From an optimization exercise on the open Yosys and OpenROAD flow, aimed at small area; shortcuts taken in it are not production practice. At most, simulation tests tie the RTL to the original design; equivalence was not proved. Not every run is shown, and edits may drop behaviour that the tests do not exercise. Function not checked in runs 1 and 2: the RTL went through the layout flow alone.

==> run_1/density.png <==
Drawn at 0.5 px/um. The die is cut into 31 by 31 equal tiles; white is low, dark blue is high, 0 to 100% covered.
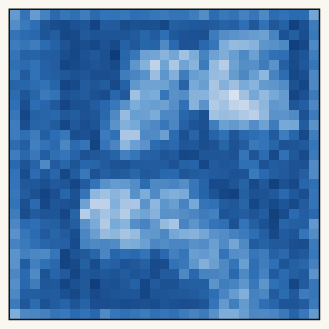
==> run_1/met2.png <==
Drawn at 1 px/um. Cells faint in the background.
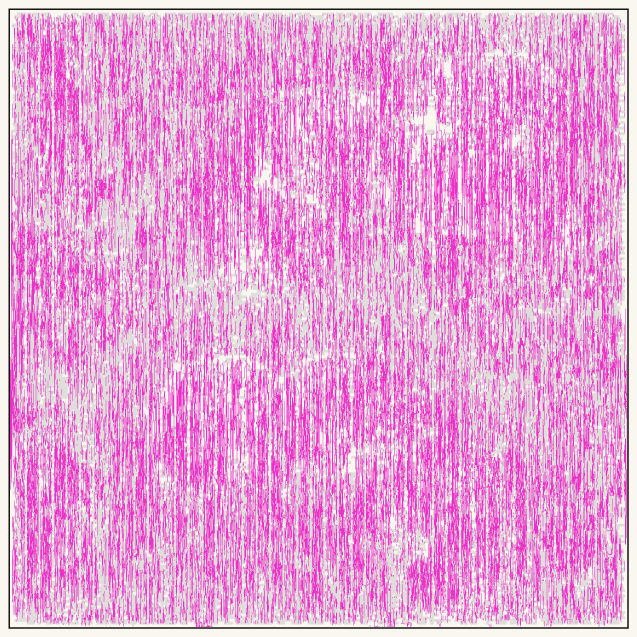
==> run_1/final_routing.png <==
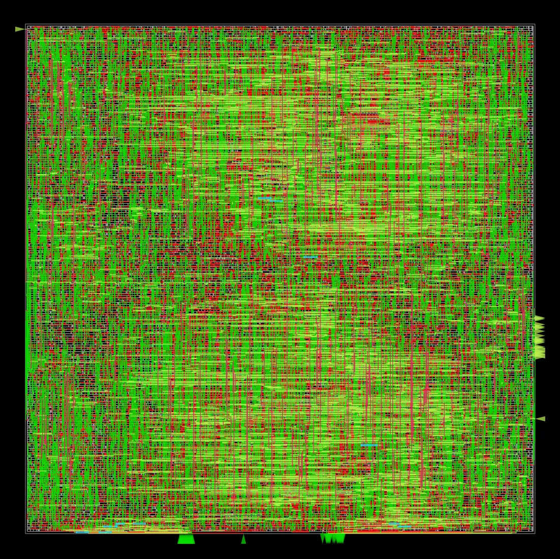
--- flow/design.v: outline only ---
// module qr_fa: 4 lines
// module qr_ha: 4 lines
// module qr_out: 19 lines
// module qr_hbf: 736 lines
// module qr_th: 902 lines
// module qr_engine: 4444 lines
// module qam_rx: 64 lines
module qam_rx(
    input clk,
    input reset,
    input [2:0] sw,
    input signed [17:0] rf_in,
    output signed [17:0] dec_var_i,
    output signed [17:0] dec_var_q
);
  // ...
==> flow/run.sh <==
#!/bin/bash
# synth_recipe.tcl (not shown) runs the flow's synth.tcl, then flattens the netlist and writes it again
# the make line also repeats each setting of config.mk as NAME=value (left out here)
make -C /OpenROAD-flow-scripts/flow DESIGN_CONFIG=/design/flow/config.mk WORK_HOME=/design/flow/orfs CLKGATE_MAP_FILE= SYNTH_SCRIPT=/design/flow/synth_recipe.tcl finish
==> flow/config.mk <==
export PLATFORM = sky130hd
export DESIGN_NAME = qam_rx
export DESIGN_NICKNAME = qam_rx
export VERILOG_FILES = /design/flow/design.v
export SDC_FILE = /design/flow/constraint.sdc
export NUM_CORES = 8
export LEC_CHECK = 0
export CAP_MARGIN = 20
export CORE_MARGIN = 2
export CORE_UTILIZATION = 70
export CTS_CLUSTER_DIAMETER = 60
export CTS_CLUSTER_SIZE = 28
export SLEW_MARGIN = 20
export SYNTH_HIERARCHICAL = 1
export SYNTH_MINIMUM_KEEP_SIZE = 0
==> flow/constraint.sdc <==
create_clock -name core_clock -period 12.0 [get_ports {clk}]
set_input_delay 2.4000 -clock core_clock [delete_from_list [all_inputs] [get_ports {clk}]]
set_output_delay 2.4000 -clock core_clock [all_outputs]
set_load 0.01 [all_outputs]
==> impl_metrics.ini, run 1 <==
[sta]
hold_viol = 0
finalMaxSlewViolations = 0
relSlewSlack_pct = 21.64
layout_min_cycle_time_ns = 10.82
setup_slack_ns = 1.182
final.period_utilization_pct = 90.15
holdWs_ns = 0.2704
rsz0062_at_grt = no
finalSetupViolCount = 0
fin_worst_skew_ns = 0.1167

[clocking]
cts_htree_levels = 5
cts_buffers = 341
cts_hold_buf = 0
post_cts_buffers = 0
clkSinkCount = 6064
cts_resized = 0
cts_root_buf = clkbuf_16
cts_tree = built
insertion_delay_ns = 1.05
clkTransAtPathRegs_ns = 0.10
cts.path.max_buffers = 4

[global_route]
antenna_found_initial = 48
grt_max_degree = 174
grt_pass1_vias = 140200
grt_pass1_wl_um = 984500

[status]
status = no timing/DRC/antenna violations

[floorplanning]
core_area_sq_um = 375000
start_util_pct = 70.20
die_y_um = 617.3
rows = 225
die_x_um = 617.3
ios = 59
die_area_sq_um = 381000

[logic_synthesis]
avgSynthCellArea_sq_um = 15.48
syn-cell-area_sq_um = 263300
syn_inst = 17000
yosys_warnings = 11

[critical_path]
worstSetupPathType = reg2reg
critPathTopFamily = adder cells
critPathBufInv = 2
critPathSlowestCell = fa_1
cp.arrival_ns = 11.51
path_max_fanout = 58
path_depth = 31
worstSetupEndpointType = flop
critPathLaunchType = flop
worstPathRequired_ns = 12.69
cp_slowest_stage_delay_ns = 0.66

[routing]
post-route-drc-count = 0
wl_per_cell_um = 30.29
vias_per_cell = 5.862
routed_wl_um = 680800
first_pass_iters = 8
drt_iter0_markers = 12310
ant_nets = 0

[hold_path]
holdPathStages = 0

[placed_design]
hpwlAfterDp_um = 545700
dpl-instance-area_sq_um = 269800
gp_congestion = 1.002
io_buffers = 58

[cells_and_area]
layout-drive-gt1-share_pct = 11.18
syn2layout_area_growth_pct = 7.219
fin_area_sq_um = 282300
multi_input_area_sq_um = 119700
nets = 21920
largest_register_ffs = 170
layoutNonFillerInstCount = 22480
seq_area_sq_um = 137300
fillers = 21900

[job]
maxCapViolations = 0
## Picture notes: density.png
fullest tile: 95%
tiles over 75% full: 52%
mean over tiles: 72%

## Picture notes: met2.png
wire length on this layer: 305 mm
main direction: vertical

## Picture notes: final_routing.png
GR Util All Layers: 36.64%
met3 WL: 75370 um
Met2 Wirelength: 304800 um

run 1: layout by cell type (no fill, tap or decap), types with 28 or more instances in the layout:
master and instances:
xnor2_1 217, mux2i_1 96, o21ai_1 29, clkinv_8 28, nor2b_1 370, o21a_1 51, nand4_1 36, nand2_1 425
nand3_1 39, inv_12 31, o21ai_0 287, ha_1 1201, a21o_1 282, xor2_1 35, inv_6 34, dfxtp_1 4469
edfxtp_1 1590, nor2_1 335, a21oi_1 147, clkbuf_1 35, clkinv_16 28, nand2b_1 198, a222oi_1 50, buf_4 88
clkbuf_16 349, clkdlybuf4s50_1 56, mux2_2 1130, fa_1 3522, a22oi_1 122, and2_1 358, diode_2 39, inv_1 1326
run 1: per-layer routing:
metal / vias to the layer above / part of all wire, % / global-route usage, %
met3: 894 / 11 / 12.51
met5: - / 0.022 / 0
met4: 22 / 2.8 / 8.956
li1: 56330 / - / -
met2: 5176 / 45 / 54.73
met1: 69330 / 41 / 52.43
run 1: cell type report:
class	count	area share, %
sequential	6064	48.65
multi-input combinational	9271	42.42
clock buffer	396	3.196
tap	4994	2.214
inverter	1330	1.769
clock inverter	221	1.185
timing repair buffer	160	0.5324
antenna	39	0.03458
==> inputs of run 2 (changes only) <==
--- a/flow/config.mk
+++ b/flow/config.mk
@@ -9,6 +9,6 @@
 export CORE_MARGIN = 2
 export CORE_UTILIZATION = 70
-export CTS_CLUSTER_DIAMETER = 60
-export CTS_CLUSTER_SIZE = 28
+export CTS_CLUSTER_DIAMETER = 80
+export CTS_CLUSTER_SIZE = 24
 export SLEW_MARGIN = 20
 export SYNTH_HIERARCHICAL = 1
==> impl_metrics.ini, run 2 <==
[status]
status = no timing/DRC/antenna violations

[clocking]
cts_root_buf = clkbuf_16
cts_htree_levels = 5
clkTransAtPathRegs_ns = 0.09
cts_hold_buf = 0
cts_resized = 0
cts_tree = built
clkSinkCount = 6064
cts_buffers = 304
post_cts_buffers = 0
cts.path.max_buffers = 4
insertion_delay_ns = 0.98

[global_route]
grt_use_met3_pct = 11.22
grt.busiest_layer = met2
antenna_found_initial = 48
grt_remaining_overflow = 0
use_met2_pct = 54.15
grtUsageTotal_pct = 36.30
grt_pass1_wl_um = 975300
grt_pass1_vias = 138900
grt_max_degree = 174
use_met1_pct = 52.81

[cells_and_area]
largest_register_ffs = 170
clockNetworkAreaShare_pct = 3.278
buffers = 161
seq_share_pct = 49.22
n_sequential_cell = 6064
buf_share_pct = 0.5413
syn2layout_area_growth_pct = 5.987
final_cell_mix = 4469 x dfxtp_1, 3522 x fa_1, 1590 x edfxtp_1, 1326 x inv_1, 1201 x ha_1
diodes = 28
layout-drive-gt1-share_pct = 9.977
inverters = 1330
final_common_cell = dfxtp_1
multi_input_area_sq_um = 119700
fillers = 22420
top_area_cell_class = flip-flops and latches
nMultiInputCombCells = 9271
n_clock_buffer = 456
fin_area_sq_um = 279000
multi_input_area_share_pct = 42.91
seq_area_sq_um = 137300
nets = 21880

[routing]
post-route-drc-count = 0
wl_met1_um = 282100
vias = 131000
first_pass_iters = 10
wl_per_cell_um = 30.14
dr.max_layer_used = met5
routed_wl_um = 673600
vias_per_cell = 5.862
routed-wl-met2_um = 301000
ant_nets = 0
drt_iter0_markers = 13290
wl_met3_um = 71240

[logic_synthesis]
avgSynthCellArea_sq_um = 15.48
syn_inst = 17000
yosys_warnings = 11
syn-cell-area_sq_um = 263300

[sta]
hold_viol = 0
finalMaxSlewViolations = 0
rsz0062_at_grt = no
finalSetupViolCount = 0
final.period_utilization_pct = 89.69
relSlewSlack_pct = 22.43
fin_worst_skew_ns = 0.06192
worst_slew_pin_slew_ns = 1.164
layout_min_cycle_time_ns = 10.76
fmax_mhz = 92.91

[critical_path]
worstSetupPathType = reg2reg
reg2reg_setup_slack_ns = 1.24
path_max_fanout = 58
cp_slowest_stage_delay_ns = 0.66
cpMostUsedCell = fa_1
r2r_cells = 31
worstSetupEndpointType = flop
cp.arrival_ns = 11.56
worstPathRequired_ns = 12.80
critPathSlowestCell = fa_1
critPathLaunchType = flop

[placed_design]
dpl-instance-area_sq_um = 269800
io_buffers = 58
gp_congestion = 1.002
hpwlAfterDp_um = 545700

[floorplanning]
core_area_sq_um = 375000
die_y_um = 617.3
die_area_sq_um = 381000
ios = 59
tap_cells = 4994
rows = 225
die_x_um = 617.3
start_util_pct = 70.20

[hold_path]
holdPathStages = 0
hp-class = reg2reg

[job]
maxCapViolations = 0
-- run 2: worst max-delay path: cells and delay by family (launching register included) --
| family | cells | cell delay [ns] |
|---|---|---|
| buffers and inverters | 2 | 0.71 |
| xor gates and xnor gates | 1 | 0.21 |
| and+or+nand+nor | 6 | 0.93 |
| adders and majority gates | 16 | 6.94 |
| DFF | 1 | 0.46 |
| AOI/OAI and AO/OA | 6 | 1.26 |
-- run 2: through the flow --
stage	util [%]	setup WS, ns	hold WS, ns	std cells
after global placement	71.94	1.418	0.3095	21820
after floorplan	-	0.1047	0.3096	17020
final	74.41	1.237	0.2865	22350
after detailed placement	71.94	1.280	0.3121	21820
after CTS	74.38	1.249	0.2889	22320
after global routing	74.39	0.8445	0.3010	22330
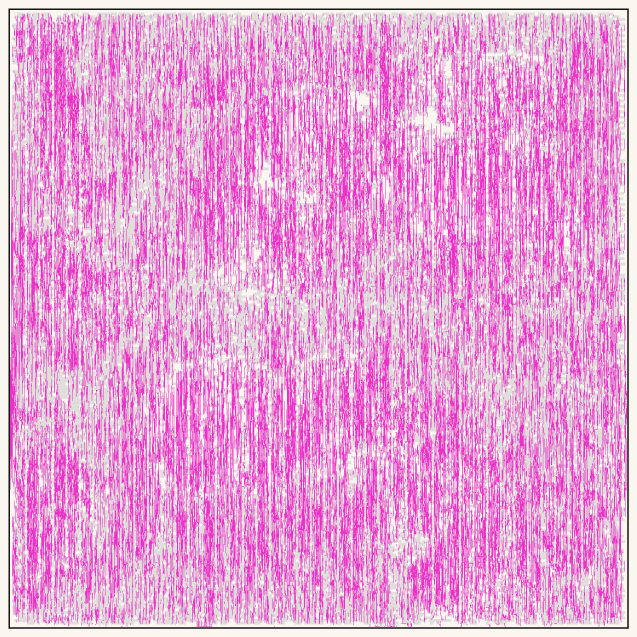
(run_2/met2.png)
Drawn at 1 px/um. Cells faint in the background.
share of all routed wire: 45%
nets with wire on the layer: 19517
longest straight run: 191 um
main direction: vertical

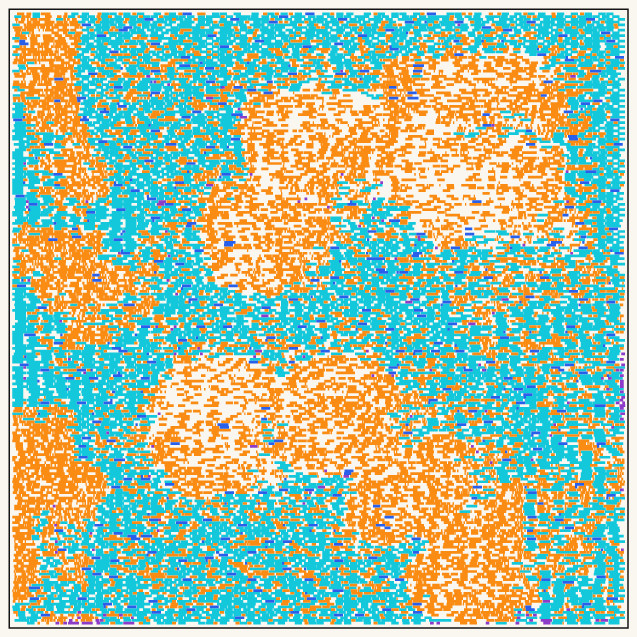
(run_2/cell_classes.png)
Drawn at 1 px/um.
legend:
  other buffers and delay cells:
    colour: purple
    cells: 161
  clock drivers and dummy loads:
    colour: blue
    cells: 504
  flip-flops:
    colour: cyan
    cells: 6064
  all other logic:
    colour: orange
    cells: 10601

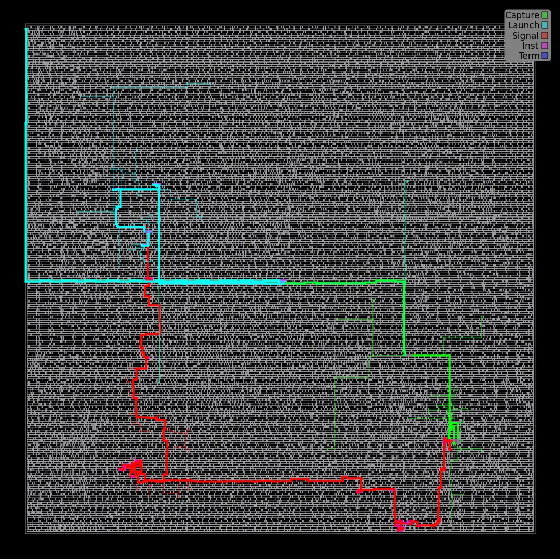
(run_2/final_worst_path.png)
final core occ: 74.41%
Finished Layout Cells: 22350
setup TNS: 0 ns
PnR worst setup slack: 1.237 ns

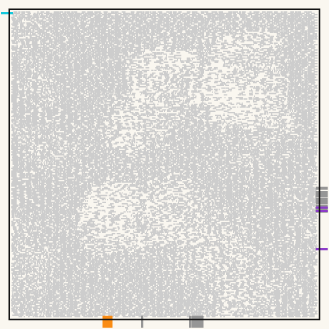
(run_2/pins.png)
Drawn at 0.5 px/um. Pins as bars across the die edge, other pins in grey.
legend:
  rf_in:
    colour: orange
    pins: 18
    direction: input
    edge: south
    colour: purple
    pins: 3
    direction: input
    edge: east
  clk:
    colour: cyan
    pins: 1
    direction: input
    edge: west
all pins by edge: 37 south, 21 east, 1 west

==> run_2/final_routing.png <==
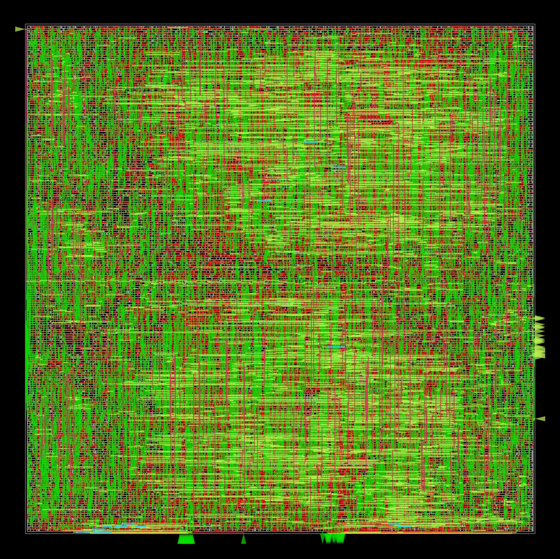

--- run 3: outline of the changes from run 2 ---
flow/design.v: 6173 -> 6110 lines; modules unchanged: 6
  qr_engine: edited, 4444 -> 4381 lines
--- a/flow/config.mk
+++ b/flow/config.mk
@@ -10,5 +10,5 @@
 export CORE_UTILIZATION = 70
 export CTS_CLUSTER_DIAMETER = 80
-export CTS_CLUSTER_SIZE = 24
+export CTS_CLUSTER_SIZE = 30
 export SLEW_MARGIN = 20
 export SYNTH_HIERARCHICAL = 1
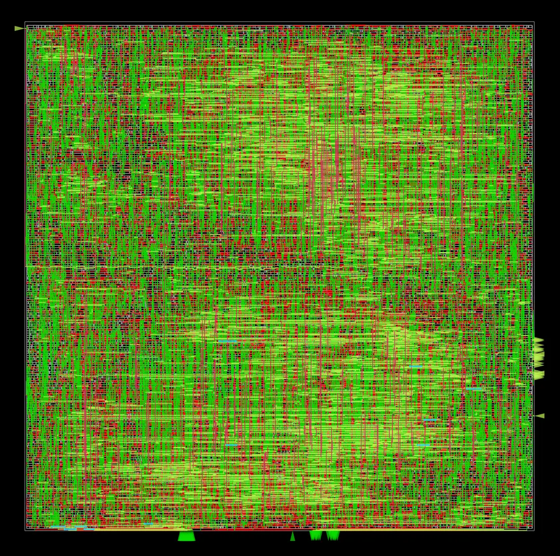
(run_3/final_routing.png)
GR Util All Layers: 36.94%
via count: 133200
met3 WL: 72560 um
top sig layer: met5

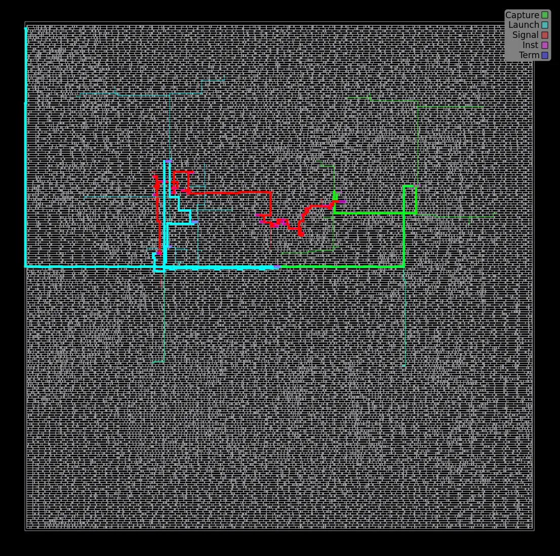
(run_3/final_worst_path.png)
final core occ: 74.54%
Finished Layout Cells: 22290
Final min period: 11.03 ns
PnR worst setup slack: 0.9726 ns

==> impl_metrics.ini, run 3 <==
[status]
status = no timing/DRC/antenna violations

[routing]
drt_iter0_markers = 14310
post-route-drc-count = 0
routed_wl_um = 683400
first_pass_iters = 10
wl_per_cell_um = 30.66
vias_per_cell = 5.976
ant_nets = 0

[clocking]
cts.path.max_buffers = 4
cts_tree = built
cts_htree_levels = 5
insertion_delay_ns = 0.97
cts_root_buf = clkbuf_16
cts_resized = 0
clkTransAtPathRegs_ns = 0.11
post_cts_buffers = 0
clkSinkCount = 6064
cts_hold_buf = 0
cts_buffers = 265

[sta]
fin_tns_setup_ns = 0
fin_worst_skew_ns = 0.05784
hold_viol = 0
final.period_utilization_pct = 91.89
relSlewSlack_pct = 18.20
fmax_mhz = 90.68
finalSetupViolCount = 0
rsz0062_at_grt = no
holdWs_ns = 0.2911
finalMaxSlewViolations = 0
worst_slew_pin_slew_ns = 1.214

[floorplanning]
rows = 224
die_x_um = 616.5
die_y_um = 616.5
core_area_sq_um = 372800
die_area_sq_um = 380000
ios = 59
start_util_pct = 70.44

[global_route]
antenna_found_initial = 42
grt_remaining_overflow = 0
grt_pass1_vias = 142000
grt_pass1_wl_um = 992700
grt_max_degree = 156

[logic_synthesis]
avgSynthCellArea_sq_um = 15.44
syn-cell-area_sq_um = 262600
yosys_warnings = 11
syn_inst = 17010

[critical_path]
worstPathRequired_ns = 12.65
path_depth = 30
cp.arrival_ns = 11.67
reg2reg_setup_slack_ns = 0.97
path_max_fanout = 9
critPathSlowestCell = dfxtp_1
cpMostUsedCell = fa_1
worstSetupPathType = reg2reg
cp_slowest_stage_delay_ns = 0.65
worstSetupEndpointType = flop
critPathBufInv = 2
critPathLaunchType = flop
critPathTopFamily = adder cells
r2r_cells = 30

[hold_path]
holdPathStages = 0
hp-class = reg2reg

[cells_and_area]
layout-drive-gt1-share_pct = 9.999
fillers = 22200
nets = 22000
final_cell_mix = 4469 x dfxtp_1, 3394 x fa_1, 1590 x edfxtp_1, 1457 x ha_1, 1328 x inv_1
largest_register_ffs = 170
fin_area_sq_um = 277900
syn2layout_area_growth_pct = 5.821
final_common_cell = dfxtp_1

[job]
maxCapViolations = 0

[placed_design]
numPlacedInstances = 21830
gp_congestion = 1.045
dp_slack_ns = 1.206
dpl-instance-area_sq_um = 269100
hpwlAfterDp_um = 552700
io_buffers = 58
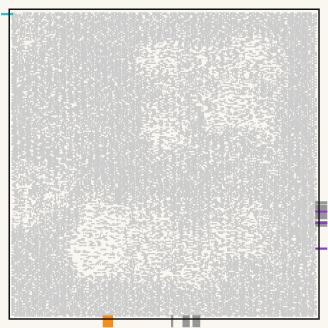
(run_3/pins.png)
Drawn at 0.5 px/um. Pins as bars across the die edge, other pins in grey.
legend:
  clk:
    colour: cyan
    pins: 1
    direction: input
    edge: west
    colour: purple
    pins: 3
    direction: input
    edge: east
  rf_in:
    colour: orange
    pins: 18
    direction: input
    edge: south
all pins by edge: 37 south, 21 east, 1 west

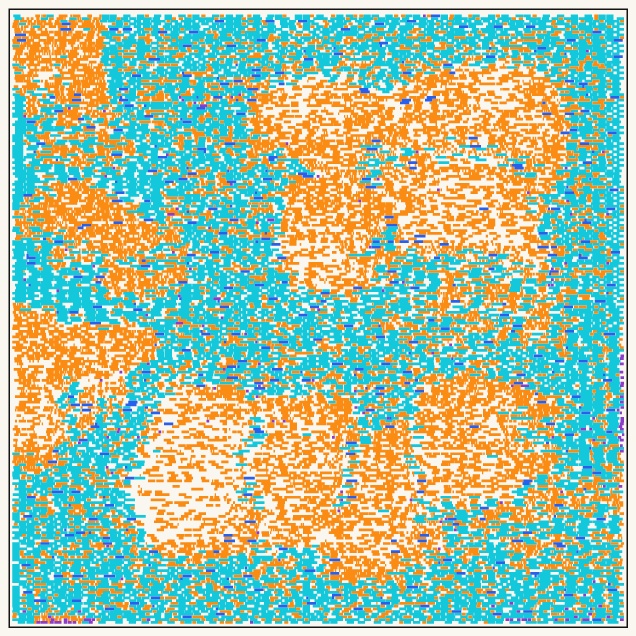
(run_3/cell_classes.png)
Drawn at 1 px/um.
legend:
  flip-flops:
    colour: cyan
    cells: 6064
  all other logic:
    colour: orange
    cells: 10619
  other buffers and delay cells:
    colour: purple
    cells: 170
  clock drivers and dummy loads:
    colour: blue
    cells: 448

run 3: cell types whose count changed in the layout (fill, tap and decap cells not counted), moves of 22 or more:
cell / delta
and2_1: -266
ha_1: +256
nand2_1: +226
o21ai_0: +150
nor2b_1: -130
fa_1: -128
nand2b_1: -116
a22o_1: +114
a21o_1: -86
clkbuf_1: -43
clkbuf_16: -38
o21ai_1: -22
run 3: final cells by class:
type | instances | area [sq um] | area share [%]
timing repair buffer | 170 | 1474 | 0.5305
antenna | 18 | 45.04 | 0.01621
multi-input combinational | 9289 | 119100 | 42.86
clock buffer | 375 | 7246 | 2.608
sequential | 6064 | 137300 | 49.43
clock inverter | 73 | 1445 | 0.5201
inverter | 1330 | 4992 | 1.797
tap | 4972 | 6221 | 2.239
run 3: metal layers:
layer / part of all wire (%) / GRT usage [%] / vias to the layer above / routed length (um)
li1: - / - / 56560 / -
met1: 42 / 53.31 / 69990 / 283800
met2: 45 / 55.39 / 5618 / 305200
met3: 11 / 11.14 / 1016 / 72560
met4: 3.2 / 9.762 / 22 / 21650
met5: 0.022 / 0 / - / 151
==> inputs of run 4 (changes only) <==
--- a/flow/config.mk
+++ b/flow/config.mk
@@ -10,5 +10,5 @@
 export CORE_UTILIZATION = 70
 export CTS_CLUSTER_DIAMETER = 80
-export CTS_CLUSTER_SIZE = 30
+export CTS_CLUSTER_SIZE = 24
 export SLEW_MARGIN = 20
 export SYNTH_HIERARCHICAL = 1
==> impl_metrics.ini, run 4 <==
[status]
status = no timing/DRC/antenna violations

[cells_and_area]
buffers = 171
syn2layout_area_growth_pct = 6.182
final_cell_mix = 4469 x dfxtp_1, 3394 x fa_1, 1590 x edfxtp_1, 1457 x ha_1, 1328 x inv_1
n_sequential_cell = 6064
diodes = 22
final_common_cell = dfxtp_1
fillers = 21990
seq_share_pct = 49.26
nMultiInputCombCells = 9289
utilization_pct = 74.79
clockNetworkAreaShare_pct = 3.444
multi_input_area_sq_um = 119100
top_area_cell_class = flip-flops and latches
layout-drive-gt1-share_pct = 10.16
largest_register_ffs = 170
inverters = 1330
nets = 22050
multi_input_area_share_pct = 42.72
n_clock_buffer = 448
fin_area_sq_um = 278800
seq_area_sq_um = 137300
buf_share_pct = 0.5385

[clocking]
post_cts_buffers = 0
cts_tree = built
cts_resized = 0
cts_hold_buf = 0
cts.path.max_buffers = 4
cts_root_buf = clkbuf_16
clkTransAtPathRegs_ns = 0.10
insertion_delay_ns = 1.02
cts_htree_levels = 5
clkSinkCount = 6064
cts_buffers = 311

[sta]
hold_viol = 0
fmax_mhz = 91.24
holdWs_ns = 0.2805
rsz0062_at_grt = no
fin_worst_skew_ns = 0.08670
finalMaxSlewViolations = 0
relSlewSlack_pct = 20.09
finalSetupViolCount = 0
final.period_utilization_pct = 91.33
worst_slew_pin_slew_ns = 1.186
fin_tns_setup_ns = 0

[floorplanning]
start_util_pct = 70.44
rows = 224
ios = 59
die_y_um = 616.5
die_area_sq_um = 380000
core_area_sq_um = 372800
tap_cells = 4972
die_x_um = 616.5

[critical_path]
r2r_cells = 30
cp_slowest_stage_delay_ns = 0.65
cp.arrival_ns = 11.64
critPathSlowestCell = dfxtp_1
worstSetupEndpointType = flop
worstPathRequired_ns = 12.68
worstSetupPathType = reg2reg
reg2reg_setup_slack_ns = 1.04
cpMostUsedCell = fa_1
critPathLaunchType = flop
path_max_fanout = 9

[placed_design]
dp_slack_ns = 1.206
hpwlAfterDp_um = 552700
gp_congestion = 1.045
io_buffers = 58
dpl-instance-area_sq_um = 269100
numPlacedInstances = 21830

[job]
maxCapViolations = 0

[global_route]
grt_max_degree = 156
grt_remaining_overflow = 0
grt_pass1_vias = 142700
grt_pass1_wl_um = 998100
antenna_found_initial = 41
grtUsageTotal_pct = 37.13

[routing]
drt_iter0_markers = 14290
ant_nets = 0
vias_per_cell = 5.969
post-route-drc-count = 0
first_pass_iters = 10
wl_per_cell_um = 30.72

[hold_path]
hp-class = reg2reg
holdPathStages = 0

[logic_synthesis]
syn_inst = 17010
avgSynthCellArea_sq_um = 15.44
yosys_warnings = 11
syn-cell-area_sq_um = 262600
[run 4: cell count changes in the layout (fill, tap and decap cells not counted), sizes merged]
cell,change
buf,+1
diode,+4
clkinvlp,-2
bufinv,-4
clkinv,-12
clkbuf,+73
inv,+11
[run 4: routing by layer]
metal	vias up	global-route usage (%)	wire, um
met5	-	0	143
met4	26	9.979	21990
met3	1044	11.37	73910
met2	5654	55.71	307200
met1	70070	53.34	283600
li1	56690	-	-
[run 4: critical path: cells and delay by family, from the launching register on]
kind	cells	cell delay, ns
compound gates	9	2.38
simple gates	2	0.50
flops	1	0.65
xor+xnor	1	0.10
mux	1	0.52
buf+inv	2	0.28
fa+ha+maj	15	6.19
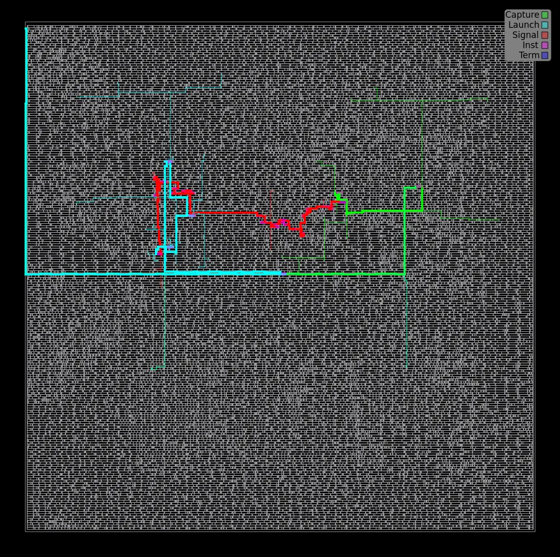
(run_4/final_worst_path.png)
Finished Layout Cells: 22360
PnR worst setup slack: 1.040 ns
Final min period: 10.96 ns

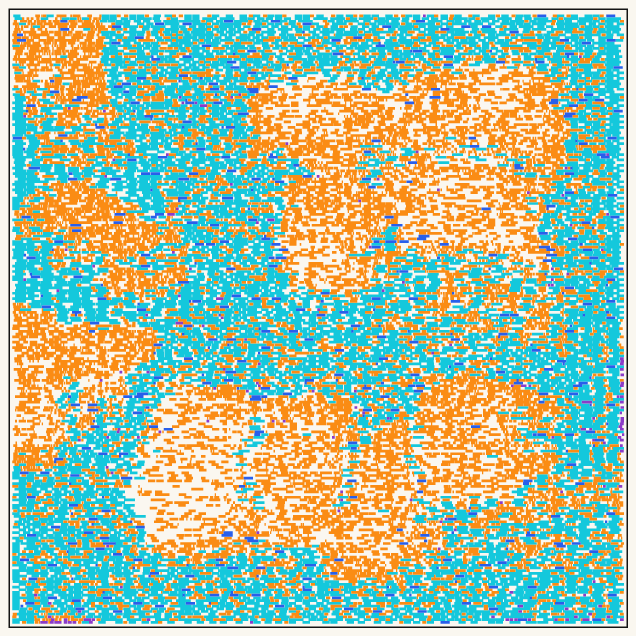
(run_4/cell_classes.png)
Drawn at 1 px/um.
legend:
  flip-flops:
    colour: cyan
    cells: 6064
  all other logic:
    colour: orange
    cells: 10619
  other buffers and delay cells:
    colour: purple
    cells: 171
  clock drivers and dummy loads:
    colour: blue
    cells: 514

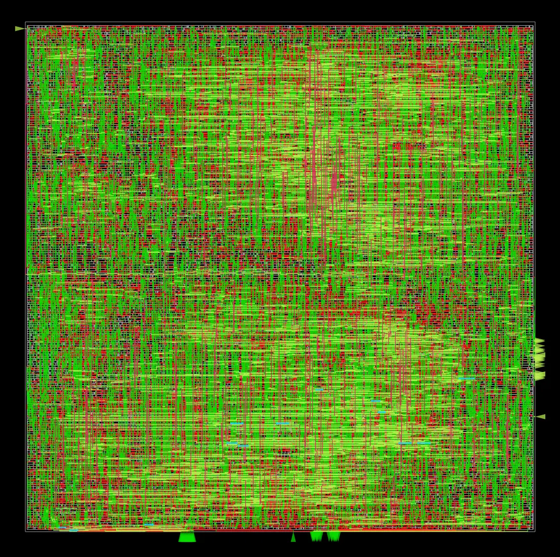
(run_4/final_routing.png)
final WL: 686900 um
via count: 133500

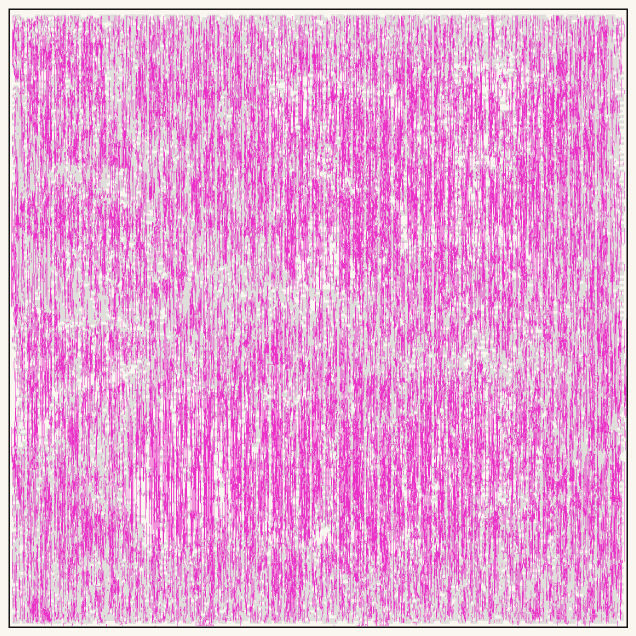
(run_4/met2.png)
Drawn at 1 px/um. Cells faint in the background.
wire length on this layer: 307 mm
main direction: vertical
nets with wire on the layer: 19669
share of all routed wire: 45%

## Run 5: large edit since run 4, in outline
flow/design.v: 6110 -> 5925 lines; modules unchanged: 5
  qr_hbf: edited, 736 -> 695 lines
  qr_engine: edited, 4381 -> 4237 lines
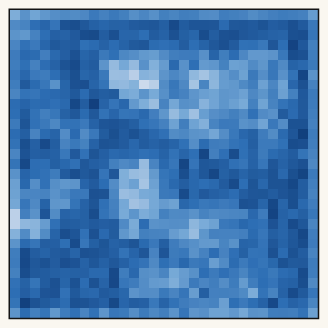
(run_5/density.png)
Drawn at 0.5 px/um. The die is cut into 31 by 31 equal tiles; white is low, dark blue is high, 0 to 100% covered.
fullest tile: 94%
mean over tiles: 72%
tiles over 75% full: 45%

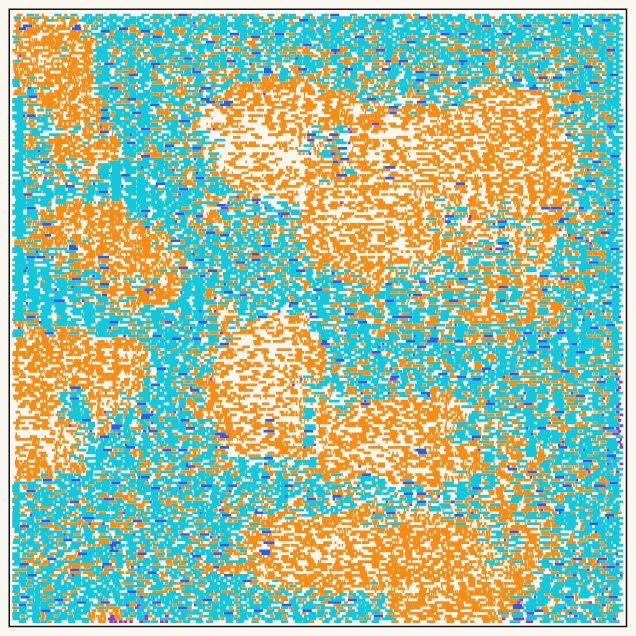
(run_5/cell_classes.png)
Drawn at 1 px/um.
legend:
  flip-flops:
    colour: cyan
    cells: 6064
  clock drivers and dummy loads:
    colour: blue
    cells: 498
  all other logic:
    colour: orange
    cells: 10205
  other buffers and delay cells:
    colour: purple
    cells: 164

==> impl_metrics.ini, run 5 <==
[status]
status = no timing/DRC/antenna violations

[sta]
finalMaxSlewViolations = 0
relSlewSlack_pct = 26.91
worst_slew_pin_slew_ns = 1.096
hold_viol = 0
fin_worst_skew_ns = 0.06936
final.period_utilization_pct = 89.00
layout_min_cycle_time_ns = 10.68
finalSetupViolCount = 0
fin_tns_setup_ns = 0
rsz0062_at_grt = no
setup_slack_ns = 1.320
holdWs_ns = 0.2926
fmax_mhz = 93.63

[floorplanning]
ios = 59
start_util_pct = 70.36
die_x_um = 615.6
rows = 224
die_area_sq_um = 379000
die_y_um = 615.6
core_area_sq_um = 372200

[global_route]
grt_remaining_overflow = 0
grtUsageTotal_pct = 35.76
antenna_found_initial = 29
grt_pass1_wl_um = 958900
grt_max_degree = 153
grt_pass1_vias = 137200

[routing]
routed_wl_um = 659300
post-route-drc-count = 0
vias_per_cell = 5.891
vias = 129100
first_pass_iters = 8
drt_iter0_markers = 13280
wl_per_cell_um = 30.09
ant_nets = 0

[critical_path]
worstPathRequired_ns = 12.66
r2r_cells = 32
worstSetupEndpointType = flop
critPathSlowestCell = dfxtp_1
cpMostUsedCell = fa_1
cp.arrival_ns = 11.34
critPathLaunchType = flop
path_max_fanout = 9
reg2reg_setup_slack_ns = 1.32
cp_slowest_stage_delay_ns = 0.62
worstSetupPathType = reg2reg

[logic_synthesis]
syn_inst = 16590
yosys_warnings = 11
syn-cell-area_sq_um = 261900
avgSynthCellArea_sq_um = 15.78

[placed_design]
io_buffers = 58
gp_congestion = 1.026
numPlacedInstances = 21400
dp_slack_ns = 1.480
dpl-instance-area_sq_um = 268400
hpwlAfterDp_um = 534100

[clocking]
cts_root_buf = clkbuf_16
clkSinkCount = 6064
post_cts_buffers = 0
cts_buffers = 305
cts_htree_levels = 5
cts_resized = 0
clkTransAtPathRegs_ns = 0.10
cts.path.max_buffers = 4
insertion_delay_ns = 1.00
cts_hold_buf = 0
cts_tree = built

[cells_and_area]
largest_register_ffs = 170
layout-drive-gt1-share_pct = 10.21
fin_area_sq_um = 277800
utilization_pct = 74.63
final_cell_mix = 4469 x dfxtp_1, 3634 x fa_1, 1590 x edfxtp_1, 1302 x inv_1, 1197 x ha_1
final_common_cell = dfxtp_1
layoutNonFillerInstCount = 21910
nets = 21600
syn2layout_area_growth_pct = 6.073

[job]
maxCapViolations = 0

[hold_path]
holdPathStages = 0
hp-class = reg2reg
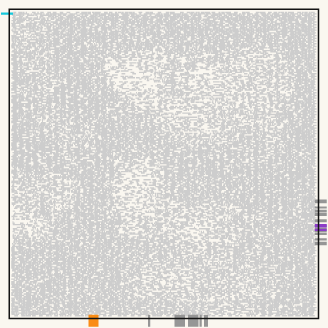
(run_5/pins.png)
Drawn at 0.5 px/um. Pins as bars across the die edge, other pins in grey.
legend:
  rf_in:
    colour: orange
    pins: 18
    direction: input
    edge: south
  clk:
    colour: cyan
    pins: 1
    direction: input
    edge: west
    colour: purple
    pins: 3
    direction: input
    edge: east

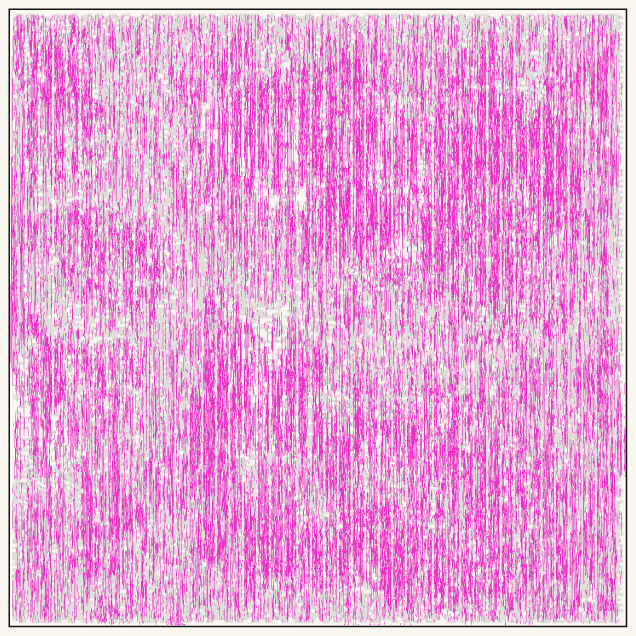
(run_5/met2.png)
Drawn at 1 px/um. Cells faint in the background.
nets with wire on the layer: 19156
longest straight run: 214 um
main direction: vertical
share of all routed wire: 44%

run 5: area by class of cell:
type                       count  area, sq um
antenna                        8        20.02
clock buffer                 438         8214
clock inverter                60         1174
fill                       22680        94430
inverter                    1302         4887
multi-input combinational   8903       118500
sequential                  6064       137300
tap                         4972         6221
timing repair buffer         164         1454
run 5: worst max-delay path: cells and delay by family (launching register included):
family / cells / cell delay [ns]
and+or+nand+nor: 2 / 0.25
muxes: 1 / 0.51
adders and majority gates: 15 / 6.08
AOI/OAI and AO/OA: 9 / 2.45
DFF: 1 / 0.62
xor gates and xnor gates: 1 / 0.13
buffers and inverters: 4 / 0.35
run 5: layer usage:
layer	vias up	global-route usage [%]	part of all wire, %
met5	-	0	0.011
met4	10	9.275	3.1
met2	5095	52.97	44
li1	54920	-	-
met3	965	10.93	11
met1	68100	52.31	42
==> inputs of run 6 (changes only) <==
--- a/flow/design.v
+++ b/flow/design.v
@@ -5798,5 +5798,5 @@
 always @(posedge clk) if (wst) begin GR0 <= G0; GR1 <= G1; GR2 <= G2; FR <= F; end
 reg [35:0] gsel;
-always @* case (icl) 2'd0: gsel = {{5{GR0[30]}}, GR0}; 2'd1: gsel = {{3{GR1[32]}}, GR1}; default: gsel = {{2{GR2[33]}}, GR2}; endcase
+always @* if (!itv) gsel = 36'd0; else case (icl) 2'd0: gsel = {{5{GR0[30]}}, GR0}; 2'd1: gsel = {{3{GR1[32]}}, GR1}; default: gsel = {{2{GR2[33]}}, GR2}; endcase
 wire ki_ls0, ki_lk0; qr_ha ki_lu0 (.a(IA[0]), .b(gsel[0]), .s(ki_ls0), .k(ki_lk0));
 wire ki_ls1, ki_lk1; qr_fa ki_lu1 (.a(IA[1]), .b(gsel[1]), .c(ki_lk0), .s(ki_ls1), .k(ki_lk1));
@@ -5857,5 +5857,6 @@
 wire [17:0] ki_h1 = {ki_bs17, ki_bs16, ki_bs15, ki_bs14, ki_bs13, ki_bs12, ki_bs11, ki_bs10, ki_bs9, ki_bs8, ki_bs7, ki_bs6, ki_bs5, ki_bs4, ki_bs3, ki_bs2, ki_bs1, ki_bs0};
 wire [35:0] IAn = {ki_lk17 ? ki_h1 : ki_h0, ki_lo};
-always @(posedge clk) if (init) begin IA <= FR; Z <= IA[35:18]; end else if (itv) IA <= IAn;
+always @(posedge clk) IA <= init ? FR : IAn;
+always @(posedge clk) if (init) Z <= IA[35:18];
 always @(posedge clk) if (tick) y <= Z;
 endmodule
--- a/flow/config.mk
+++ b/flow/config.mk
@@ -11,4 +11,5 @@
 export CTS_CLUSTER_DIAMETER = 80
 export CTS_CLUSTER_SIZE = 24
+export PLACE_DENSITY = 0.75
 export SLEW_MARGIN = 20
 export SYNTH_HIERARCHICAL = 1
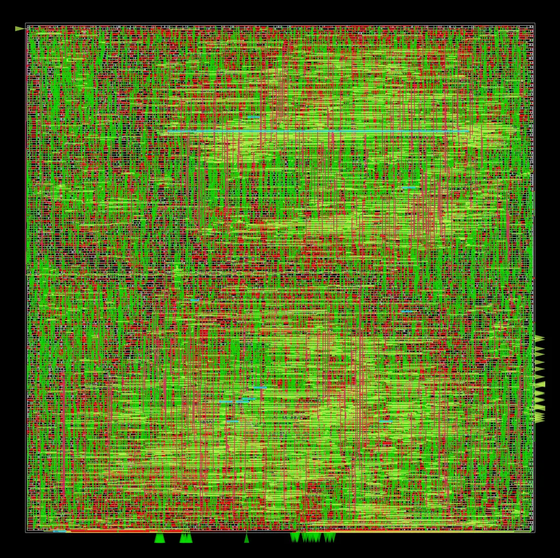
(run_6/final_routing.png)
met3 WL: 72010 um
final WL: 661400 um

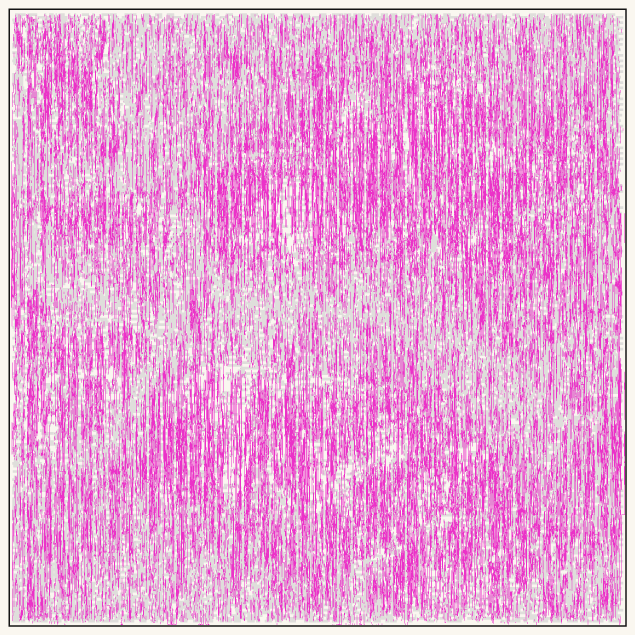
(run_6/met2.png)
Drawn at 1 px/um. Cells faint in the background.
wire length on this layer: 289 mm
main direction: vertical
share of all routed wire: 44%
longest straight run: 189 um
nets with wire on the layer: 19307

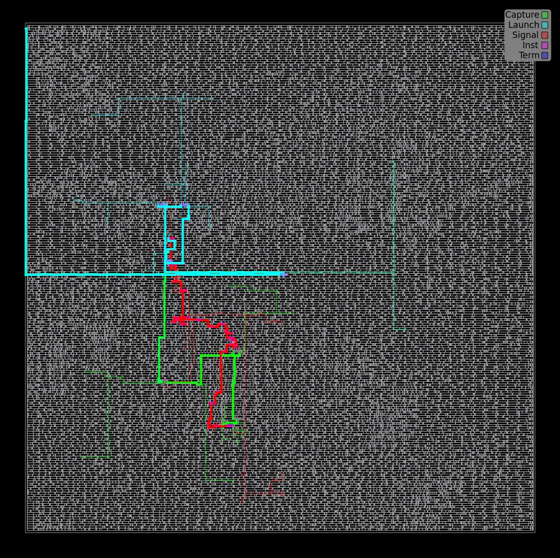
(run_6/final_worst_path.png)
Finished Layout Cells: 21930
final core occ: 74.54%

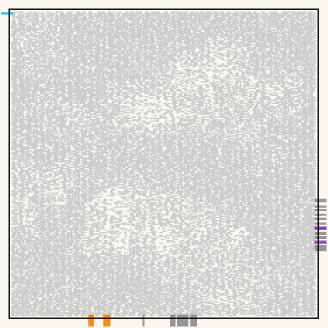
(run_6/pins.png)
Drawn at 0.5 px/um. Pins as bars across the die edge, other pins in grey.
legend:
    colour: purple
    pins: 3
    direction: input
    edge: east
  clk:
    colour: cyan
    pins: 1
    direction: input
    edge: west
  rf_in:
    colour: orange
    pins: 18
    direction: input
    edge: south

==> impl_metrics.ini, run 6 <==
[job]
maxCapViolations = 0

[cells_and_area]
largest_register_ffs = 170
final_cell_mix = 4542 x dfxtp_1, 3636 x fa_1, 1518 x edfxtp_1, 1302 x inv_1, 1197 x ha_1
final_common_cell = dfxtp_1
syn2layout_area_growth_pct = 6.098
layout-drive-gt1-share_pct = 10.26
multi_input_area_sq_um = 118800

[sta]
worst_slew_pin_slew_ns = 1.221
rsz0062_at_grt = no
fin_tns_setup_ns = 0
final.period_utilization_pct = 87.87
hold_viol = 0
holdWs_ns = 0.2767
fmax_mhz = 94.84
finalSetupViolCount = 0

[floorplanning]
start_util_pct = 70.25
die_y_um = 615.2
rows = 224
die_area_sq_um = 378500
core_area_sq_um = 372200
die_x_um = 615.2

[routing]
post-route-drc-count = 0
wl_per_cell_um = 30.16
dr.max_layer_used = met5
drt_iter0_markers = 13720
routed-wl-met2_um = 289300
vias = 129100
ant_nets = 1

[critical_path]
path_depth = 32
cp_slowest_stage_delay_ns = 0.63
r2r_cells = 32
cpMostUsedCell = fa_1
reg2reg_setup_slack_ns = 1.46
critPathBufInv = 4
critPathLaunchType = flop
worstPathRequired_ns = 12.70
worstSetupEndpointType = flop
critPathTopFamily = adder cells
path_max_fanout = 38
worstSetupPathType = reg2reg

[clocking]
insertion_delay_ns = 1.01
cts_root_buf = clkbuf_16
cts_buffers = 307
post_cts_buffers = 0
cts_htree_levels = 5
clkTransAtPathRegs_ns = 0.10
cts_hold_buf = 0

[global_route]
use_met2_pct = 52.37
grt_pass1_wl_um = 957900
grt_pass1_vias = 137200
use_met1_pct = 52.59
grt.busiest_layer = met1
grt_max_degree = 181
grt_use_met3_pct = 11.22
grtUsageTotal_pct = 35.84

[hold_path]
hp-class = reg2reg
holdPathStages = 0

[logic_synthesis]
syn_inst = 16600
avgSynthCellArea_sq_um = 15.75
yosys_warnings = 11

[status]
violations = antenna violations
status = failed layout checks

[placed_design]
hpwlAfterDp_um = 539000
io_buffers = 58
==> run 6: cell types whose count changed in the layout (fill, tap and decap cells not counted), moves of 3 or more <==
cell	change
a21oi_1	+6
clkbuf_8	-3
clkbuf_16	+4
dfxtp_1	+73
clkbuf_1	-11
o211a_1	+60
diode_2	+12
clkinv_8	-5
edfxtp_1	-72
o21ai_1	+14
buf_4	+10
o21ai_0	-74
inv_6	+6
==> run 6: stage by stage <==
step	instance area (sq um)	setup WS, ns	std cells	utilization [%]
after floorplan	261600	0.05826	16630	-
after global placement	268000	1.495	21420	72.00
after detailed placement	268000	1.349	21420	72.00
after CTS	277400	1.403	21910	74.52
after global routing	277400	0.9708	21910	74.53
final	277400	1.456	21930	74.54
==> run 6: cell type report <==
cell class,instances,share of cell area (%)
Multi-Input combinational cell,8905,42.81
Inverter,1304,1.764
Tap cell,4972,2.242
Sequential cell,6064,49.24
Clock inverter,62,0.4122
Clock buffer,428,2.967
Timing Repair Buffer,172,0.5412
Antenna cell,20,0.01804
==> inputs of run 7 (changes only) <==
--- a/flow/config.mk
+++ b/flow/config.mk
@@ -11,5 +11,4 @@
 export CTS_CLUSTER_DIAMETER = 80
 export CTS_CLUSTER_SIZE = 24
-export PLACE_DENSITY = 0.75
 export SLEW_MARGIN = 20
 export SYNTH_HIERARCHICAL = 1
==> impl_metrics.ini, run 7 <==
[status]
status = failed layout checks
violations = antenna violations

[logic_synthesis]
yosys_warnings = 11
avgSynthCellArea_sq_um = 15.75
syn_inst = 16600
syn-cell-area_sq_um = 261500

[routing]
post-route-drc-count = 0
wl_per_cell_um = 30.16
drt_iter0_markers = 13720
routed_wl_um = 661400
vias = 129100
vias_per_cell = 5.888
ant_nets = 1
first_pass_iters = 14

[critical_path]
reg2reg_setup_slack_ns = 1.46
cpMostUsedCell = fa_1
critPathBufInv = 4
path_depth = 32
worstPathRequired_ns = 12.70
critPathLaunchType = flop
r2r_cells = 32
critPathSlowestCell = fa_1
cp.arrival_ns = 11.25
path_max_fanout = 38
critPathTopFamily = adder cells
worstSetupEndpointType = flop
worstSetupPathType = reg2reg
cp_slowest_stage_delay_ns = 0.63

[placed_design]
io_buffers = 58
hpwlAfterDp_um = 539000
gp_congestion = 1.048

[sta]
holdWs_ns = 0.2767
finalMaxSlewViolations = 0
worst_slew_pin_slew_ns = 1.221
final.period_utilization_pct = 87.87
hold_viol = 0
finalSetupViolCount = 0
fmax_mhz = 94.84
fin_worst_skew_ns = 0.08601
rsz0062_at_grt = no
fin_tns_setup_ns = 0
relSlewSlack_pct = 18.61
layout_min_cycle_time_ns = 10.54

[global_route]
grt_pass1_wl_um = 957900
grt_remaining_overflow = 0
antenna_found_initial = 46
grt_pass1_vias = 137200
grtUsageTotal_pct = 35.84
grt_max_degree = 181

[cells_and_area]
largest_register_ffs = 170
final_cell_mix = 4542 x dfxtp_1, 3636 x fa_1, 1518 x edfxtp_1, 1302 x inv_1, 1197 x ha_1
syn2layout_area_growth_pct = 6.098
final_common_cell = dfxtp_1
layout-drive-gt1-share_pct = 10.26
fillers = 22750
nets = 21620

[clocking]
cts.path.max_buffers = 4
insertion_delay_ns = 1.01
cts_buffers = 307
cts_tree = built
clkSinkCount = 6064
post_cts_buffers = 0
cts_htree_levels = 5
cts_root_buf = clkbuf_16
cts_resized = 0
clkTransAtPathRegs_ns = 0.10
cts_hold_buf = 0

[floorplanning]
die_y_um = 615.2
ios = 59
rows = 224
start_util_pct = 70.25
core_area_sq_um = 372200
die_area_sq_um = 378500
die_x_um = 615.2

[job]
maxCapViolations = 0

[hold_path]
holdPathStages = 0
hp-class = reg2reg
## run 7: cell type report
type                       count  area (sq um)  area share (%)
inverter                    1304          4895           1.764
tap                         4972          6221           2.242
clock inverter                62          1144          0.4122
clock buffer                 428          8232           2.967
timing repair buffer         172          1501          0.5412
multi-input combinational   8905        118800           42.81
sequential                  6064        136600           49.24
antenna                       20         50.05         0.01804
## run 7: layer usage
layer | track usage (%) | up-vias | wire [um]
li1 | - | 54930 | -
met1 | 52.59 | 67990 | 277800
met2 | 52.37 | 5192 | 289300
met3 | 11.22 | 979 | 72010
met4 | 9.817 | 24 | 21790
met5 | 0.6692 | - | 502
## run 7: through the flow
stage	utilization [%]	instances	instance area (sq um)	worst slack (ns)
5_1_grt	74.53	21910	277400	0.9708
3_5_place_dp	72.00	21420	268000	1.349
3_3_place_gp	72.00	21420	268000	1.495
4_1_cts	74.52	21910	277400	1.403
2_1_floorplan	-	16630	261600	0.05826
6_report	74.54	21930	277400	1.456
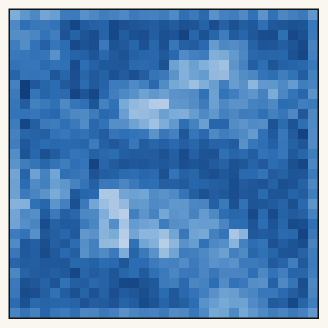
(run_7/density.png)
Drawn at 0.5 px/um. The die is cut into 31 by 31 equal tiles; white is low, dark blue is high, 0 to 100% covered.
tiles over 75% full: 46%
fullest tile: 94%
mean over tiles: 72%

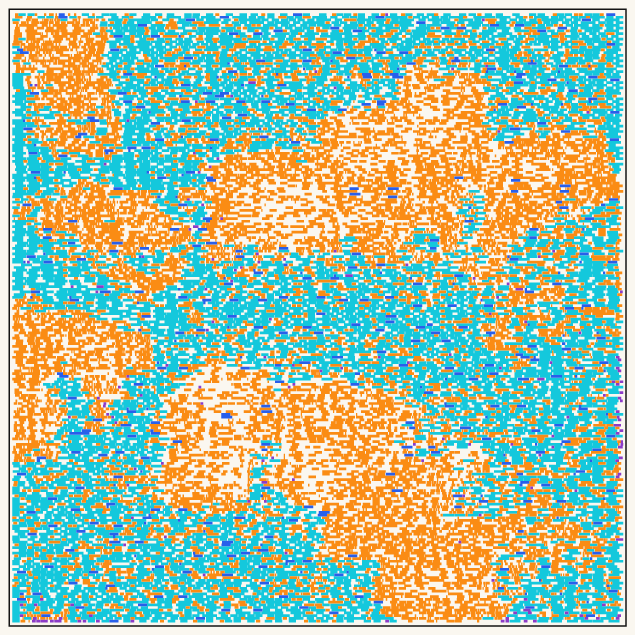
(run_7/cell_classes.png)
Drawn at 1 px/um.
legend:
  all other logic:
    colour: orange
    cells: 10209
  other buffers and delay cells:
    colour: purple
    cells: 172
  clock drivers and dummy loads:
    colour: blue
    cells: 490
  flip-flops:
    colour: cyan
    cells: 6064

==> inputs of run 8 (changes only) <==
--- a/flow/design.v
+++ b/flow/design.v
@@ -31,5 +31,5 @@
     input pp0,
     input signed [17:0] din,
-    output reg signed [17:0] y
+    output signed [16:0] yh    
 );
 localparam N = 9 + OFF;
@@ -719,5 +719,7 @@
 wire ky_s17, ky_k17; qr_fa ky_u17 (.a(p_ra[17]), .b(p_rb[17]), .c(ky_k16), .s(ky_s17), .k(ky_k17));
 wire [17:0] yn = {ky_s17, ky_s16, ky_s15, ky_s14, ky_s13, ky_s12, ky_s11, ky_s10, ky_s9, ky_s8, ky_s7, ky_s6, ky_s5, ky_s4, ky_s3, ky_s2, ky_s1, ky_s0};
-always @(posedge clk) if (p0) y <= yn;
+reg [17:1] y;
+always @(posedge clk) if (p0) y <= yn[17:1];
+assign yh = y;
 endmodule
 module qr_th(
@@ -1636,7 +1638,7 @@
   output reg signed [17:0] y   
 );
-reg signed [16:0] ds, ds2;
-always @(posedge clk) if (tick) begin ds <= din; ds2 <= ds; end
-wire [16:0] src = ptk ? ds2 : ds;
+reg signed [16:0] ds; reg [16:5] ds2;   
+always @(posedge clk) if (tick) begin ds <= din; ds2 <= ds[16:5]; end
+wire [16:0] src = ptk ? {ds2, ds[4:0]} : ds;
 wire [16:0] su = {~src[16], src[15:0]};
 wire p0 = (ph == 2'd0);
@@ -5896,9 +5898,9 @@
     if (p0) d1q <= th;
 end
-wire signed [17:0] y4i, y4q;
-qr_hbf #(.OFF(1)) HI (.clk(clk), .p0(p0), .pp0(pp0), .din(d1i), .y(y4i));
-qr_hbf #(.OFF(0)) HQ (.clk(clk), .p0(p0), .pp0(pp0), .din(d1q), .y(y4q));
+wire signed [16:0] y4i, y4q;
+qr_hbf #(.OFF(1)) HI (.clk(clk), .p0(p0), .pp0(pp0), .din(d1i), .yh(y4i));
+qr_hbf #(.OFF(0)) HQ (.clk(clk), .p0(p0), .pp0(pp0), .din(d1q), .yh(y4q));
 reg signed [16:0] h4d;
-always @(posedge clk) if (p0) h4d <= y4q[17:1];
+always @(posedge clk) if (p0) h4d <= y4q;
 reg [1:0] ph;                  
 always @(posedge clk) ph <= ph + 2'd1;
@@ -5919,5 +5921,5 @@
 wire signed [17:0] yi, yq;
 qr_engine EI (.clk(clk), .tick(tick), .act(act), .ph(ph), .wst(wst), .ptk(ptk), .init(init),
-              .itv(itv), .icl(qd3), .din(y4i[17:1]), .y(yi));
+              .itv(itv), .icl(qd3), .din(y4i), .y(yi));
 qr_engine EQ (.clk(clk), .tick(tick), .act(act), .ph(ph), .wst(wst), .ptk(ptk), .init(init),
               .itv(itv), .icl(qd3), .din(h4d), .y(yq));
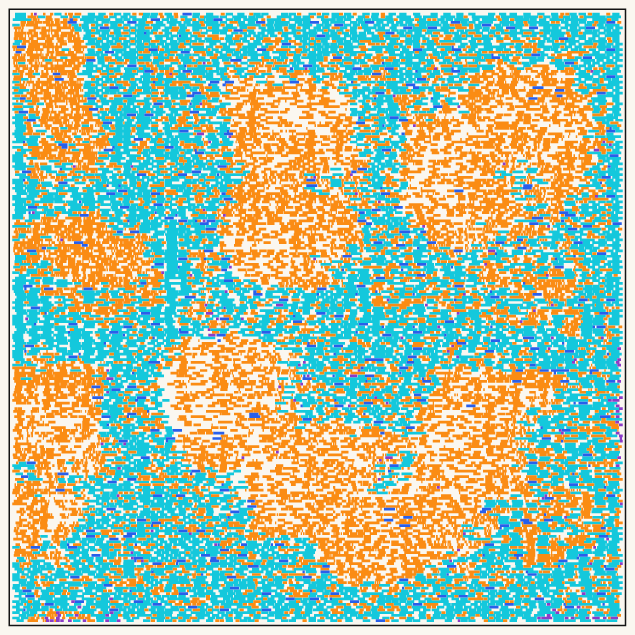
(run_8/cell_classes.png)
Drawn at 1 px/um.
legend:
  other buffers and delay cells:
    colour: purple
    cells: 166
  clock drivers and dummy loads:
    colour: blue
    cells: 494
  all other logic:
    colour: orange
    cells: 10215
  flip-flops:
    colour: cyan
    cells: 6054

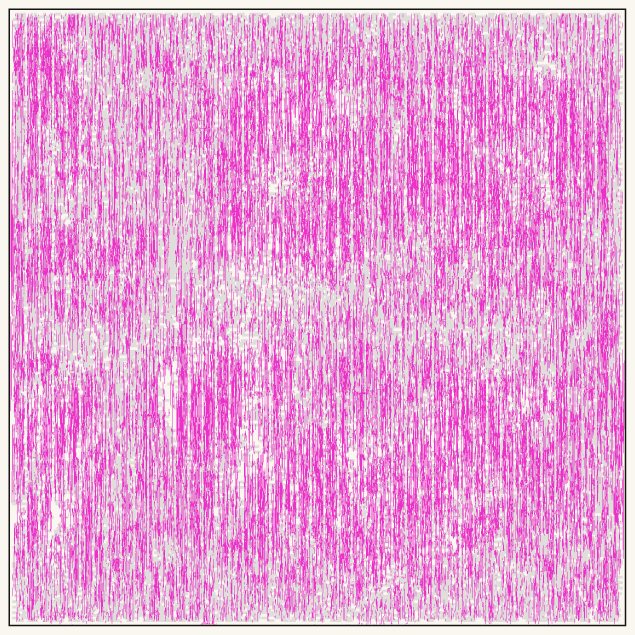
(run_8/met2.png)
Drawn at 1 px/um. Cells faint in the background.
main direction: vertical
nets with wire on the layer: 19186

==> impl_metrics.ini, run 8 <==
[status]
status = no timing/DRC/antenna violations

[clocking]
insertion_delay_ns = 0.99
cts_buffers = 304
clkSinkCount = 6054
cts_hold_buf = 0
cts_root_buf = clkbuf_16
cts_resized = 0
clkTransAtPathRegs_ns = 0.10
cts_tree = built
cts.path.max_buffers = 4
post_cts_buffers = 0
cts_htree_levels = 5

[cells_and_area]
nets = 21600
syn2layout_area_growth_pct = 6.049
multi_input_area_sq_um = 118900
largest_register_ffs = 170
seq_area_sq_um = 136300
fillers = 22330
fin_area_sq_um = 277000
final_common_cell = dfxtp_1
layout-drive-gt1-share_pct = 10.23
final_cell_mix = 4542 x dfxtp_1, 3636 x fa_1, 1508 x edfxtp_1, 1286 x inv_1, 1197 x ha_1

[logic_synthesis]
yosys_warnings = 11
avgSynthCellArea_sq_um = 15.74
syn_inst = 16600
syn-cell-area_sq_um = 261200

[routing]
routed_wl_um = 676900
vias_per_cell = 5.938
drt_iter0_markers = 14490
post-route-drc-count = 0
ant_nets = 0
first_pass_iters = 9

[sta]
holdWs_ns = 0.2645
finalMaxSlewViolations = 0
hold_viol = 0
relSlewSlack_pct = 18.51
final.period_utilization_pct = 85.39
fmax_mhz = 97.59
setup_slack_ns = 1.753
worst_slew_pin_slew_ns = 1.214
rsz0062_at_grt = no
layout_min_cycle_time_ns = 10.25
fin_worst_skew_ns = 0.08707
fin_tns_setup_ns = 0
finalSetupViolCount = 0

[floorplanning]
rows = 224
ios = 59
start_util_pct = 70.22
die_x_um = 614.8
die_y_um = 614.8
die_area_sq_um = 378000
core_area_sq_um = 371900

[critical_path]
reg2reg_setup_slack_ns = 1.75
critPathLaunchType = flop
cp.arrival_ns = 10.93
worstSetupEndpointType = flop
path_max_fanout = 16
r2r_cells = 31
critPathSlowestCell = dfxtp_1
worstPathRequired_ns = 12.68
cpMostUsedCell = fa_1
cp_slowest_stage_delay_ns = 0.72
worstSetupPathType = reg2reg

[global_route]
grt_pass1_wl_um = 980000
antenna_found_initial = 52
grt_remaining_overflow = 0
grt_max_degree = 148
grt_pass1_vias = 138700

[placed_design]
dpl-instance-area_sq_um = 267700
gp_congestion = 1.028
numPlacedInstances = 21410
dp_slack_ns = 1.540
hpwlAfterDp_um = 547800
io_buffers = 58

[hold_path]
hp-class = reg2reg
holdPathStages = 0

[job]
maxCapViolations = 0

[pwr]
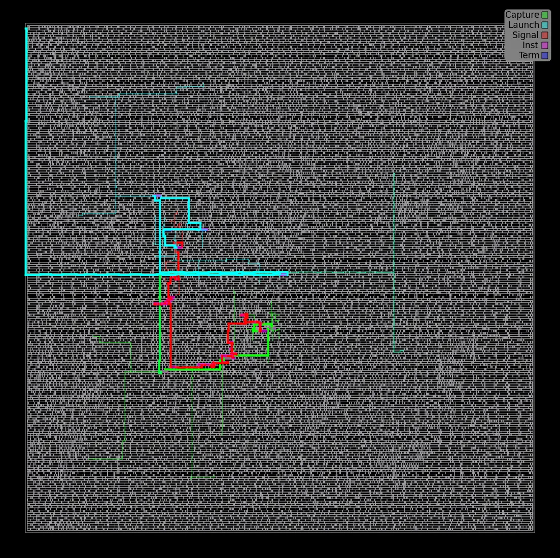
(run_8/final_worst_path.png)
final core occ: 74.47%
Finished Layout Cells: 21920

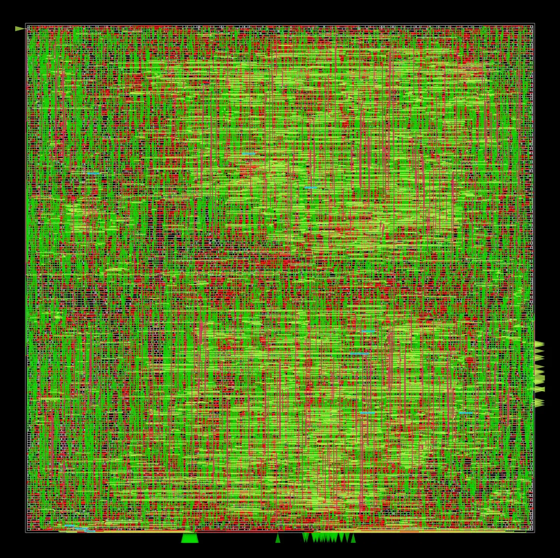
(run_8/final_routing.png)
M1 WL: 284500 um
GR Util All Layers: 36.69%
average wire per standard cell: 30.88 um
via count: 130100
met3 WL: 70840 um

## run 8: layout make-up
type,count,area share (%)
Antenna cell,18,0.01626
Clock buffer,437,2.981
Clock inverter,57,0.3460
Inverter,1290,1.748
Multi-Input combinational cell,8925,42.91
Sequential cell,6054,49.21
Tap cell,4972,2.246
Timing Repair Buffer,166,0.5349
## run 8: critical path: cells and delay by family, from the launching register on
kind | cells | cell delay [ns]
buf+inv | 3 | 0.43
mux | 1 | 0.36
compound gates | 11 | 2.58
fa+ha+maj | 14 | 5.67
simple gates | 1 | 0.12
flops | 1 | 0.72
xor+xnor | 1 | 0.10
## run 8: routing by layer
layer	up-vias	GRT usage, %	wire, um
met5	-	0	136
met4	20	10.24	22730
met3	1033	10.19	70840
met2	5595	54.11	298600
met1	68610	54.29	284500
li1	54880	-	-
==> inputs of run 9 (changes only) <==
--- a/flow/design.v
+++ b/flow/design.v
@@ -909,5 +909,5 @@
 wire m1_s61, m1_c62;
 qr_fa um1_s61 (.a(s1[16]), .b(~s1[14]), .c(~s1[11]), .s(m1_s61), .k(m1_c62));
-wire m1_s63 = ~~s1[6];
+wire m1_s63 = s1[6];
 wire m1_c64 = ~s1[6];
 wire m1_s65, m1_c66;
@@ -1001,11 +1001,11 @@
 wire m1_s153, m1_c154;
 qr_fa um1_s153 (.a(s1[17]), .b(~s1[12]), .c(m1_c108), .s(m1_s153), .k(m1_c154));
-wire m1_s155 = ~~s1[13];
+wire m1_s155 = s1[13];
 wire m1_c156 = ~s1[13];
-wire m1_s157 = ~~s1[14];
+wire m1_s157 = s1[14];
 wire m1_c158 = ~s1[14];
-wire m1_s159 = ~~s1[15];
+wire m1_s159 = s1[15];
 wire m1_c160 = ~s1[15];
-wire m1_s161 = ~~s1[16];
+wire m1_s161 = s1[16];
 wire m1_c162 = ~s1[16];
 wire [35:0] m1_ra = {1'b1, 1'b1, 1'b1, 1'b1, s1[17], m1_c160, m1_c158, m1_c156, m1_c154, m1_c152, m1_c150, m1_c148, m1_c146, m1_c144, m1_c142, m1_c140, m1_c138, m1_c136, m1_c134, m1_c132, m1_c130, m1_c128, m1_c126, m1_c124, m1_c122, m1_c120, m1_c118, m1_c116, m1_c114, m1_c112, m1_c110, s1[0], ~s1[3], ~s1[2], ~s1[1], ~s1[0]};
--- a/flow/config.mk
+++ b/flow/config.mk
@@ -8,5 +8,5 @@
 export CAP_MARGIN = 20
 export CORE_MARGIN = 2
-export CORE_UTILIZATION = 70
+export CORE_UTILIZATION = 76
 export CTS_CLUSTER_DIAMETER = 80
 export CTS_CLUSTER_SIZE = 24
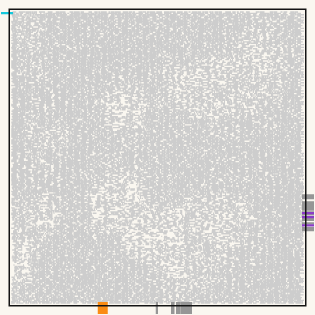
(run_9/pins.png)
Drawn at 0.5 px/um. Pins as bars across the die edge, other pins in grey.
legend:
    colour: purple
    pins: 3
    direction: input
    edge: east
  rf_in:
    colour: orange
    pins: 18
    direction: input
    edge: south
  clk:
    colour: cyan
    pins: 1
    direction: input
    edge: west

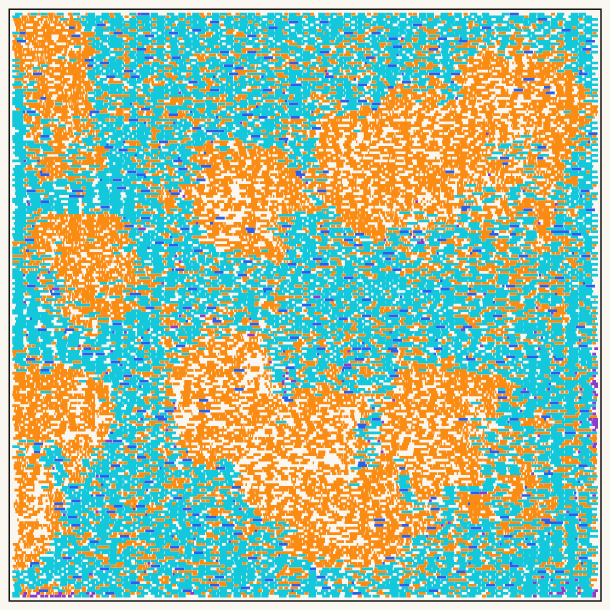
(run_9/cell_classes.png)
Drawn at 1 px/um.
legend:
  all other logic:
    colour: orange
    cells: 10215
  other buffers and delay cells:
    colour: purple
    cells: 153
  clock drivers and dummy loads:
    colour: blue
    cells: 497
  flip-flops:
    colour: cyan
    cells: 6054

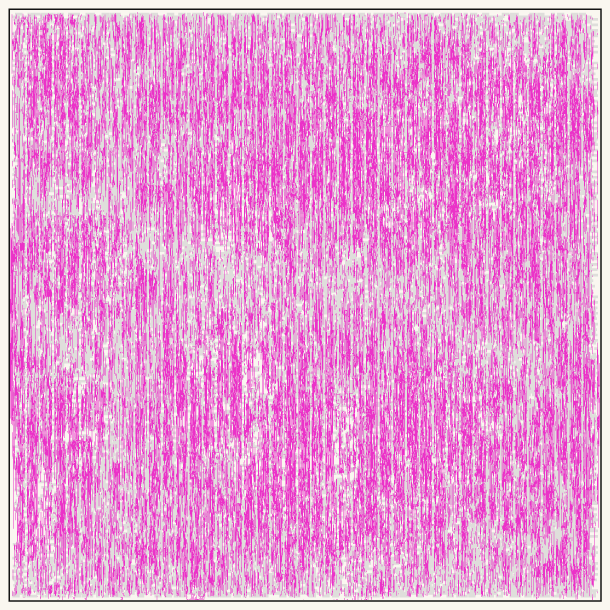
(run_9/met2.png)
Drawn at 1 px/um. Cells faint in the background.
main direction: vertical
share of all routed wire: 45%
nets with wire on the layer: 19559

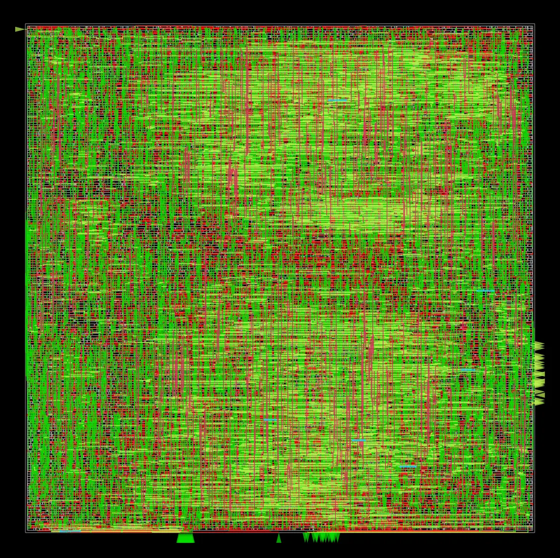
(run_9/final_routing.png)
final WL: 674600 um
average wire per standard cell: 31.39 um
GR Util All Layers: 39.91%
Met2 Wirelength: 302900 um
met3 WL: 81740 um

==> impl_metrics.ini, run 9 <==
[critical_path]
cp.arrival_ns = 11.38
critPathLaunchType = flop
critPathSlowestCell = dfxtp_1
reg2reg_setup_slack_ns = 1.41
worstSetupEndpointType = flop
r2r_cells = 31
cpMostUsedCell = fa_1
worstPathRequired_ns = 12.79
cp_slowest_stage_delay_ns = 0.75
path_max_fanout = 16
worstSetupPathType = reg2reg

[job]
maxCapViolations = 0

[placed_design]
gp_congestion = 1.062
io_buffers = 58
numPlacedInstances = 20980
hpwlAfterDp_um = 533500
dpl-instance-area_sq_um = 267100
dp_slack_ns = 1.634

[cells_and_area]
layoutNonFillerInstCount = 21490
n_sequential_cell = 6054
seq_area_sq_um = 136300
final_cell_mix = 4542 x dfxtp_1, 3634 x fa_1, 1508 x edfxtp_1, 1287 x inv_1, 1197 x ha_1
fillers = 17550
diodes = 16
nMultiInputCombCells = 8925
syn2layout_area_growth_pct = 5.786
multi_input_area_share_pct = 43.02
seq_share_pct = 49.34
buf_share_pct = 0.5054
top_area_cell_class = flip-flops and latches
largest_register_ffs = 170
clockNetworkAreaShare_pct = 3.310
buffers = 153
final_common_cell = dfxtp_1
utilization_pct = 80.68
fin_area_sq_um = 276300
inverters = 1290
nets = 21590
multi_input_area_sq_um = 118800
n_clock_buffer = 449
layout-drive-gt1-share_pct = 10.10

[floorplanning]
ios = 59
die_y_um = 590.2
die_x_um = 590.2
rows = 215
core_area_sq_um = 342400
die_area_sq_um = 348300
tap_cells = 4557
start_util_pct = 76.26

[sta]
finalSetupViolCount = 0
fin_tns_setup_ns = 0
worst_slew_pin_slew_ns = 1.239
finalMaxSlewViolations = 0
setup_slack_ns = 1.406
fin_worst_skew_ns = 0.04999
fmax_mhz = 94.40
layout_min_cycle_time_ns = 10.59
hold_viol = 0
holdWs_ns = 0.3074
final.period_utilization_pct = 88.28
rsz0062_at_grt = no
relSlewSlack_pct = 17.38

[clocking]
cts_buffers = 304
cts_resized = 0
insertion_delay_ns = 1.01
clkTransAtPathRegs_ns = 0.09
post_cts_buffers = 0
cts_tree = built
cts_root_buf = clkbuf_16
clkSinkCount = 6054
cts_hold_buf = 0
cts.path.max_buffers = 4
cts_htree_levels = 5

[hold_path]
hp-class = reg2reg
holdPathStages = 0

[logic_synthesis]
syn-cell-area_sq_um = 261200
syn_inst = 16600
yosys_warnings = 11
avgSynthCellArea_sq_um = 15.74

[routing]
ant_nets = 0
post-route-drc-count = 0
first_pass_iters = 10
drt_iter0_markers = 14460
vias = 131600
vias_per_cell = 6.125

[status]
status = no timing/DRC/antenna violations

[global_route]
grt_remaining_overflow = 0
grt_pass1_vias = 142300
antenna_found_initial = 42
grt_max_degree = 164
grt_pass1_wl_um = 979000
-- run 9: cell count changes in the layout (fill, tap and decap cells not counted), moves of 2 or more --
cell       delta
clkinv_8      +2
clkbuf_8      -2
clkbuf_1     +11
fa_2          +2
clkbuf_16     +4
diode_2       -2
nor2_1        +2
fa_1          -2
inv_12        +2
inv_6         -4
clkinv_2      -4
nor2_2        -2
clkinv_16     -5
buf_4        -14
-- run 9: layer usage --
| layer | track usage [%] | routed length, um | vias to the layer above |
|---|---|---|---|
| met3 | 14.63 | 81740 | 1384 |
| met1 | 54.84 | 259900 | 69080 |
| li1 | - | - | 54860 |
| met5 | 0 | 117 | - |
| met2 | 59.45 | 302900 | 6313 |
| met4 | 14.25 | 29930 | 14 |
-- run 9: critical path: cells and delay by family (launching register included) --
kind                       cells  cell delay (ns)
xor gates and xnor gates       1             0.19
muxes                          1             0.37
adders and majority gates     14             5.75
DFF                            1             0.75
AOI/OAI and AO/OA             10             2.65
buffers and inverters          3             0.46
and+or+nand+nor                2             0.23
==> run_9/density.png <==
Drawn at 0.5 px/um. The die is cut into 30 by 30 equal tiles; white is low, dark blue is high, 0 to 100% covered.
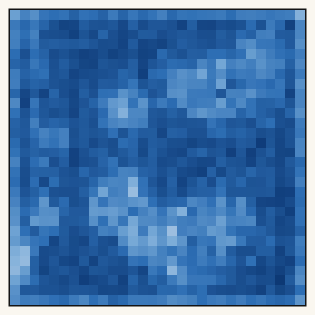

==> inputs of run 10 (changes only) <==
--- a/flow/config.mk
+++ b/flow/config.mk
@@ -8,5 +8,5 @@
 export CAP_MARGIN = 20
 export CORE_MARGIN = 2
-export CORE_UTILIZATION = 76
+export CORE_UTILIZATION = 70
 export CTS_CLUSTER_DIAMETER = 80
 export CTS_CLUSTER_SIZE = 24
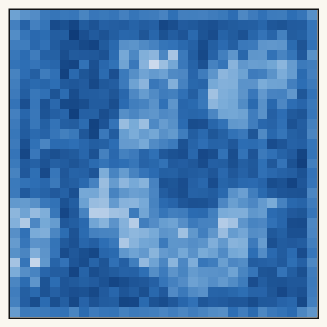
(run_10/density.png)
Drawn at 0.5 px/um. The die is cut into 31 by 31 equal tiles; white is low, dark blue is high, 0 to 100% covered.
fullest tile: 95%
mean over tiles: 72%
tiles over 75% full: 48%

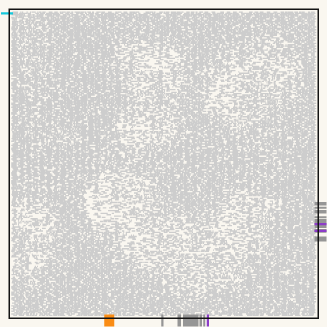
(run_10/pins.png)
Drawn at 0.5 px/um. Pins as bars across the die edge, other pins in grey.
legend:
  clk:
    colour: cyan
    pins: 1
    direction: input
    edge: west
    colour: purple
    pins: 3
    direction: input
    edge: 2 east, 1 south
  rf_in:
    colour: orange
    pins: 18
    direction: input
    edge: south

==> impl_metrics.ini, run 10 <==
[status]
status = no timing/DRC/antenna violations

[placed_design]
hpwlAfterDp_um = 547800
gp_congestion = 1.028
io_buffers = 58

[sta]
rsz0062_at_grt = no
fmax_mhz = 97.59
fin_tns_setup_ns = 0
fin_worst_skew_ns = 0.08707
worst_slew_pin_slew_ns = 1.214
finalMaxSlewViolations = 0
hold_viol = 0
layout_min_cycle_time_ns = 10.25
finalSetupViolCount = 0
setup_slack_ns = 1.753

[clocking]
cts_htree_levels = 5
post_cts_buffers = 0
clkSinkCount = 6054
insertion_delay_ns = 0.99
cts_tree = built
cts_root_buf = clkbuf_16
cts_resized = 0
cts_hold_buf = 0

[logic_synthesis]
syn_inst = 16600
syn-cell-area_sq_um = 261200
yosys_warnings = 11

[cells_and_area]
syn2layout_area_growth_pct = 6.049
nets = 21600
fillers = 22330
final_common_cell = dfxtp_1
largest_register_ffs = 170
final_cell_mix = 4542 x dfxtp_1, 3636 x fa_1, 1508 x edfxtp_1, 1286 x inv_1, 1197 x ha_1

[routing]
dr.max_layer_used = met5
vias_per_cell = 5.938
wl_met1_um = 284500
vias = 130100
ant_nets = 0
first_pass_iters = 9
wl_per_cell_um = 30.88

[critical_path]
worstPathRequired_ns = 12.68
cp_slowest_stage_delay_ns = 0.72
worstSetupPathType = reg2reg
cpMostUsedCell = fa_1
cp.arrival_ns = 10.93
path_max_fanout = 16
worstSetupEndpointType = flop
critPathLaunchType = flop
reg2reg_setup_slack_ns = 1.75

[global_route]
use_met1_pct = 54.29
grt_pass1_vias = 138700
grt_pass1_wl_um = 980000
use_met2_pct = 54.11
grt_remaining_overflow = 0
antenna_found_initial = 52

[hold_path]
holdPathStages = 0
hp-class = reg2reg

[floorplanning]
core_area_sq_um = 371900
rows = 224
run 10: stage by stage:
stage	utilization, %	area (sq um)	hold slack [ns]
floorplan	-	261300	0.3096
detailed placement	71.97	267700	0.3121
finish	74.47	277000	0.2645
global route	74.46	276900	0.3008
CTS	74.45	276900	0.2817
global placement	71.96	267600	0.3095
run 10: worst max-delay path, delay by kind of cell, from the launching register on:
| kind | cells | cell delay (ns) |
|---|---|---|
| DFF | 1 | 0.72 |
| adders and majority gates | 14 | 5.67 |
| and+or+nand+nor | 1 | 0.12 |
| AOI/OAI and AO/OA | 11 | 2.58 |
| xor gates and xnor gates | 1 | 0.10 |
| buffers and inverters | 3 | 0.43 |
| muxes | 1 | 0.36 |
run 10: cell type report:
cell class / instances / area [sq um] / share of cell area [%]
diodes: 18 / 45.04 / 0.01626
clock buffers: 437 / 8255 / 2.981
clock inverters: 57 / 958.4 / 0.3460
inverters: 1290 / 4842 / 1.748
multi-input cells: 8925 / 118900 / 42.91
flip-flops and latches: 6054 / 136300 / 49.21
well taps: 4972 / 6221 / 2.246
repair buffers: 166 / 1481 / 0.5349
==> run 11: too many edits to list; what changed since run 10 <==
flow/design.v: 5928 -> 5919 lines; modules unchanged: 5
  qr_engine: edited, 4238 -> 4235 lines
  qam_rx: edited, 64 -> 58 lines
==> module qam_rx as of run 11 <==
module qam_rx(
    input clk,
    input reset,
    input [2:0] sw,
    input signed [17:0] rf_in,
    output signed [17:0] dec_var_i,
    output signed [17:0] dec_var_q
);
reg [3:0] p;
always @(posedge clk) p <= reset ? 4'd0 : p + 4'd1;
wire [1:0] q = p[1:0];
wire tick = &q;
wire sym = &p;
wire p0 = p[0];
reg pp0;
always @(posedge clk) pp0 <= p0;
wire neg = q[1] ^ q[0];
wire [17:0] val = neg ? -rf_in : rf_in;
reg [17:0] fl0, fl1, fl2, fl3, fl4, fl5, fl6, fl7, fl8;
always @(posedge clk) begin
    fl0 <= {q[0], val[17:1]};
    fl1 <= fl0; fl2 <= fl1; fl3 <= fl2; fl4 <= fl3;
    fl5 <= fl4; fl6 <= fl5; fl7 <= fl6; fl8 <= fl7;
end
function signed [17:0] g(input [17:0] f, input b);
    g = (f[17] == b) ? {f[16], f[16:0]} : 18'd0;
endfunction
wire signed [17:0] ta = g(fl2, p0), tc = g(fl4, p0), te = g(fl5, p0), td = g(fl6, p0), tb = g(fl8, p0);
wire [17:0] th;
qr_th TH (.a(ta), .b(tb), .c(tc), .d(td), .e(te), .y(th));
reg signed [17:0] d1i, d1q;
always @(posedge clk) begin
    if (!p0) d1i <= th;
    if (p0) d1q <= th;
end
wire signed [16:0] y4i, y4q;
qr_hbf #(.OFF(1)) HI (.clk(clk), .p0(p0), .pp0(pp0), .din(d1i), .yh(y4i));
qr_hbf #(.OFF(0)) HQ (.clk(clk), .p0(p0), .pp0(pp0), .din(d1q), .yh(y4q));
reg signed [16:0] h4d;
always @(posedge clk) if (p0) h4d <= y4q;
reg [3:0] tk;                  
reg [1:0] qd1, qd2, qd3;
always @(posedge clk) begin
    tk <= {tk[2:0], tick};
    qd1 <= q; qd2 <= qd1; qd3 <= qd2;
end
wire act = |tk;
wire [1:0] ph = {~(tk[0] | tk[1]), ~(tk[0] | tk[2])};   
wire init = tk[0];
wire itv = ~|tk;
wire signed [17:0] yi, yq;
qr_engine EI (.clk(clk), .tick(tick), .act(act), .ph(ph), .init(init),
              .itv(itv), .icl(qd3), .din(y4i), .y(yi));
qr_engine EQ (.clk(clk), .tick(tick), .act(act), .ph(ph), .init(init),
              .itv(itv), .icl(qd3), .din(h4d), .y(yq));
qr_out OI (.clk(clk), .tick(tick), .sym(sym), .sw(sw), .x(yi), .y(dec_var_i));
qr_out OQ (.clk(clk), .tick(tick), .sym(sym), .sw(sw), .x(yq), .y(dec_var_q));
endmodule
==> impl_metrics.ini, run 11 <==
[status]
status = no timing/DRC/antenna violations

[global_route]
grt_pass1_wl_um = 1059000
grt_use_met3_pct = 6.739
use_met2_pct = 59.33
grtUsageTotal_pct = 37.59
grt.busiest_layer = met2
grt_max_degree = 222
use_met1_pct = 48.32
grt_remaining_overflow = 0
antenna_found_initial = 20
grt_pass1_vias = 145600

[critical_path]
worstPathRequired_ns = 12.71
worstSetupEndpointType = flop
cp_slowest_stage_delay_ns = 0.89
r2r_cells = 34
worstSetupPathType = reg2reg
cp.arrival_ns = 11.37
reg2reg_setup_slack_ns = 1.34
path_max_fanout = 17
critPathSlowestCell = xnor2_1
critPathLaunchType = flop

[cells_and_area]
final_cell_mix = 5346 x edfxtp_1, 3601 x fa_1, 1295 x inv_1, 1193 x ha_1, 603 x nand2_1
fillers = 21970
inverters = 1300
diodes = 8
seq_share_pct = 56.64
seq_area_sq_um = 169500
layout-drive-gt1-share_pct = 4.803
n_clock_buffer = 462
nMultiInputCombCells = 7858
n_sequential_cell = 5791
clockNetworkAreaShare_pct = 3.055
top_area_cell_class = flip-flops and latches
final_common_cell = edfxtp_1
largest_register_ffs = 170
buf_share_pct = 0.6360
multi_input_area_sq_um = 107200
multi_input_area_share_pct = 35.82
nets = 20310
syn2layout_area_growth_pct = 6.090
buffers = 202

[floorplanning]
die_area_sq_um = 408000
ios = 59
rows = 233
die_x_um = 638.7
tap_cells = 5287
start_util_pct = 70.15
core_area_sq_um = 402000
die_y_um = 638.7

[placed_design]
hpwlAfterDp_um = 569800
io_buffers = 58
gp_congestion = 1.013

[logic_synthesis]
yosys_warnings = 11
syn_inst = 15160
avgSynthCellArea_sq_um = 18.60
syn-cell-area_sq_um = 282000

[routing]
drt_iter0_markers = 16190
wl_met1_um = 264200
ant_nets = 0
post-route-drc-count = 0
wl_met3_um = 58110
vias_per_cell = 6.378
first_pass_iters = 10
routed_wl_um = 745600
dr.max_layer_used = met5

[hold_path]
holdPathStages = 0
hp-class = reg2reg

[sta]
worst_slew_pin_slew_ns = 1.227
fmax_mhz = 93.85
hold_viol = 0
fin_tns_setup_ns = 0
fin_worst_skew_ns = 0.05724
finalMaxSlewViolations = 0
relSlewSlack_pct = 18.12
rsz0062_at_grt = no
final.period_utilization_pct = 88.80
finalSetupViolCount = 0

[clocking]
clkSinkCount = 5791
cts_root_buf = clkbuf_16
cts_tree = built
cts_resized = 0
post_cts_buffers = 0
cts.path.max_buffers = 4
cts_htree_levels = 5
clkTransAtPathRegs_ns = 0.11
cts_buffers = 296
cts_hold_buf = 0
insertion_delay_ns = 1.01

[job]
maxCapViolations = 0
==> run 11: critical path, delay by kind of cell (launching register included) <==
kind	cells	cell delay [ns]
adders and majority gates	14	5.01
AOI/OAI and AO/OA	11	2.21
xor gates and xnor gates	3	1.56
and+or+nand+nor	5	0.76
DFF	1	0.46
buffers and inverters	1	0.32
==> run 11: per-stage QoR <==
stage               utilization, %  hold WS (ns)  area, sq um  instances  setup slack [ns]
CTS                          74.38        0.3324       299000      20960             1.307
finish                       74.43        0.3327       299200      20970             1.344
floorplan                        -        0.3096       282500      15190            -16.36
global route                 74.42        0.3383       299200      20970            0.8718
detailed placement           72.11        0.3121       289900      20440             1.419
global placement             72.11        0.3106       289900      20430             1.780
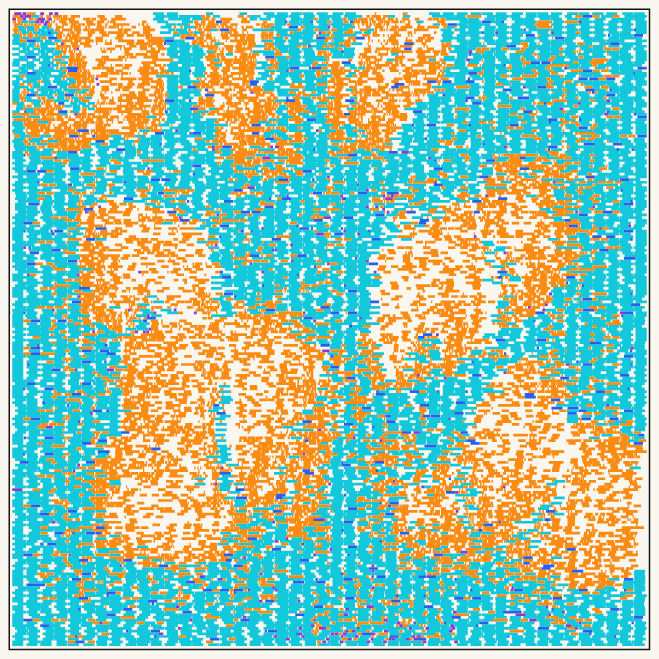
(run_11/cell_classes.png)
Drawn at 1 px/um.
legend:
  other buffers and delay cells:
    colour: purple
    cells: 202
  all other logic:
    colour: orange
    cells: 9158
  clock drivers and dummy loads:
    colour: blue
    cells: 526
  flip-flops:
    colour: cyan
    cells: 5791

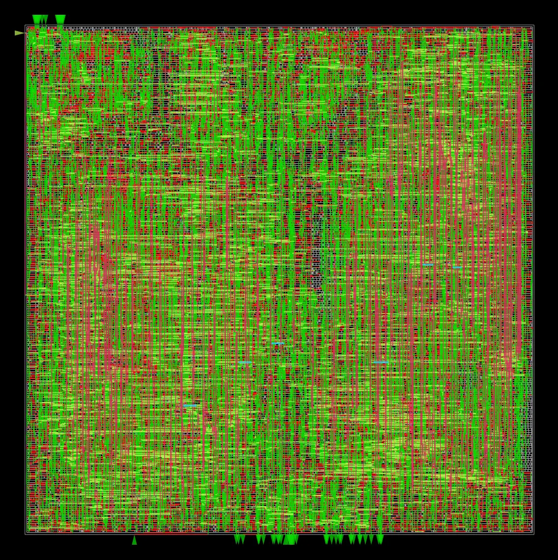
(run_11/final_routing.png)
average wire per standard cell: 35.55 um
Met2 Wirelength: 356600 um
via count: 133800

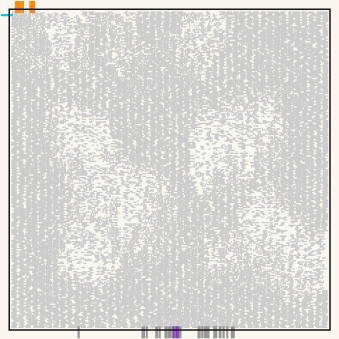
(run_11/pins.png)
Drawn at 0.5 px/um. Pins as bars across the die edge, other pins in grey.
legend:
  clk:
    colour: cyan
    pins: 1
    direction: input
    edge: west
  rf_in:
    colour: orange
    pins: 18
    direction: input
    edge: north
    colour: purple
    pins: 3
    direction: input
    edge: south

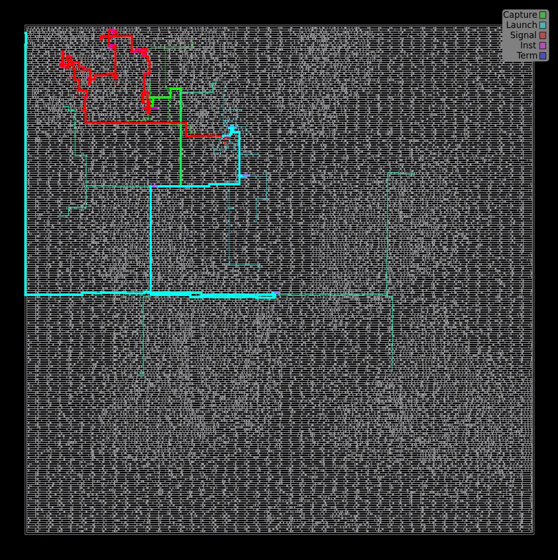
(run_11/final_worst_path.png)
final core occ: 74.43%
PnR worst setup slack: 1.344 ns
Finished Layout Cells: 20970
Final min period: 10.66 ns

--- run 12: outline of the changes from run 11 ---
flow/design.v: 5919 -> 5610 lines; modules unchanged: 5
  qr_engine: edited, 4235 -> 3920 lines
  qam_rx: edited, 58 -> 64 lines
==> module qam_rx as of run 12 <==
module qam_rx(
    input clk,
    input reset,
    input [2:0] sw,
    input signed [17:0] rf_in,
    output signed [17:0] dec_var_i,
    output signed [17:0] dec_var_q
);
reg [3:0] p;
always @(posedge clk) p <= reset ? 4'd0 : p + 4'd1;
wire [1:0] q = p[1:0];
wire tick = &q;
wire sym = &p;
wire p0 = p[0];
reg pp0;
always @(posedge clk) pp0 <= p0;
wire neg = q[1] ^ q[0];
wire [17:0] val = neg ? -rf_in : rf_in;
reg [17:0] fl0, fl1, fl2, fl3, fl4, fl5, fl6, fl7, fl8;
always @(posedge clk) begin
    fl0 <= {q[0], val[17:1]};
    fl1 <= fl0; fl2 <= fl1; fl3 <= fl2; fl4 <= fl3;
    fl5 <= fl4; fl6 <= fl5; fl7 <= fl6; fl8 <= fl7;
end
function signed [17:0] g(input [17:0] f, input b);
    g = (f[17] == b) ? {f[16], f[16:0]} : 18'd0;
endfunction
wire signed [17:0] ta = g(fl2, p0), tc = g(fl4, p0), te = g(fl5, p0), td = g(fl6, p0), tb = g(fl8, p0);
wire [17:0] th;
qr_th TH (.a(ta), .b(tb), .c(tc), .d(td), .e(te), .y(th));
reg signed [17:0] d1i, d1q;
always @(posedge clk) begin
    if (!p0) d1i <= th;
    if (p0) d1q <= th;
end
wire signed [16:0] y4i, y4q;
qr_hbf #(.OFF(1)) HI (.clk(clk), .p0(p0), .pp0(pp0), .din(d1i), .yh(y4i));
qr_hbf #(.OFF(0)) HQ (.clk(clk), .p0(p0), .pp0(pp0), .din(d1q), .yh(y4q));
reg signed [16:0] h4d;
always @(posedge clk) if (p0) h4d <= y4q;
reg [1:0] ph;                  
always @(posedge clk) ph <= ph + 2'd1;
reg pend, win, ptk;
reg [3:0] tk;
reg [1:0] qd1, qd2, qd3;
wire act = (ph == 2'd0) ? pend : win;
wire wst = (ph == 2'd0) & pend;
always @(posedge clk) begin
    pend <= tick | (pend & ~wst);
    win <= act & (ph != 2'd3);
    ptk <= act & (ph != 2'd3) & (ptk | tick);
    tk <= {tk[2:0], tick};
    qd1 <= q; qd2 <= qd1; qd3 <= qd2;
end
wire init = tk[0];
wire itv = ~|tk;
wire signed [17:0] yi, yq;
qr_engine EI (.clk(clk), .tick(tick), .act(act), .ph(ph), .wst(wst), .ptk(ptk), .init(init),
              .itv(itv), .icl(qd3), .din(y4i), .y(yi));
qr_engine EQ (.clk(clk), .tick(tick), .act(act), .ph(ph), .wst(wst), .ptk(ptk), .init(init),
              .itv(itv), .icl(qd3), .din(h4d), .y(yq));
qr_out OI (.clk(clk), .tick(tick), .sym(sym), .sw(sw), .x(yi), .y(dec_var_i));
qr_out OQ (.clk(clk), .tick(tick), .sym(sym), .sw(sw), .x(yq), .y(dec_var_q));
endmodule
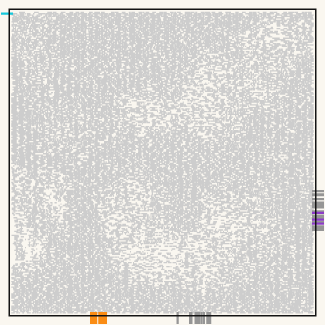
(run_12/pins.png)
Drawn at 0.5 px/um. Pins as bars across the die edge, other pins in grey.
legend:
  rf_in:
    colour: orange
    pins: 18
    direction: input
    edge: south
    colour: purple
    pins: 3
    direction: input
    edge: east
  clk:
    colour: cyan
    pins: 1
    direction: input
    edge: west

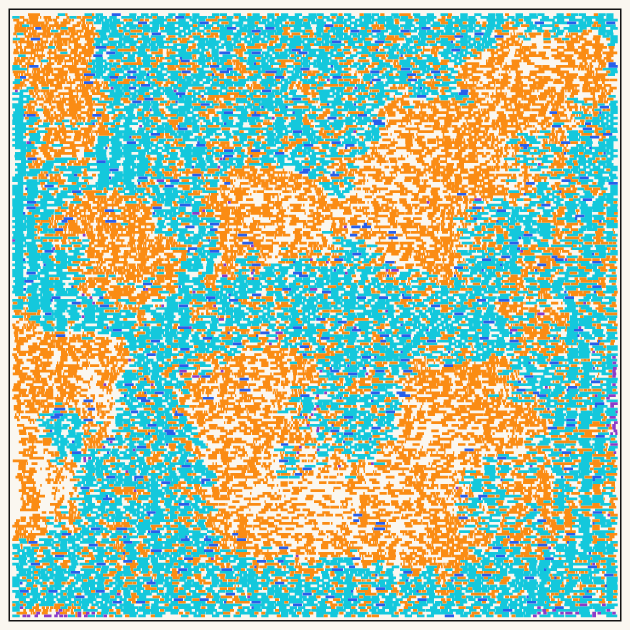
(run_12/cell_classes.png)
Drawn at 1 px/um.
legend:
  flip-flops:
    colour: cyan
    cells: 6054
  clock drivers and dummy loads:
    colour: blue
    cells: 511
  all other logic:
    colour: orange
    cells: 10166
  other buffers and delay cells:
    colour: purple
    cells: 159

==> impl_metrics.ini, run 12 <==
[critical_path]
path_max_fanout = 17
worstSetupEndpointType = flop
r2r_cells = 35
reg2reg_setup_slack_ns = 2.02
worstSetupPathType = reg2reg
critPathSlowestCell = xor2_1
worstPathRequired_ns = 12.70
cp_slowest_stage_delay_ns = 0.60

[sta]
fin_tns_setup_ns = 0
worst_slew_pin_slew_ns = 1.150
holdWs_ns = 0.2782
rsz0062_at_grt = no
finalSetupViolCount = 0
layout_min_cycle_time_ns = 9.983
fin_worst_skew_ns = 0.05753
fmax_mhz = 100.2

[placed_design]
gp_congestion = 1.033
hpwlAfterDp_um = 527700
dpl-instance-area_sq_um = 263400

[floorplanning]
start_util_pct = 70.31
rows = 222
ios = 59
die_area_sq_um = 372000

[logic_synthesis]
syn_inst = 16520
syn-cell-area_sq_um = 257000
yosys_warnings = 11

[cells_and_area]
fin_area_sq_um = 272600
final_cell_mix = 4542 x dfxtp_1, 3401 x fa_1, 1508 x edfxtp_1, 1442 x inv_1, 1191 x ha_1
syn2layout_area_growth_pct = 6.080
nets = 21310
utilization_pct = 74.58
final_common_cell = dfxtp_1
largest_register_ffs = 170

[routing]
routed-wl-met2_um = 282700
drt_iter0_markers = 13190
dr.max_layer_used = met5
ant_nets = 0
wl_per_cell_um = 29.91
vias_per_cell = 5.855

[clocking]
cts_htree_levels = 5
post_cts_buffers = 0
cts_root_buf = clkbuf_16
insertion_delay_ns = 0.98
cts_hold_buf = 0
cts_tree = built
cts_resized = 0
clkTransAtPathRegs_ns = 0.10
cts_buffers = 304

[global_route]
use_met2_pct = 51.97
grt_pass1_wl_um = 938700
grt_use_met3_pct = 11.10
antenna_found_initial = 41

[status]
status = no timing/DRC/antenna violations

[job]
maxCapViolations = 0
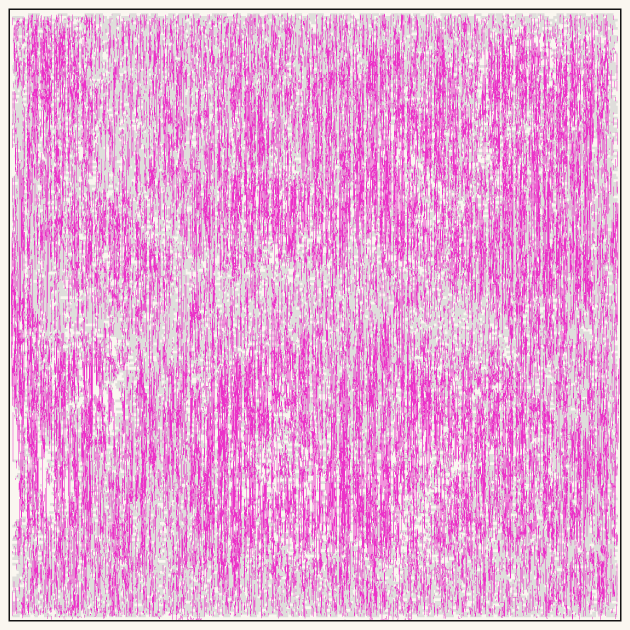
(run_12/met2.png)
Drawn at 1 px/um. Cells faint in the background.
nets with wire on the layer: 18778
wire length on this layer: 283 mm

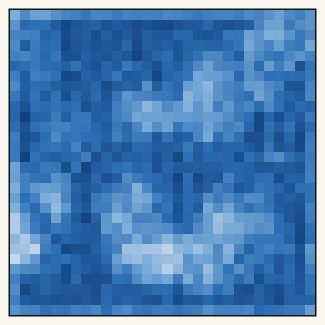
(run_12/density.png)
Drawn at 0.5 px/um. The die is cut into 30 by 30 equal tiles; white is low, dark blue is high, 0 to 100% covered.
tiles over 75% full: 47%
fullest tile: 94%
mean over tiles: 72%

==> run 12: metrics by stage <==
| stage | cells | setup slack [ns] |
|---|---|---|
| final | 21720 | 2.017 |
| after global routing | 21710 | 1.372 |
| after CTS | 21710 | 1.981 |
| after detailed placement | 21200 | 2.025 |
| after global placement | 21200 | 2.213 |
| after floorplan | 16570 | 0.05950 |
==> run 12: layout make-up <==
type                            instances  area [sq um]  share of cell area (%)
Sequential cell                      6054        136300                   50.00
Multi-Input combinational cell       8720        114200                   41.88
Clock buffer                          454          8213                   3.012
Tap cell                             4816          6026                   2.210
Inverter                             1446          5428                   1.991
Timing Repair Buffer                  159          1466                  0.5379
Clock inverter                         57         970.9                  0.3561
Antenna cell                           14         35.03                 0.01285
==> run 12: worst max-delay path, delay by kind of cell, from the launching register on <==
kind | cells | cell delay, ns
flip-flops | 1 | 0.53
AND/OR/NAND/NOR | 5 | 0.66
XOR/XNOR | 3 | 0.82
AO/OA/AOI/OAI | 11 | 2.18
buffers and inverters | 2 | 0.50
adder cells (fa/ha/maj) | 14 | 5.02
==> run 13: too many edits to list; what changed since run 12 <==
flow/design.v: 5610 -> 5601 lines; modules unchanged: 5
  qr_engine: edited, 3920 -> 3917 lines
  qam_rx: edited, 64 -> 58 lines
==> module qam_rx as of run 13 <==
module qam_rx(
    input clk,
    input reset,
    input [2:0] sw,
    input signed [17:0] rf_in,
    output signed [17:0] dec_var_i,
    output signed [17:0] dec_var_q
);
reg [3:0] p;
always @(posedge clk) p <= reset ? 4'd0 : p + 4'd1;
wire [1:0] q = p[1:0];
wire tick = &q;
wire sym = &p;
wire p0 = p[0];
reg pp0;
always @(posedge clk) pp0 <= p0;
wire neg = q[1] ^ q[0];
wire [17:0] val = neg ? -rf_in : rf_in;
reg [17:0] fl0, fl1, fl2, fl3, fl4, fl5, fl6, fl7, fl8;
always @(posedge clk) begin
    fl0 <= {q[0], val[17:1]};
    fl1 <= fl0; fl2 <= fl1; fl3 <= fl2; fl4 <= fl3;
    fl5 <= fl4; fl6 <= fl5; fl7 <= fl6; fl8 <= fl7;
end
function signed [17:0] g(input [17:0] f, input b);
    g = (f[17] == b) ? {f[16], f[16:0]} : 18'd0;
endfunction
wire signed [17:0] ta = g(fl2, p0), tc = g(fl4, p0), te = g(fl5, p0), td = g(fl6, p0), tb = g(fl8, p0);
wire [17:0] th;
qr_th TH (.a(ta), .b(tb), .c(tc), .d(td), .e(te), .y(th));
reg signed [17:0] d1i, d1q;
always @(posedge clk) begin
    if (!p0) d1i <= th;
    if (p0) d1q <= th;
end
wire signed [16:0] y4i, y4q;
qr_hbf #(.OFF(1)) HI (.clk(clk), .p0(p0), .pp0(pp0), .din(d1i), .yh(y4i));
qr_hbf #(.OFF(0)) HQ (.clk(clk), .p0(p0), .pp0(pp0), .din(d1q), .yh(y4q));
reg signed [16:0] h4d;
always @(posedge clk) if (p0) h4d <= y4q;
reg [3:0] tk;                  
reg [1:0] qd1, qd2, qd3;
always @(posedge clk) begin
    tk <= {tk[2:0], tick};
    qd1 <= q; qd2 <= qd1; qd3 <= qd2;
end
wire act = |tk;
wire [1:0] ph = {~(tk[0] | tk[1]), ~(tk[0] | tk[2])};   
wire init = tk[0];
wire itv = ~|tk;
wire signed [17:0] yi, yq;
qr_engine EI (.clk(clk), .tick(tick), .act(act), .ph(ph), .init(init),
              .itv(itv), .icl(qd3), .din(y4i), .y(yi));
qr_engine EQ (.clk(clk), .tick(tick), .act(act), .ph(ph), .init(init),
              .itv(itv), .icl(qd3), .din(h4d), .y(yq));
qr_out OI (.clk(clk), .tick(tick), .sym(sym), .sw(sw), .x(yi), .y(dec_var_i));
qr_out OQ (.clk(clk), .tick(tick), .sym(sym), .sw(sw), .x(yq), .y(dec_var_q));
endmodule
==> impl_metrics.ini, run 13 <==
[status]
status = no timing/DRC/antenna violations

[critical_path]
critPathBufInv = 5
cp.arrival_ns = 11.16
worstSetupEndpointType = flop
worstPathRequired_ns = 12.75
worstSetupPathType = reg2reg
cp_slowest_stage_delay_ns = 0.82
path_depth = 27
critPathSlowestCell = nor2_1
critPathLaunchType = flop
path_max_fanout = 78
critPathTopFamily = adder cells
r2r_cells = 27
reg2reg_setup_slack_ns = 1.59
cpMostUsedCell = fa_1

[sta]
fin_tns_setup_ns = 0
hold_viol = 0
finalSetupViolCount = 0
finalMaxSlewViolations = 0
rsz0062_at_grt = no
fmax_mhz = 96.05
layout_min_cycle_time_ns = 10.41
relSlewSlack_pct = 10.87
final.period_utilization_pct = 86.76
worst_slew_pin_slew_ns = 1.335
fin_worst_skew_ns = 0.1061

[clocking]
cts_root_buf = clkbuf_16
cts_hold_buf = 0
post_cts_buffers = 0
clkTransAtPathRegs_ns = 0.09
cts.path.max_buffers = 4
cts_htree_levels = 5
insertion_delay_ns = 1.04
clkSinkCount = 5791
cts_buffers = 298
cts_resized = 0
cts_tree = built

[cells_and_area]
nets = 19990
final_common_cell = edfxtp_1
layout-drive-gt1-share_pct = 4.707
final_cell_mix = 5346 x edfxtp_1, 3365 x fa_1, 1451 x inv_1, 1187 x ha_1, 605 x nand2_1
fin_area_sq_um = 295000
syn2layout_area_growth_pct = 6.166
layoutNonFillerInstCount = 20870
largest_register_ffs = 170

[floorplanning]
start_util_pct = 70.27
die_area_sq_um = 402000
die_x_um = 634.0
die_y_um = 634.0
rows = 231
core_area_sq_um = 395400
ios = 59

[placed_design]
numPlacedInstances = 20320
dpl-instance-area_sq_um = 285600
hpwlAfterDp_um = 577300
io_buffers = 58
gp_congestion = 1.026

[global_route]
grt_pass1_wl_um = 1065000
antenna_found_initial = 31
grtUsageTotal_pct = 38.93
grt_pass1_vias = 143000
grt_max_degree = 199
grt_remaining_overflow = 0

[logic_synthesis]
syn_inst = 15080
avgSynthCellArea_sq_um = 18.43
syn-cell-area_sq_um = 277800
yosys_warnings = 11

[routing]
first_pass_iters = 9
post-route-drc-count = 0
ant_nets = 0
routed_wl_um = 757100
drt_iter0_markers = 18530
routed-wl-met2_um = 356000
wl_met3_um = 67500
vias = 133800
wl_per_cell_um = 36.28
wl_met1_um = 262200
vias_per_cell = 6.414
dr.max_layer_used = met5

[job]
maxCapViolations = 0

[hold_path]
holdPathStages = 0
hp-class = reg2reg
## run 13: changes by cell type in the layout (fill, tap and decap cells not counted), sizes merged, moves of 9 or more
cell / change
a211oi: +28
a21oi: +40
buf: +20
clkbuf: +27
dfxtp: -4101
edfxtp: +3838
mux2: -1066
nand2: -72
nor2: +14
nor2b: +23
o21a: +9
o21ai: -46
## run 13: stage by stage
stage          hold slack, ns  util [%]  setup slack [ns]
6_report               0.3287     74.61             1.589
5_1_grt                0.3337     74.60             1.030
4_1_cts                0.3286     74.58             1.221
3_5_place_dp           0.3121     72.24             1.315
3_3_place_gp           0.3117     72.24             1.362
2_1_floorplan          0.3096         -            -16.36
## run 13: metal layers
metal	up-vias	track usage, %
met3	1933	7.669
li1	53280	-
met1	70350	49.83
met2	8264	60.50
met5	-	0
met4	14	28.45
## run 13: area by class of cell
class	count	area (sq um)
diodes	8	20.02
clock buffers	481	8272
clock inverters	61	960.9
fillers	21590	100400
inverters	1456	5465
multi-input cells	7648	102500
flip-flops and latches	5791	169500
well taps	5242	6559
repair buffers	179	1702
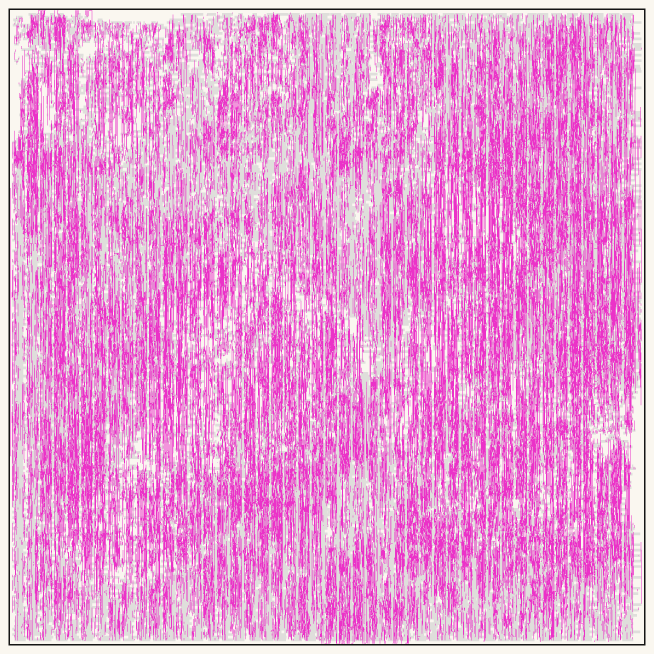
(run_13/met2.png)
Drawn at 1 px/um. Cells faint in the background.
wire length on this layer: 356 mm
nets with wire on the layer: 18354
longest straight run: 268 um
share of all routed wire: 47%

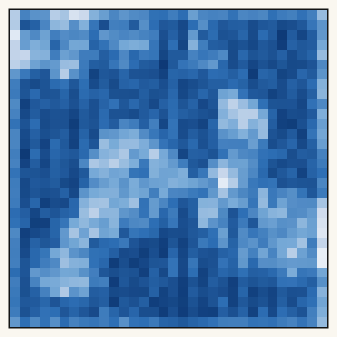
(run_13/density.png)
Drawn at 0.5 px/um. The die is cut into 32 by 32 equal tiles; white is low, dark blue is high, 0 to 100% covered.
fullest tile: 96%
tiles over 75% full: 53%
mean over tiles: 72%

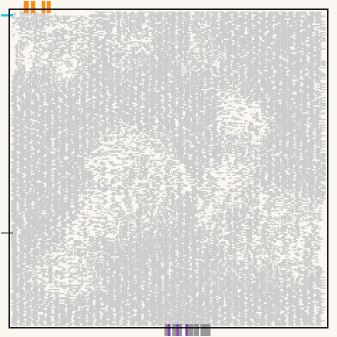
(run_13/pins.png)
Drawn at 0.5 px/um. Pins as bars across the die edge, other pins in grey.
legend:
    colour: purple
    pins: 3
    direction: input
    edge: south
  clk:
    colour: cyan
    pins: 1
    direction: input
    edge: west
  rf_in:
    colour: orange
    pins: 18
    direction: input
    edge: north

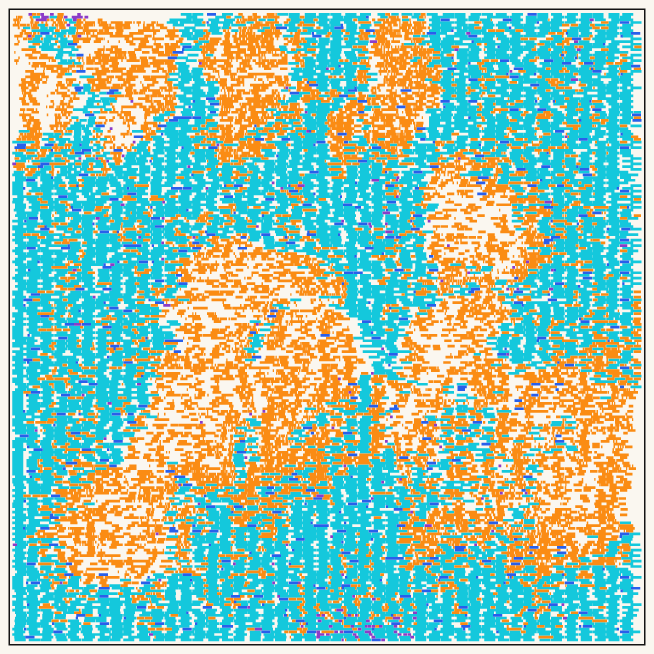
(run_13/cell_classes.png)
Drawn at 1 px/um.
legend:
  clock drivers and dummy loads:
    colour: blue
    cells: 542
  all other logic:
    colour: orange
    cells: 9104
  other buffers and delay cells:
    colour: purple
    cells: 179
  flip-flops:
    colour: cyan
    cells: 5791

==> run 14: too many edits to list; what changed since run 13 <==
flow/design.v: 5601 -> 5634 lines; modules unchanged: 3
  qr_out: edited, 19 -> 26 lines
  qr_hbf: edited, 697 -> 697 lines
  qr_engine: edited, 3917 -> 3932 lines
  qam_rx: edited, 58 -> 69 lines
==> module qr_out as of run 14 <==
module qr_out(
    input clk,
    input tick,
    input ntick,
    input sym,
    input nsym,
    input [2:0] sw,
    input signed [17:0] x,
    output reg signed [17:0] y
);
reg signed [17:0] r1, r2, r3, r4, rx;
always @(posedge clk) begin
    r1 <= ({18{tick}} & x) | ({18{ntick}} & r1);
    r2 <= ({18{tick}} & r1) | ({18{ntick}} & r2);
    r3 <= ({18{tick}} & r2) | ({18{ntick}} & r3);
    r4 <= ({18{tick}} & r3) | ({18{ntick}} & r4);
end
always @* case (sw)
    3'd0: rx = r1;
    3'd1: rx = r2;
    3'd2: rx = r3;
    3'd3: rx = r4;
    default: rx = x;
endcase
always @(posedge clk) y <= ({18{sym}} & rx) | ({18{nsym}} & y);
endmodule
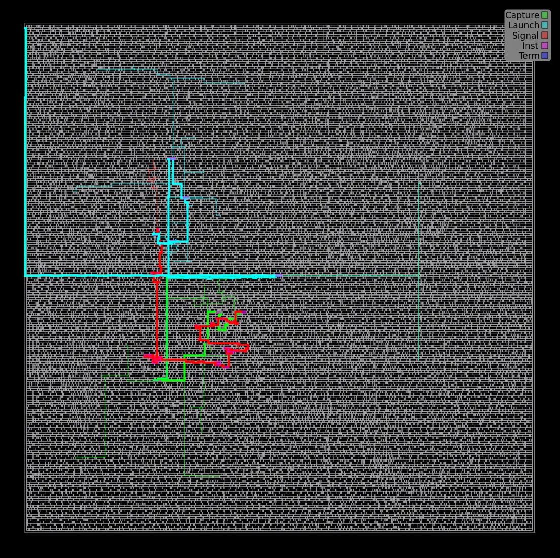
(run_14/final_worst_path.png)
Finished Layout Cells: 23080
PnR worst setup slack: 1.750 ns

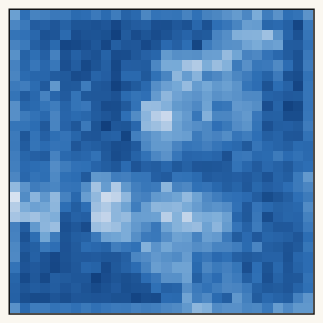
(run_14/density.png)
Drawn at 0.5 px/um. The die is cut into 30 by 30 equal tiles; white is low, dark blue is high, 0 to 100% covered.
tiles over 75% full: 48%
fullest tile: 94%
mean over tiles: 71%

==> impl_metrics.ini, run 14 <==
[status]
status = no timing/DRC/antenna violations

[global_route]
use_met2_pct = 56.90
grt_remaining_overflow = 0
use_met1_pct = 56.08
grtUsageTotal_pct = 39.04
grt.busiest_layer = met2
grt_pass1_wl_um = 1029000
grt_max_degree = 177
grt_pass1_vias = 149400
grt_use_met3_pct = 10.62
antenna_found_initial = 18

[sta]
worst_slew_pin_slew_ns = 1.180
fin_tns_setup_ns = 0
final.period_utilization_pct = 85.42
finalSetupViolCount = 0
rsz0062_at_grt = no
finalMaxSlewViolations = 0
fin_worst_skew_ns = 0.06213
fmax_mhz = 97.56
holdWs_ns = 0.2860
relSlewSlack_pct = 21.31
hold_viol = 0
layout_min_cycle_time_ns = 10.25

[routing]
post-route-drc-count = 0
routed_wl_um = 707700
first_pass_iters = 6
ant_nets = 0
wl_per_cell_um = 30.66
drt_iter0_markers = 16640
vias = 145200
vias_per_cell = 6.291

[critical_path]
critPathBufInv = 1
critPathTopFamily = adder cells
critPathLaunchType = flop
r2r_cells = 31
path_max_fanout = 16
reg2reg_setup_slack_ns = 1.75
worstPathRequired_ns = 12.91
cp_slowest_stage_delay_ns = 0.74
path_depth = 31
cpMostUsedCell = fa_1
cp.arrival_ns = 11.16
worstSetupPathType = reg2reg
worstSetupEndpointType = flop
critPathSlowestCell = dfxtp_1

[cells_and_area]
seq_share_pct = 45.42
utilization_pct = 74.09
nets = 22830
syn2layout_area_growth_pct = 5.547
seq_area_sq_um = 121700
largest_register_ffs = 170
buffers = 191
nMultiInputCombCells = 10210
inverters = 1437
fillers = 22860
top_area_cell_class = multi-input combinational cells
n_clock_buffer = 323
final_cell_mix = 5999 x dfxtp_1, 3400 x fa_1, 2393 x a22o_1, 1425 x inv_1, 1193 x ha_1
clockNetworkAreaShare_pct = 3.349
final_common_cell = dfxtp_1
n_sequential_cell = 6054
multi_input_area_share_pct = 46.32
diodes = 8
multi_input_area_sq_um = 124100
buf_share_pct = 0.6354
layout-drive-gt1-share_pct = 4.054

[floorplanning]
die_area_sq_um = 367600
rows = 221
start_util_pct = 70.20
die_x_um = 606.3
core_area_sq_um = 361700
die_y_um = 606.3
tap_cells = 4794
ios = 59

[clocking]
cts_root_buf = clkbuf_16
cts_buffers = 307
insertion_delay_ns = 1.02
post_cts_buffers = 0
cts_resized = 0
cts.path.max_buffers = 4
cts_htree_levels = 5
clkTransAtPathRegs_ns = 0.11
clkSinkCount = 6054
cts_hold_buf = 0
cts_tree = built

[logic_synthesis]
yosys_warnings = 11
avgSynthCellArea_sq_um = 13.77
syn-cell-area_sq_um = 253900
syn_inst = 18430

[placed_design]
hpwlAfterDp_um = 555700
gp_congestion = 1.043
dp_slack_ns = 1.846
io_buffers = 58

[job]
maxCapViolations = 0

[hold_path]
hp-class = reg2reg
holdPathStages = 0
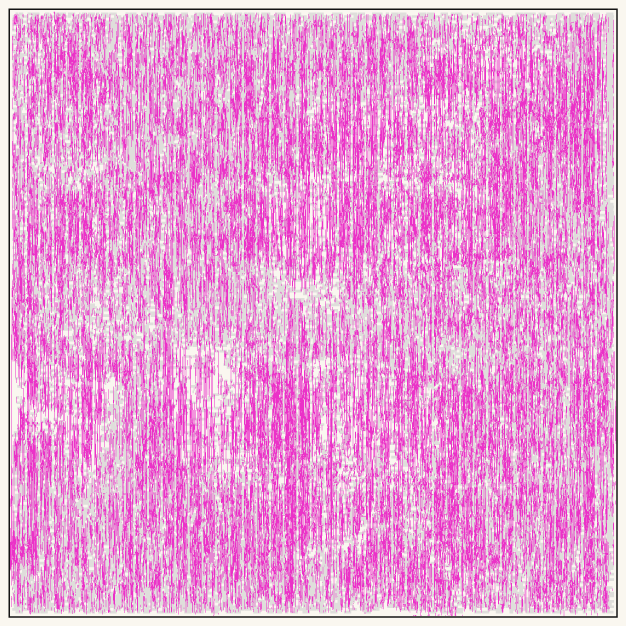
(run_14/met2.png)
Drawn at 1 px/um. Cells faint in the background.
share of all routed wire: 43%
wire length on this layer: 306 mm
main direction: vertical
nets with wire on the layer: 20259

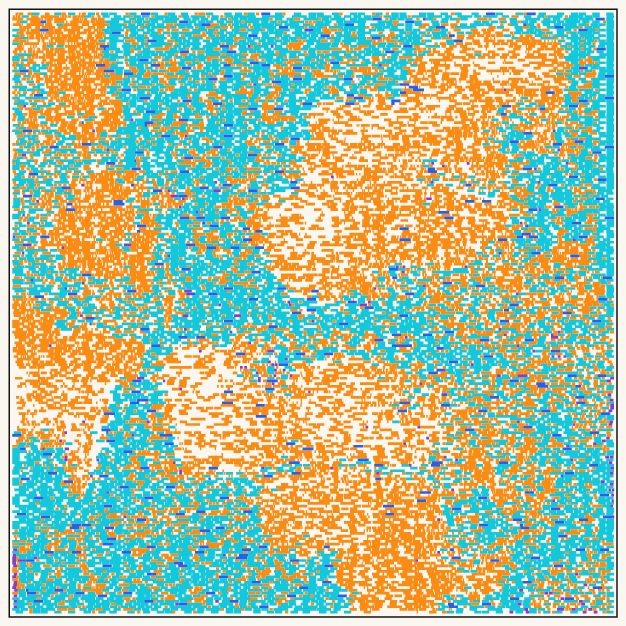
(run_14/cell_classes.png)
Drawn at 1 px/um.
legend:
  flip-flops:
    colour: cyan
    cells: 6054
  clock drivers and dummy loads:
    colour: blue
    cells: 384
  other buffers and delay cells:
    colour: purple
    cells: 191
  all other logic:
    colour: orange
    cells: 11650

run 14: cell types whose count changed in the layout (fill, tap and decap cells not counted), moves of 44 or more:
cell	previous run	this run
edfxtp_1	5346	51
nand2_1	605	720
clkbuf_1	175	14
a22oi_1	136	70
mux2_2	106	160
dfxtp_1	441	5999
o21ai_0	295	542
nor2b_1	259	185
a22o_1	114	2393
o21a_1	62	18
and2_1	86	146
a221o_1	6	128
run 14: through the flow:
step           instances  cell area, sq um
2_1_floorplan      18490            254100
3_3_place_gp       22680            258900
3_5_place_dp       22690            258900
4_1_cts            23070            267900
5_1_grt            23080            268000
6_report           23080            268000
run 14: layer usage:
layer / vias to the layer above / share of wire [%]
met5: - / 0.028
met4: 22 / 4.7
met3: 1352 / 10
met2: 6768 / 43
met1: 75640 / 41
li1: 61430 / -

==> layout pictures side by side <==
Critical path on the layout.
Plate I
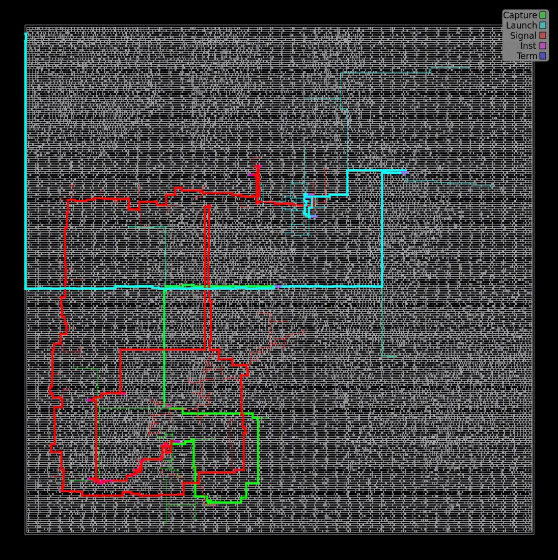
Plate II
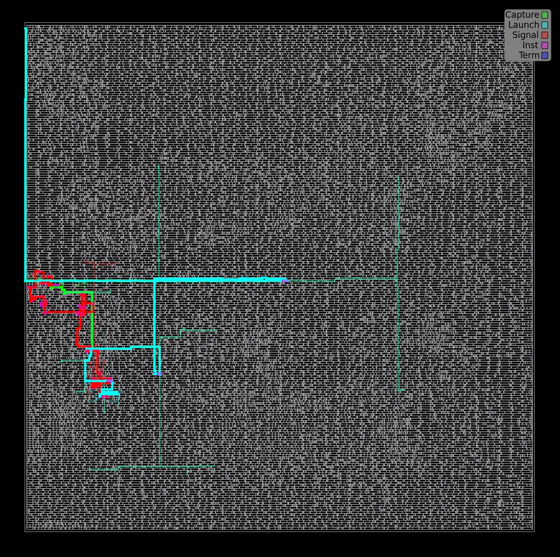
Plate III
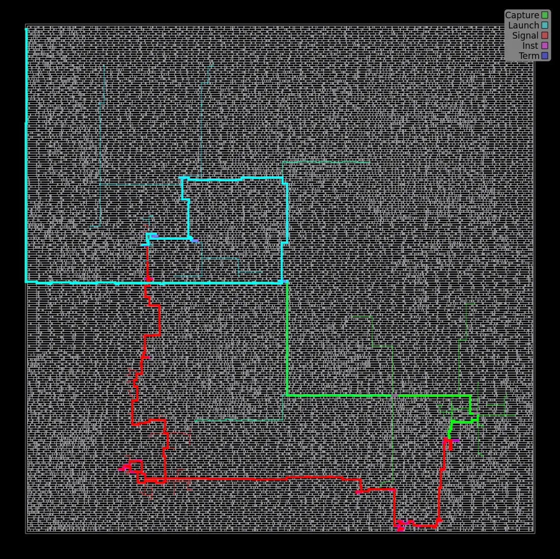
Plate I is run 13.
Plate III is run 1.
Plate II is run 12.


==> layout pictures side by side <==
Placement density heat map.
(a)
Drawn at 0.5 px/um. The die is cut into 31 by 31 equal tiles; white is low, dark blue is high, 0 to 100% covered.
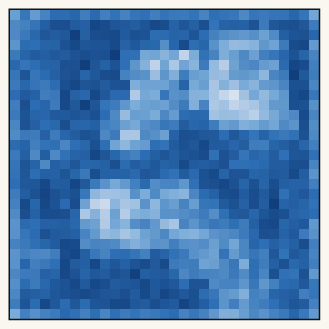
(b)
Drawn at 0.5 px/um. The die is cut into 31 by 31 equal tiles; white is low, dark blue is high, 0 to 100% covered.
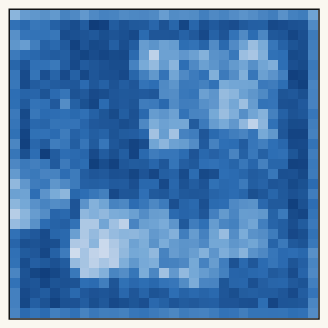
(c)
Drawn at 0.5 px/um. The die is cut into 32 by 32 equal tiles; white is low, dark blue is high, 0 to 100% covered.
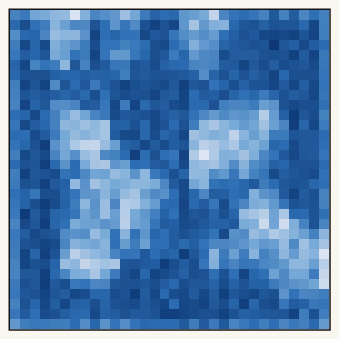
| from | picture |
|---|---|
| run 2 | (a) |
| run 11 | (c) |
| run 4 | (b) |

## static timing again, ports no longer ideal
The flow's constraints put no driver on any port. The routed layouts listed below were extracted and timed again, unchanged, in two steps.
Step 1 sets driving cells, clkbuf_16 on the clock port and buf_2 on the other inputs (assumed; they add their load-dependent delay and slew).
Step 2, shift: input delay + t, output delay - t, t = (earliest + latest rising clock arrival at the registers) / 2. This alone moves slack from input paths to output paths.
a / b / c = ideal ports / drivers / drivers and shift; a / b = the first two.
run	t (ns)	setup WS [ns]	clock arrival spread, ns	worst data-port slew with drivers (ns)
run 1	1.118	1.182 / 1.182 / 1.182	0.118 / 0.118	0.20
run 2	1.071	1.237 / 1.237 / 1.237	0.071 / 0.071	0.19
run 3	1.069	0.973 / 0.973 / 0.973	0.084 / 0.084	0.23
run 4	1.089	1.040 / 1.040 / 1.040	0.097 / 0.097	0.22
run 5	1.066	1.320 / 1.320 / 1.320	0.091 / 0.091	0.22
run 6	1.067	1.456 / 1.456 / 1.456	0.103 / 0.103	0.20
run 7	1.067	1.456 / 1.456 / 1.456	0.103 / 0.103	0.20
run 8	1.067	1.753 / 1.753 / 1.753	0.089 / 0.089	0.24
run 9	1.107	1.406 / 1.406 / 1.406	0.060 / 0.060	0.21
run 10	1.067	1.753 / 1.753 / 1.753	0.089 / 0.089	0.24
run 11	1.106	1.344 / 1.344 / 1.344	0.095 / 0.095	0.08
run 12	1.075	2.017 / 2.017 / 2.017	0.074 / 0.074	0.24
run 13	1.107	1.589 / 1.589 / 1.589	0.108 / 0.107	0.16
run 14	1.087	1.750 / 1.750 / 1.750	0.083 / 0.083	0.05
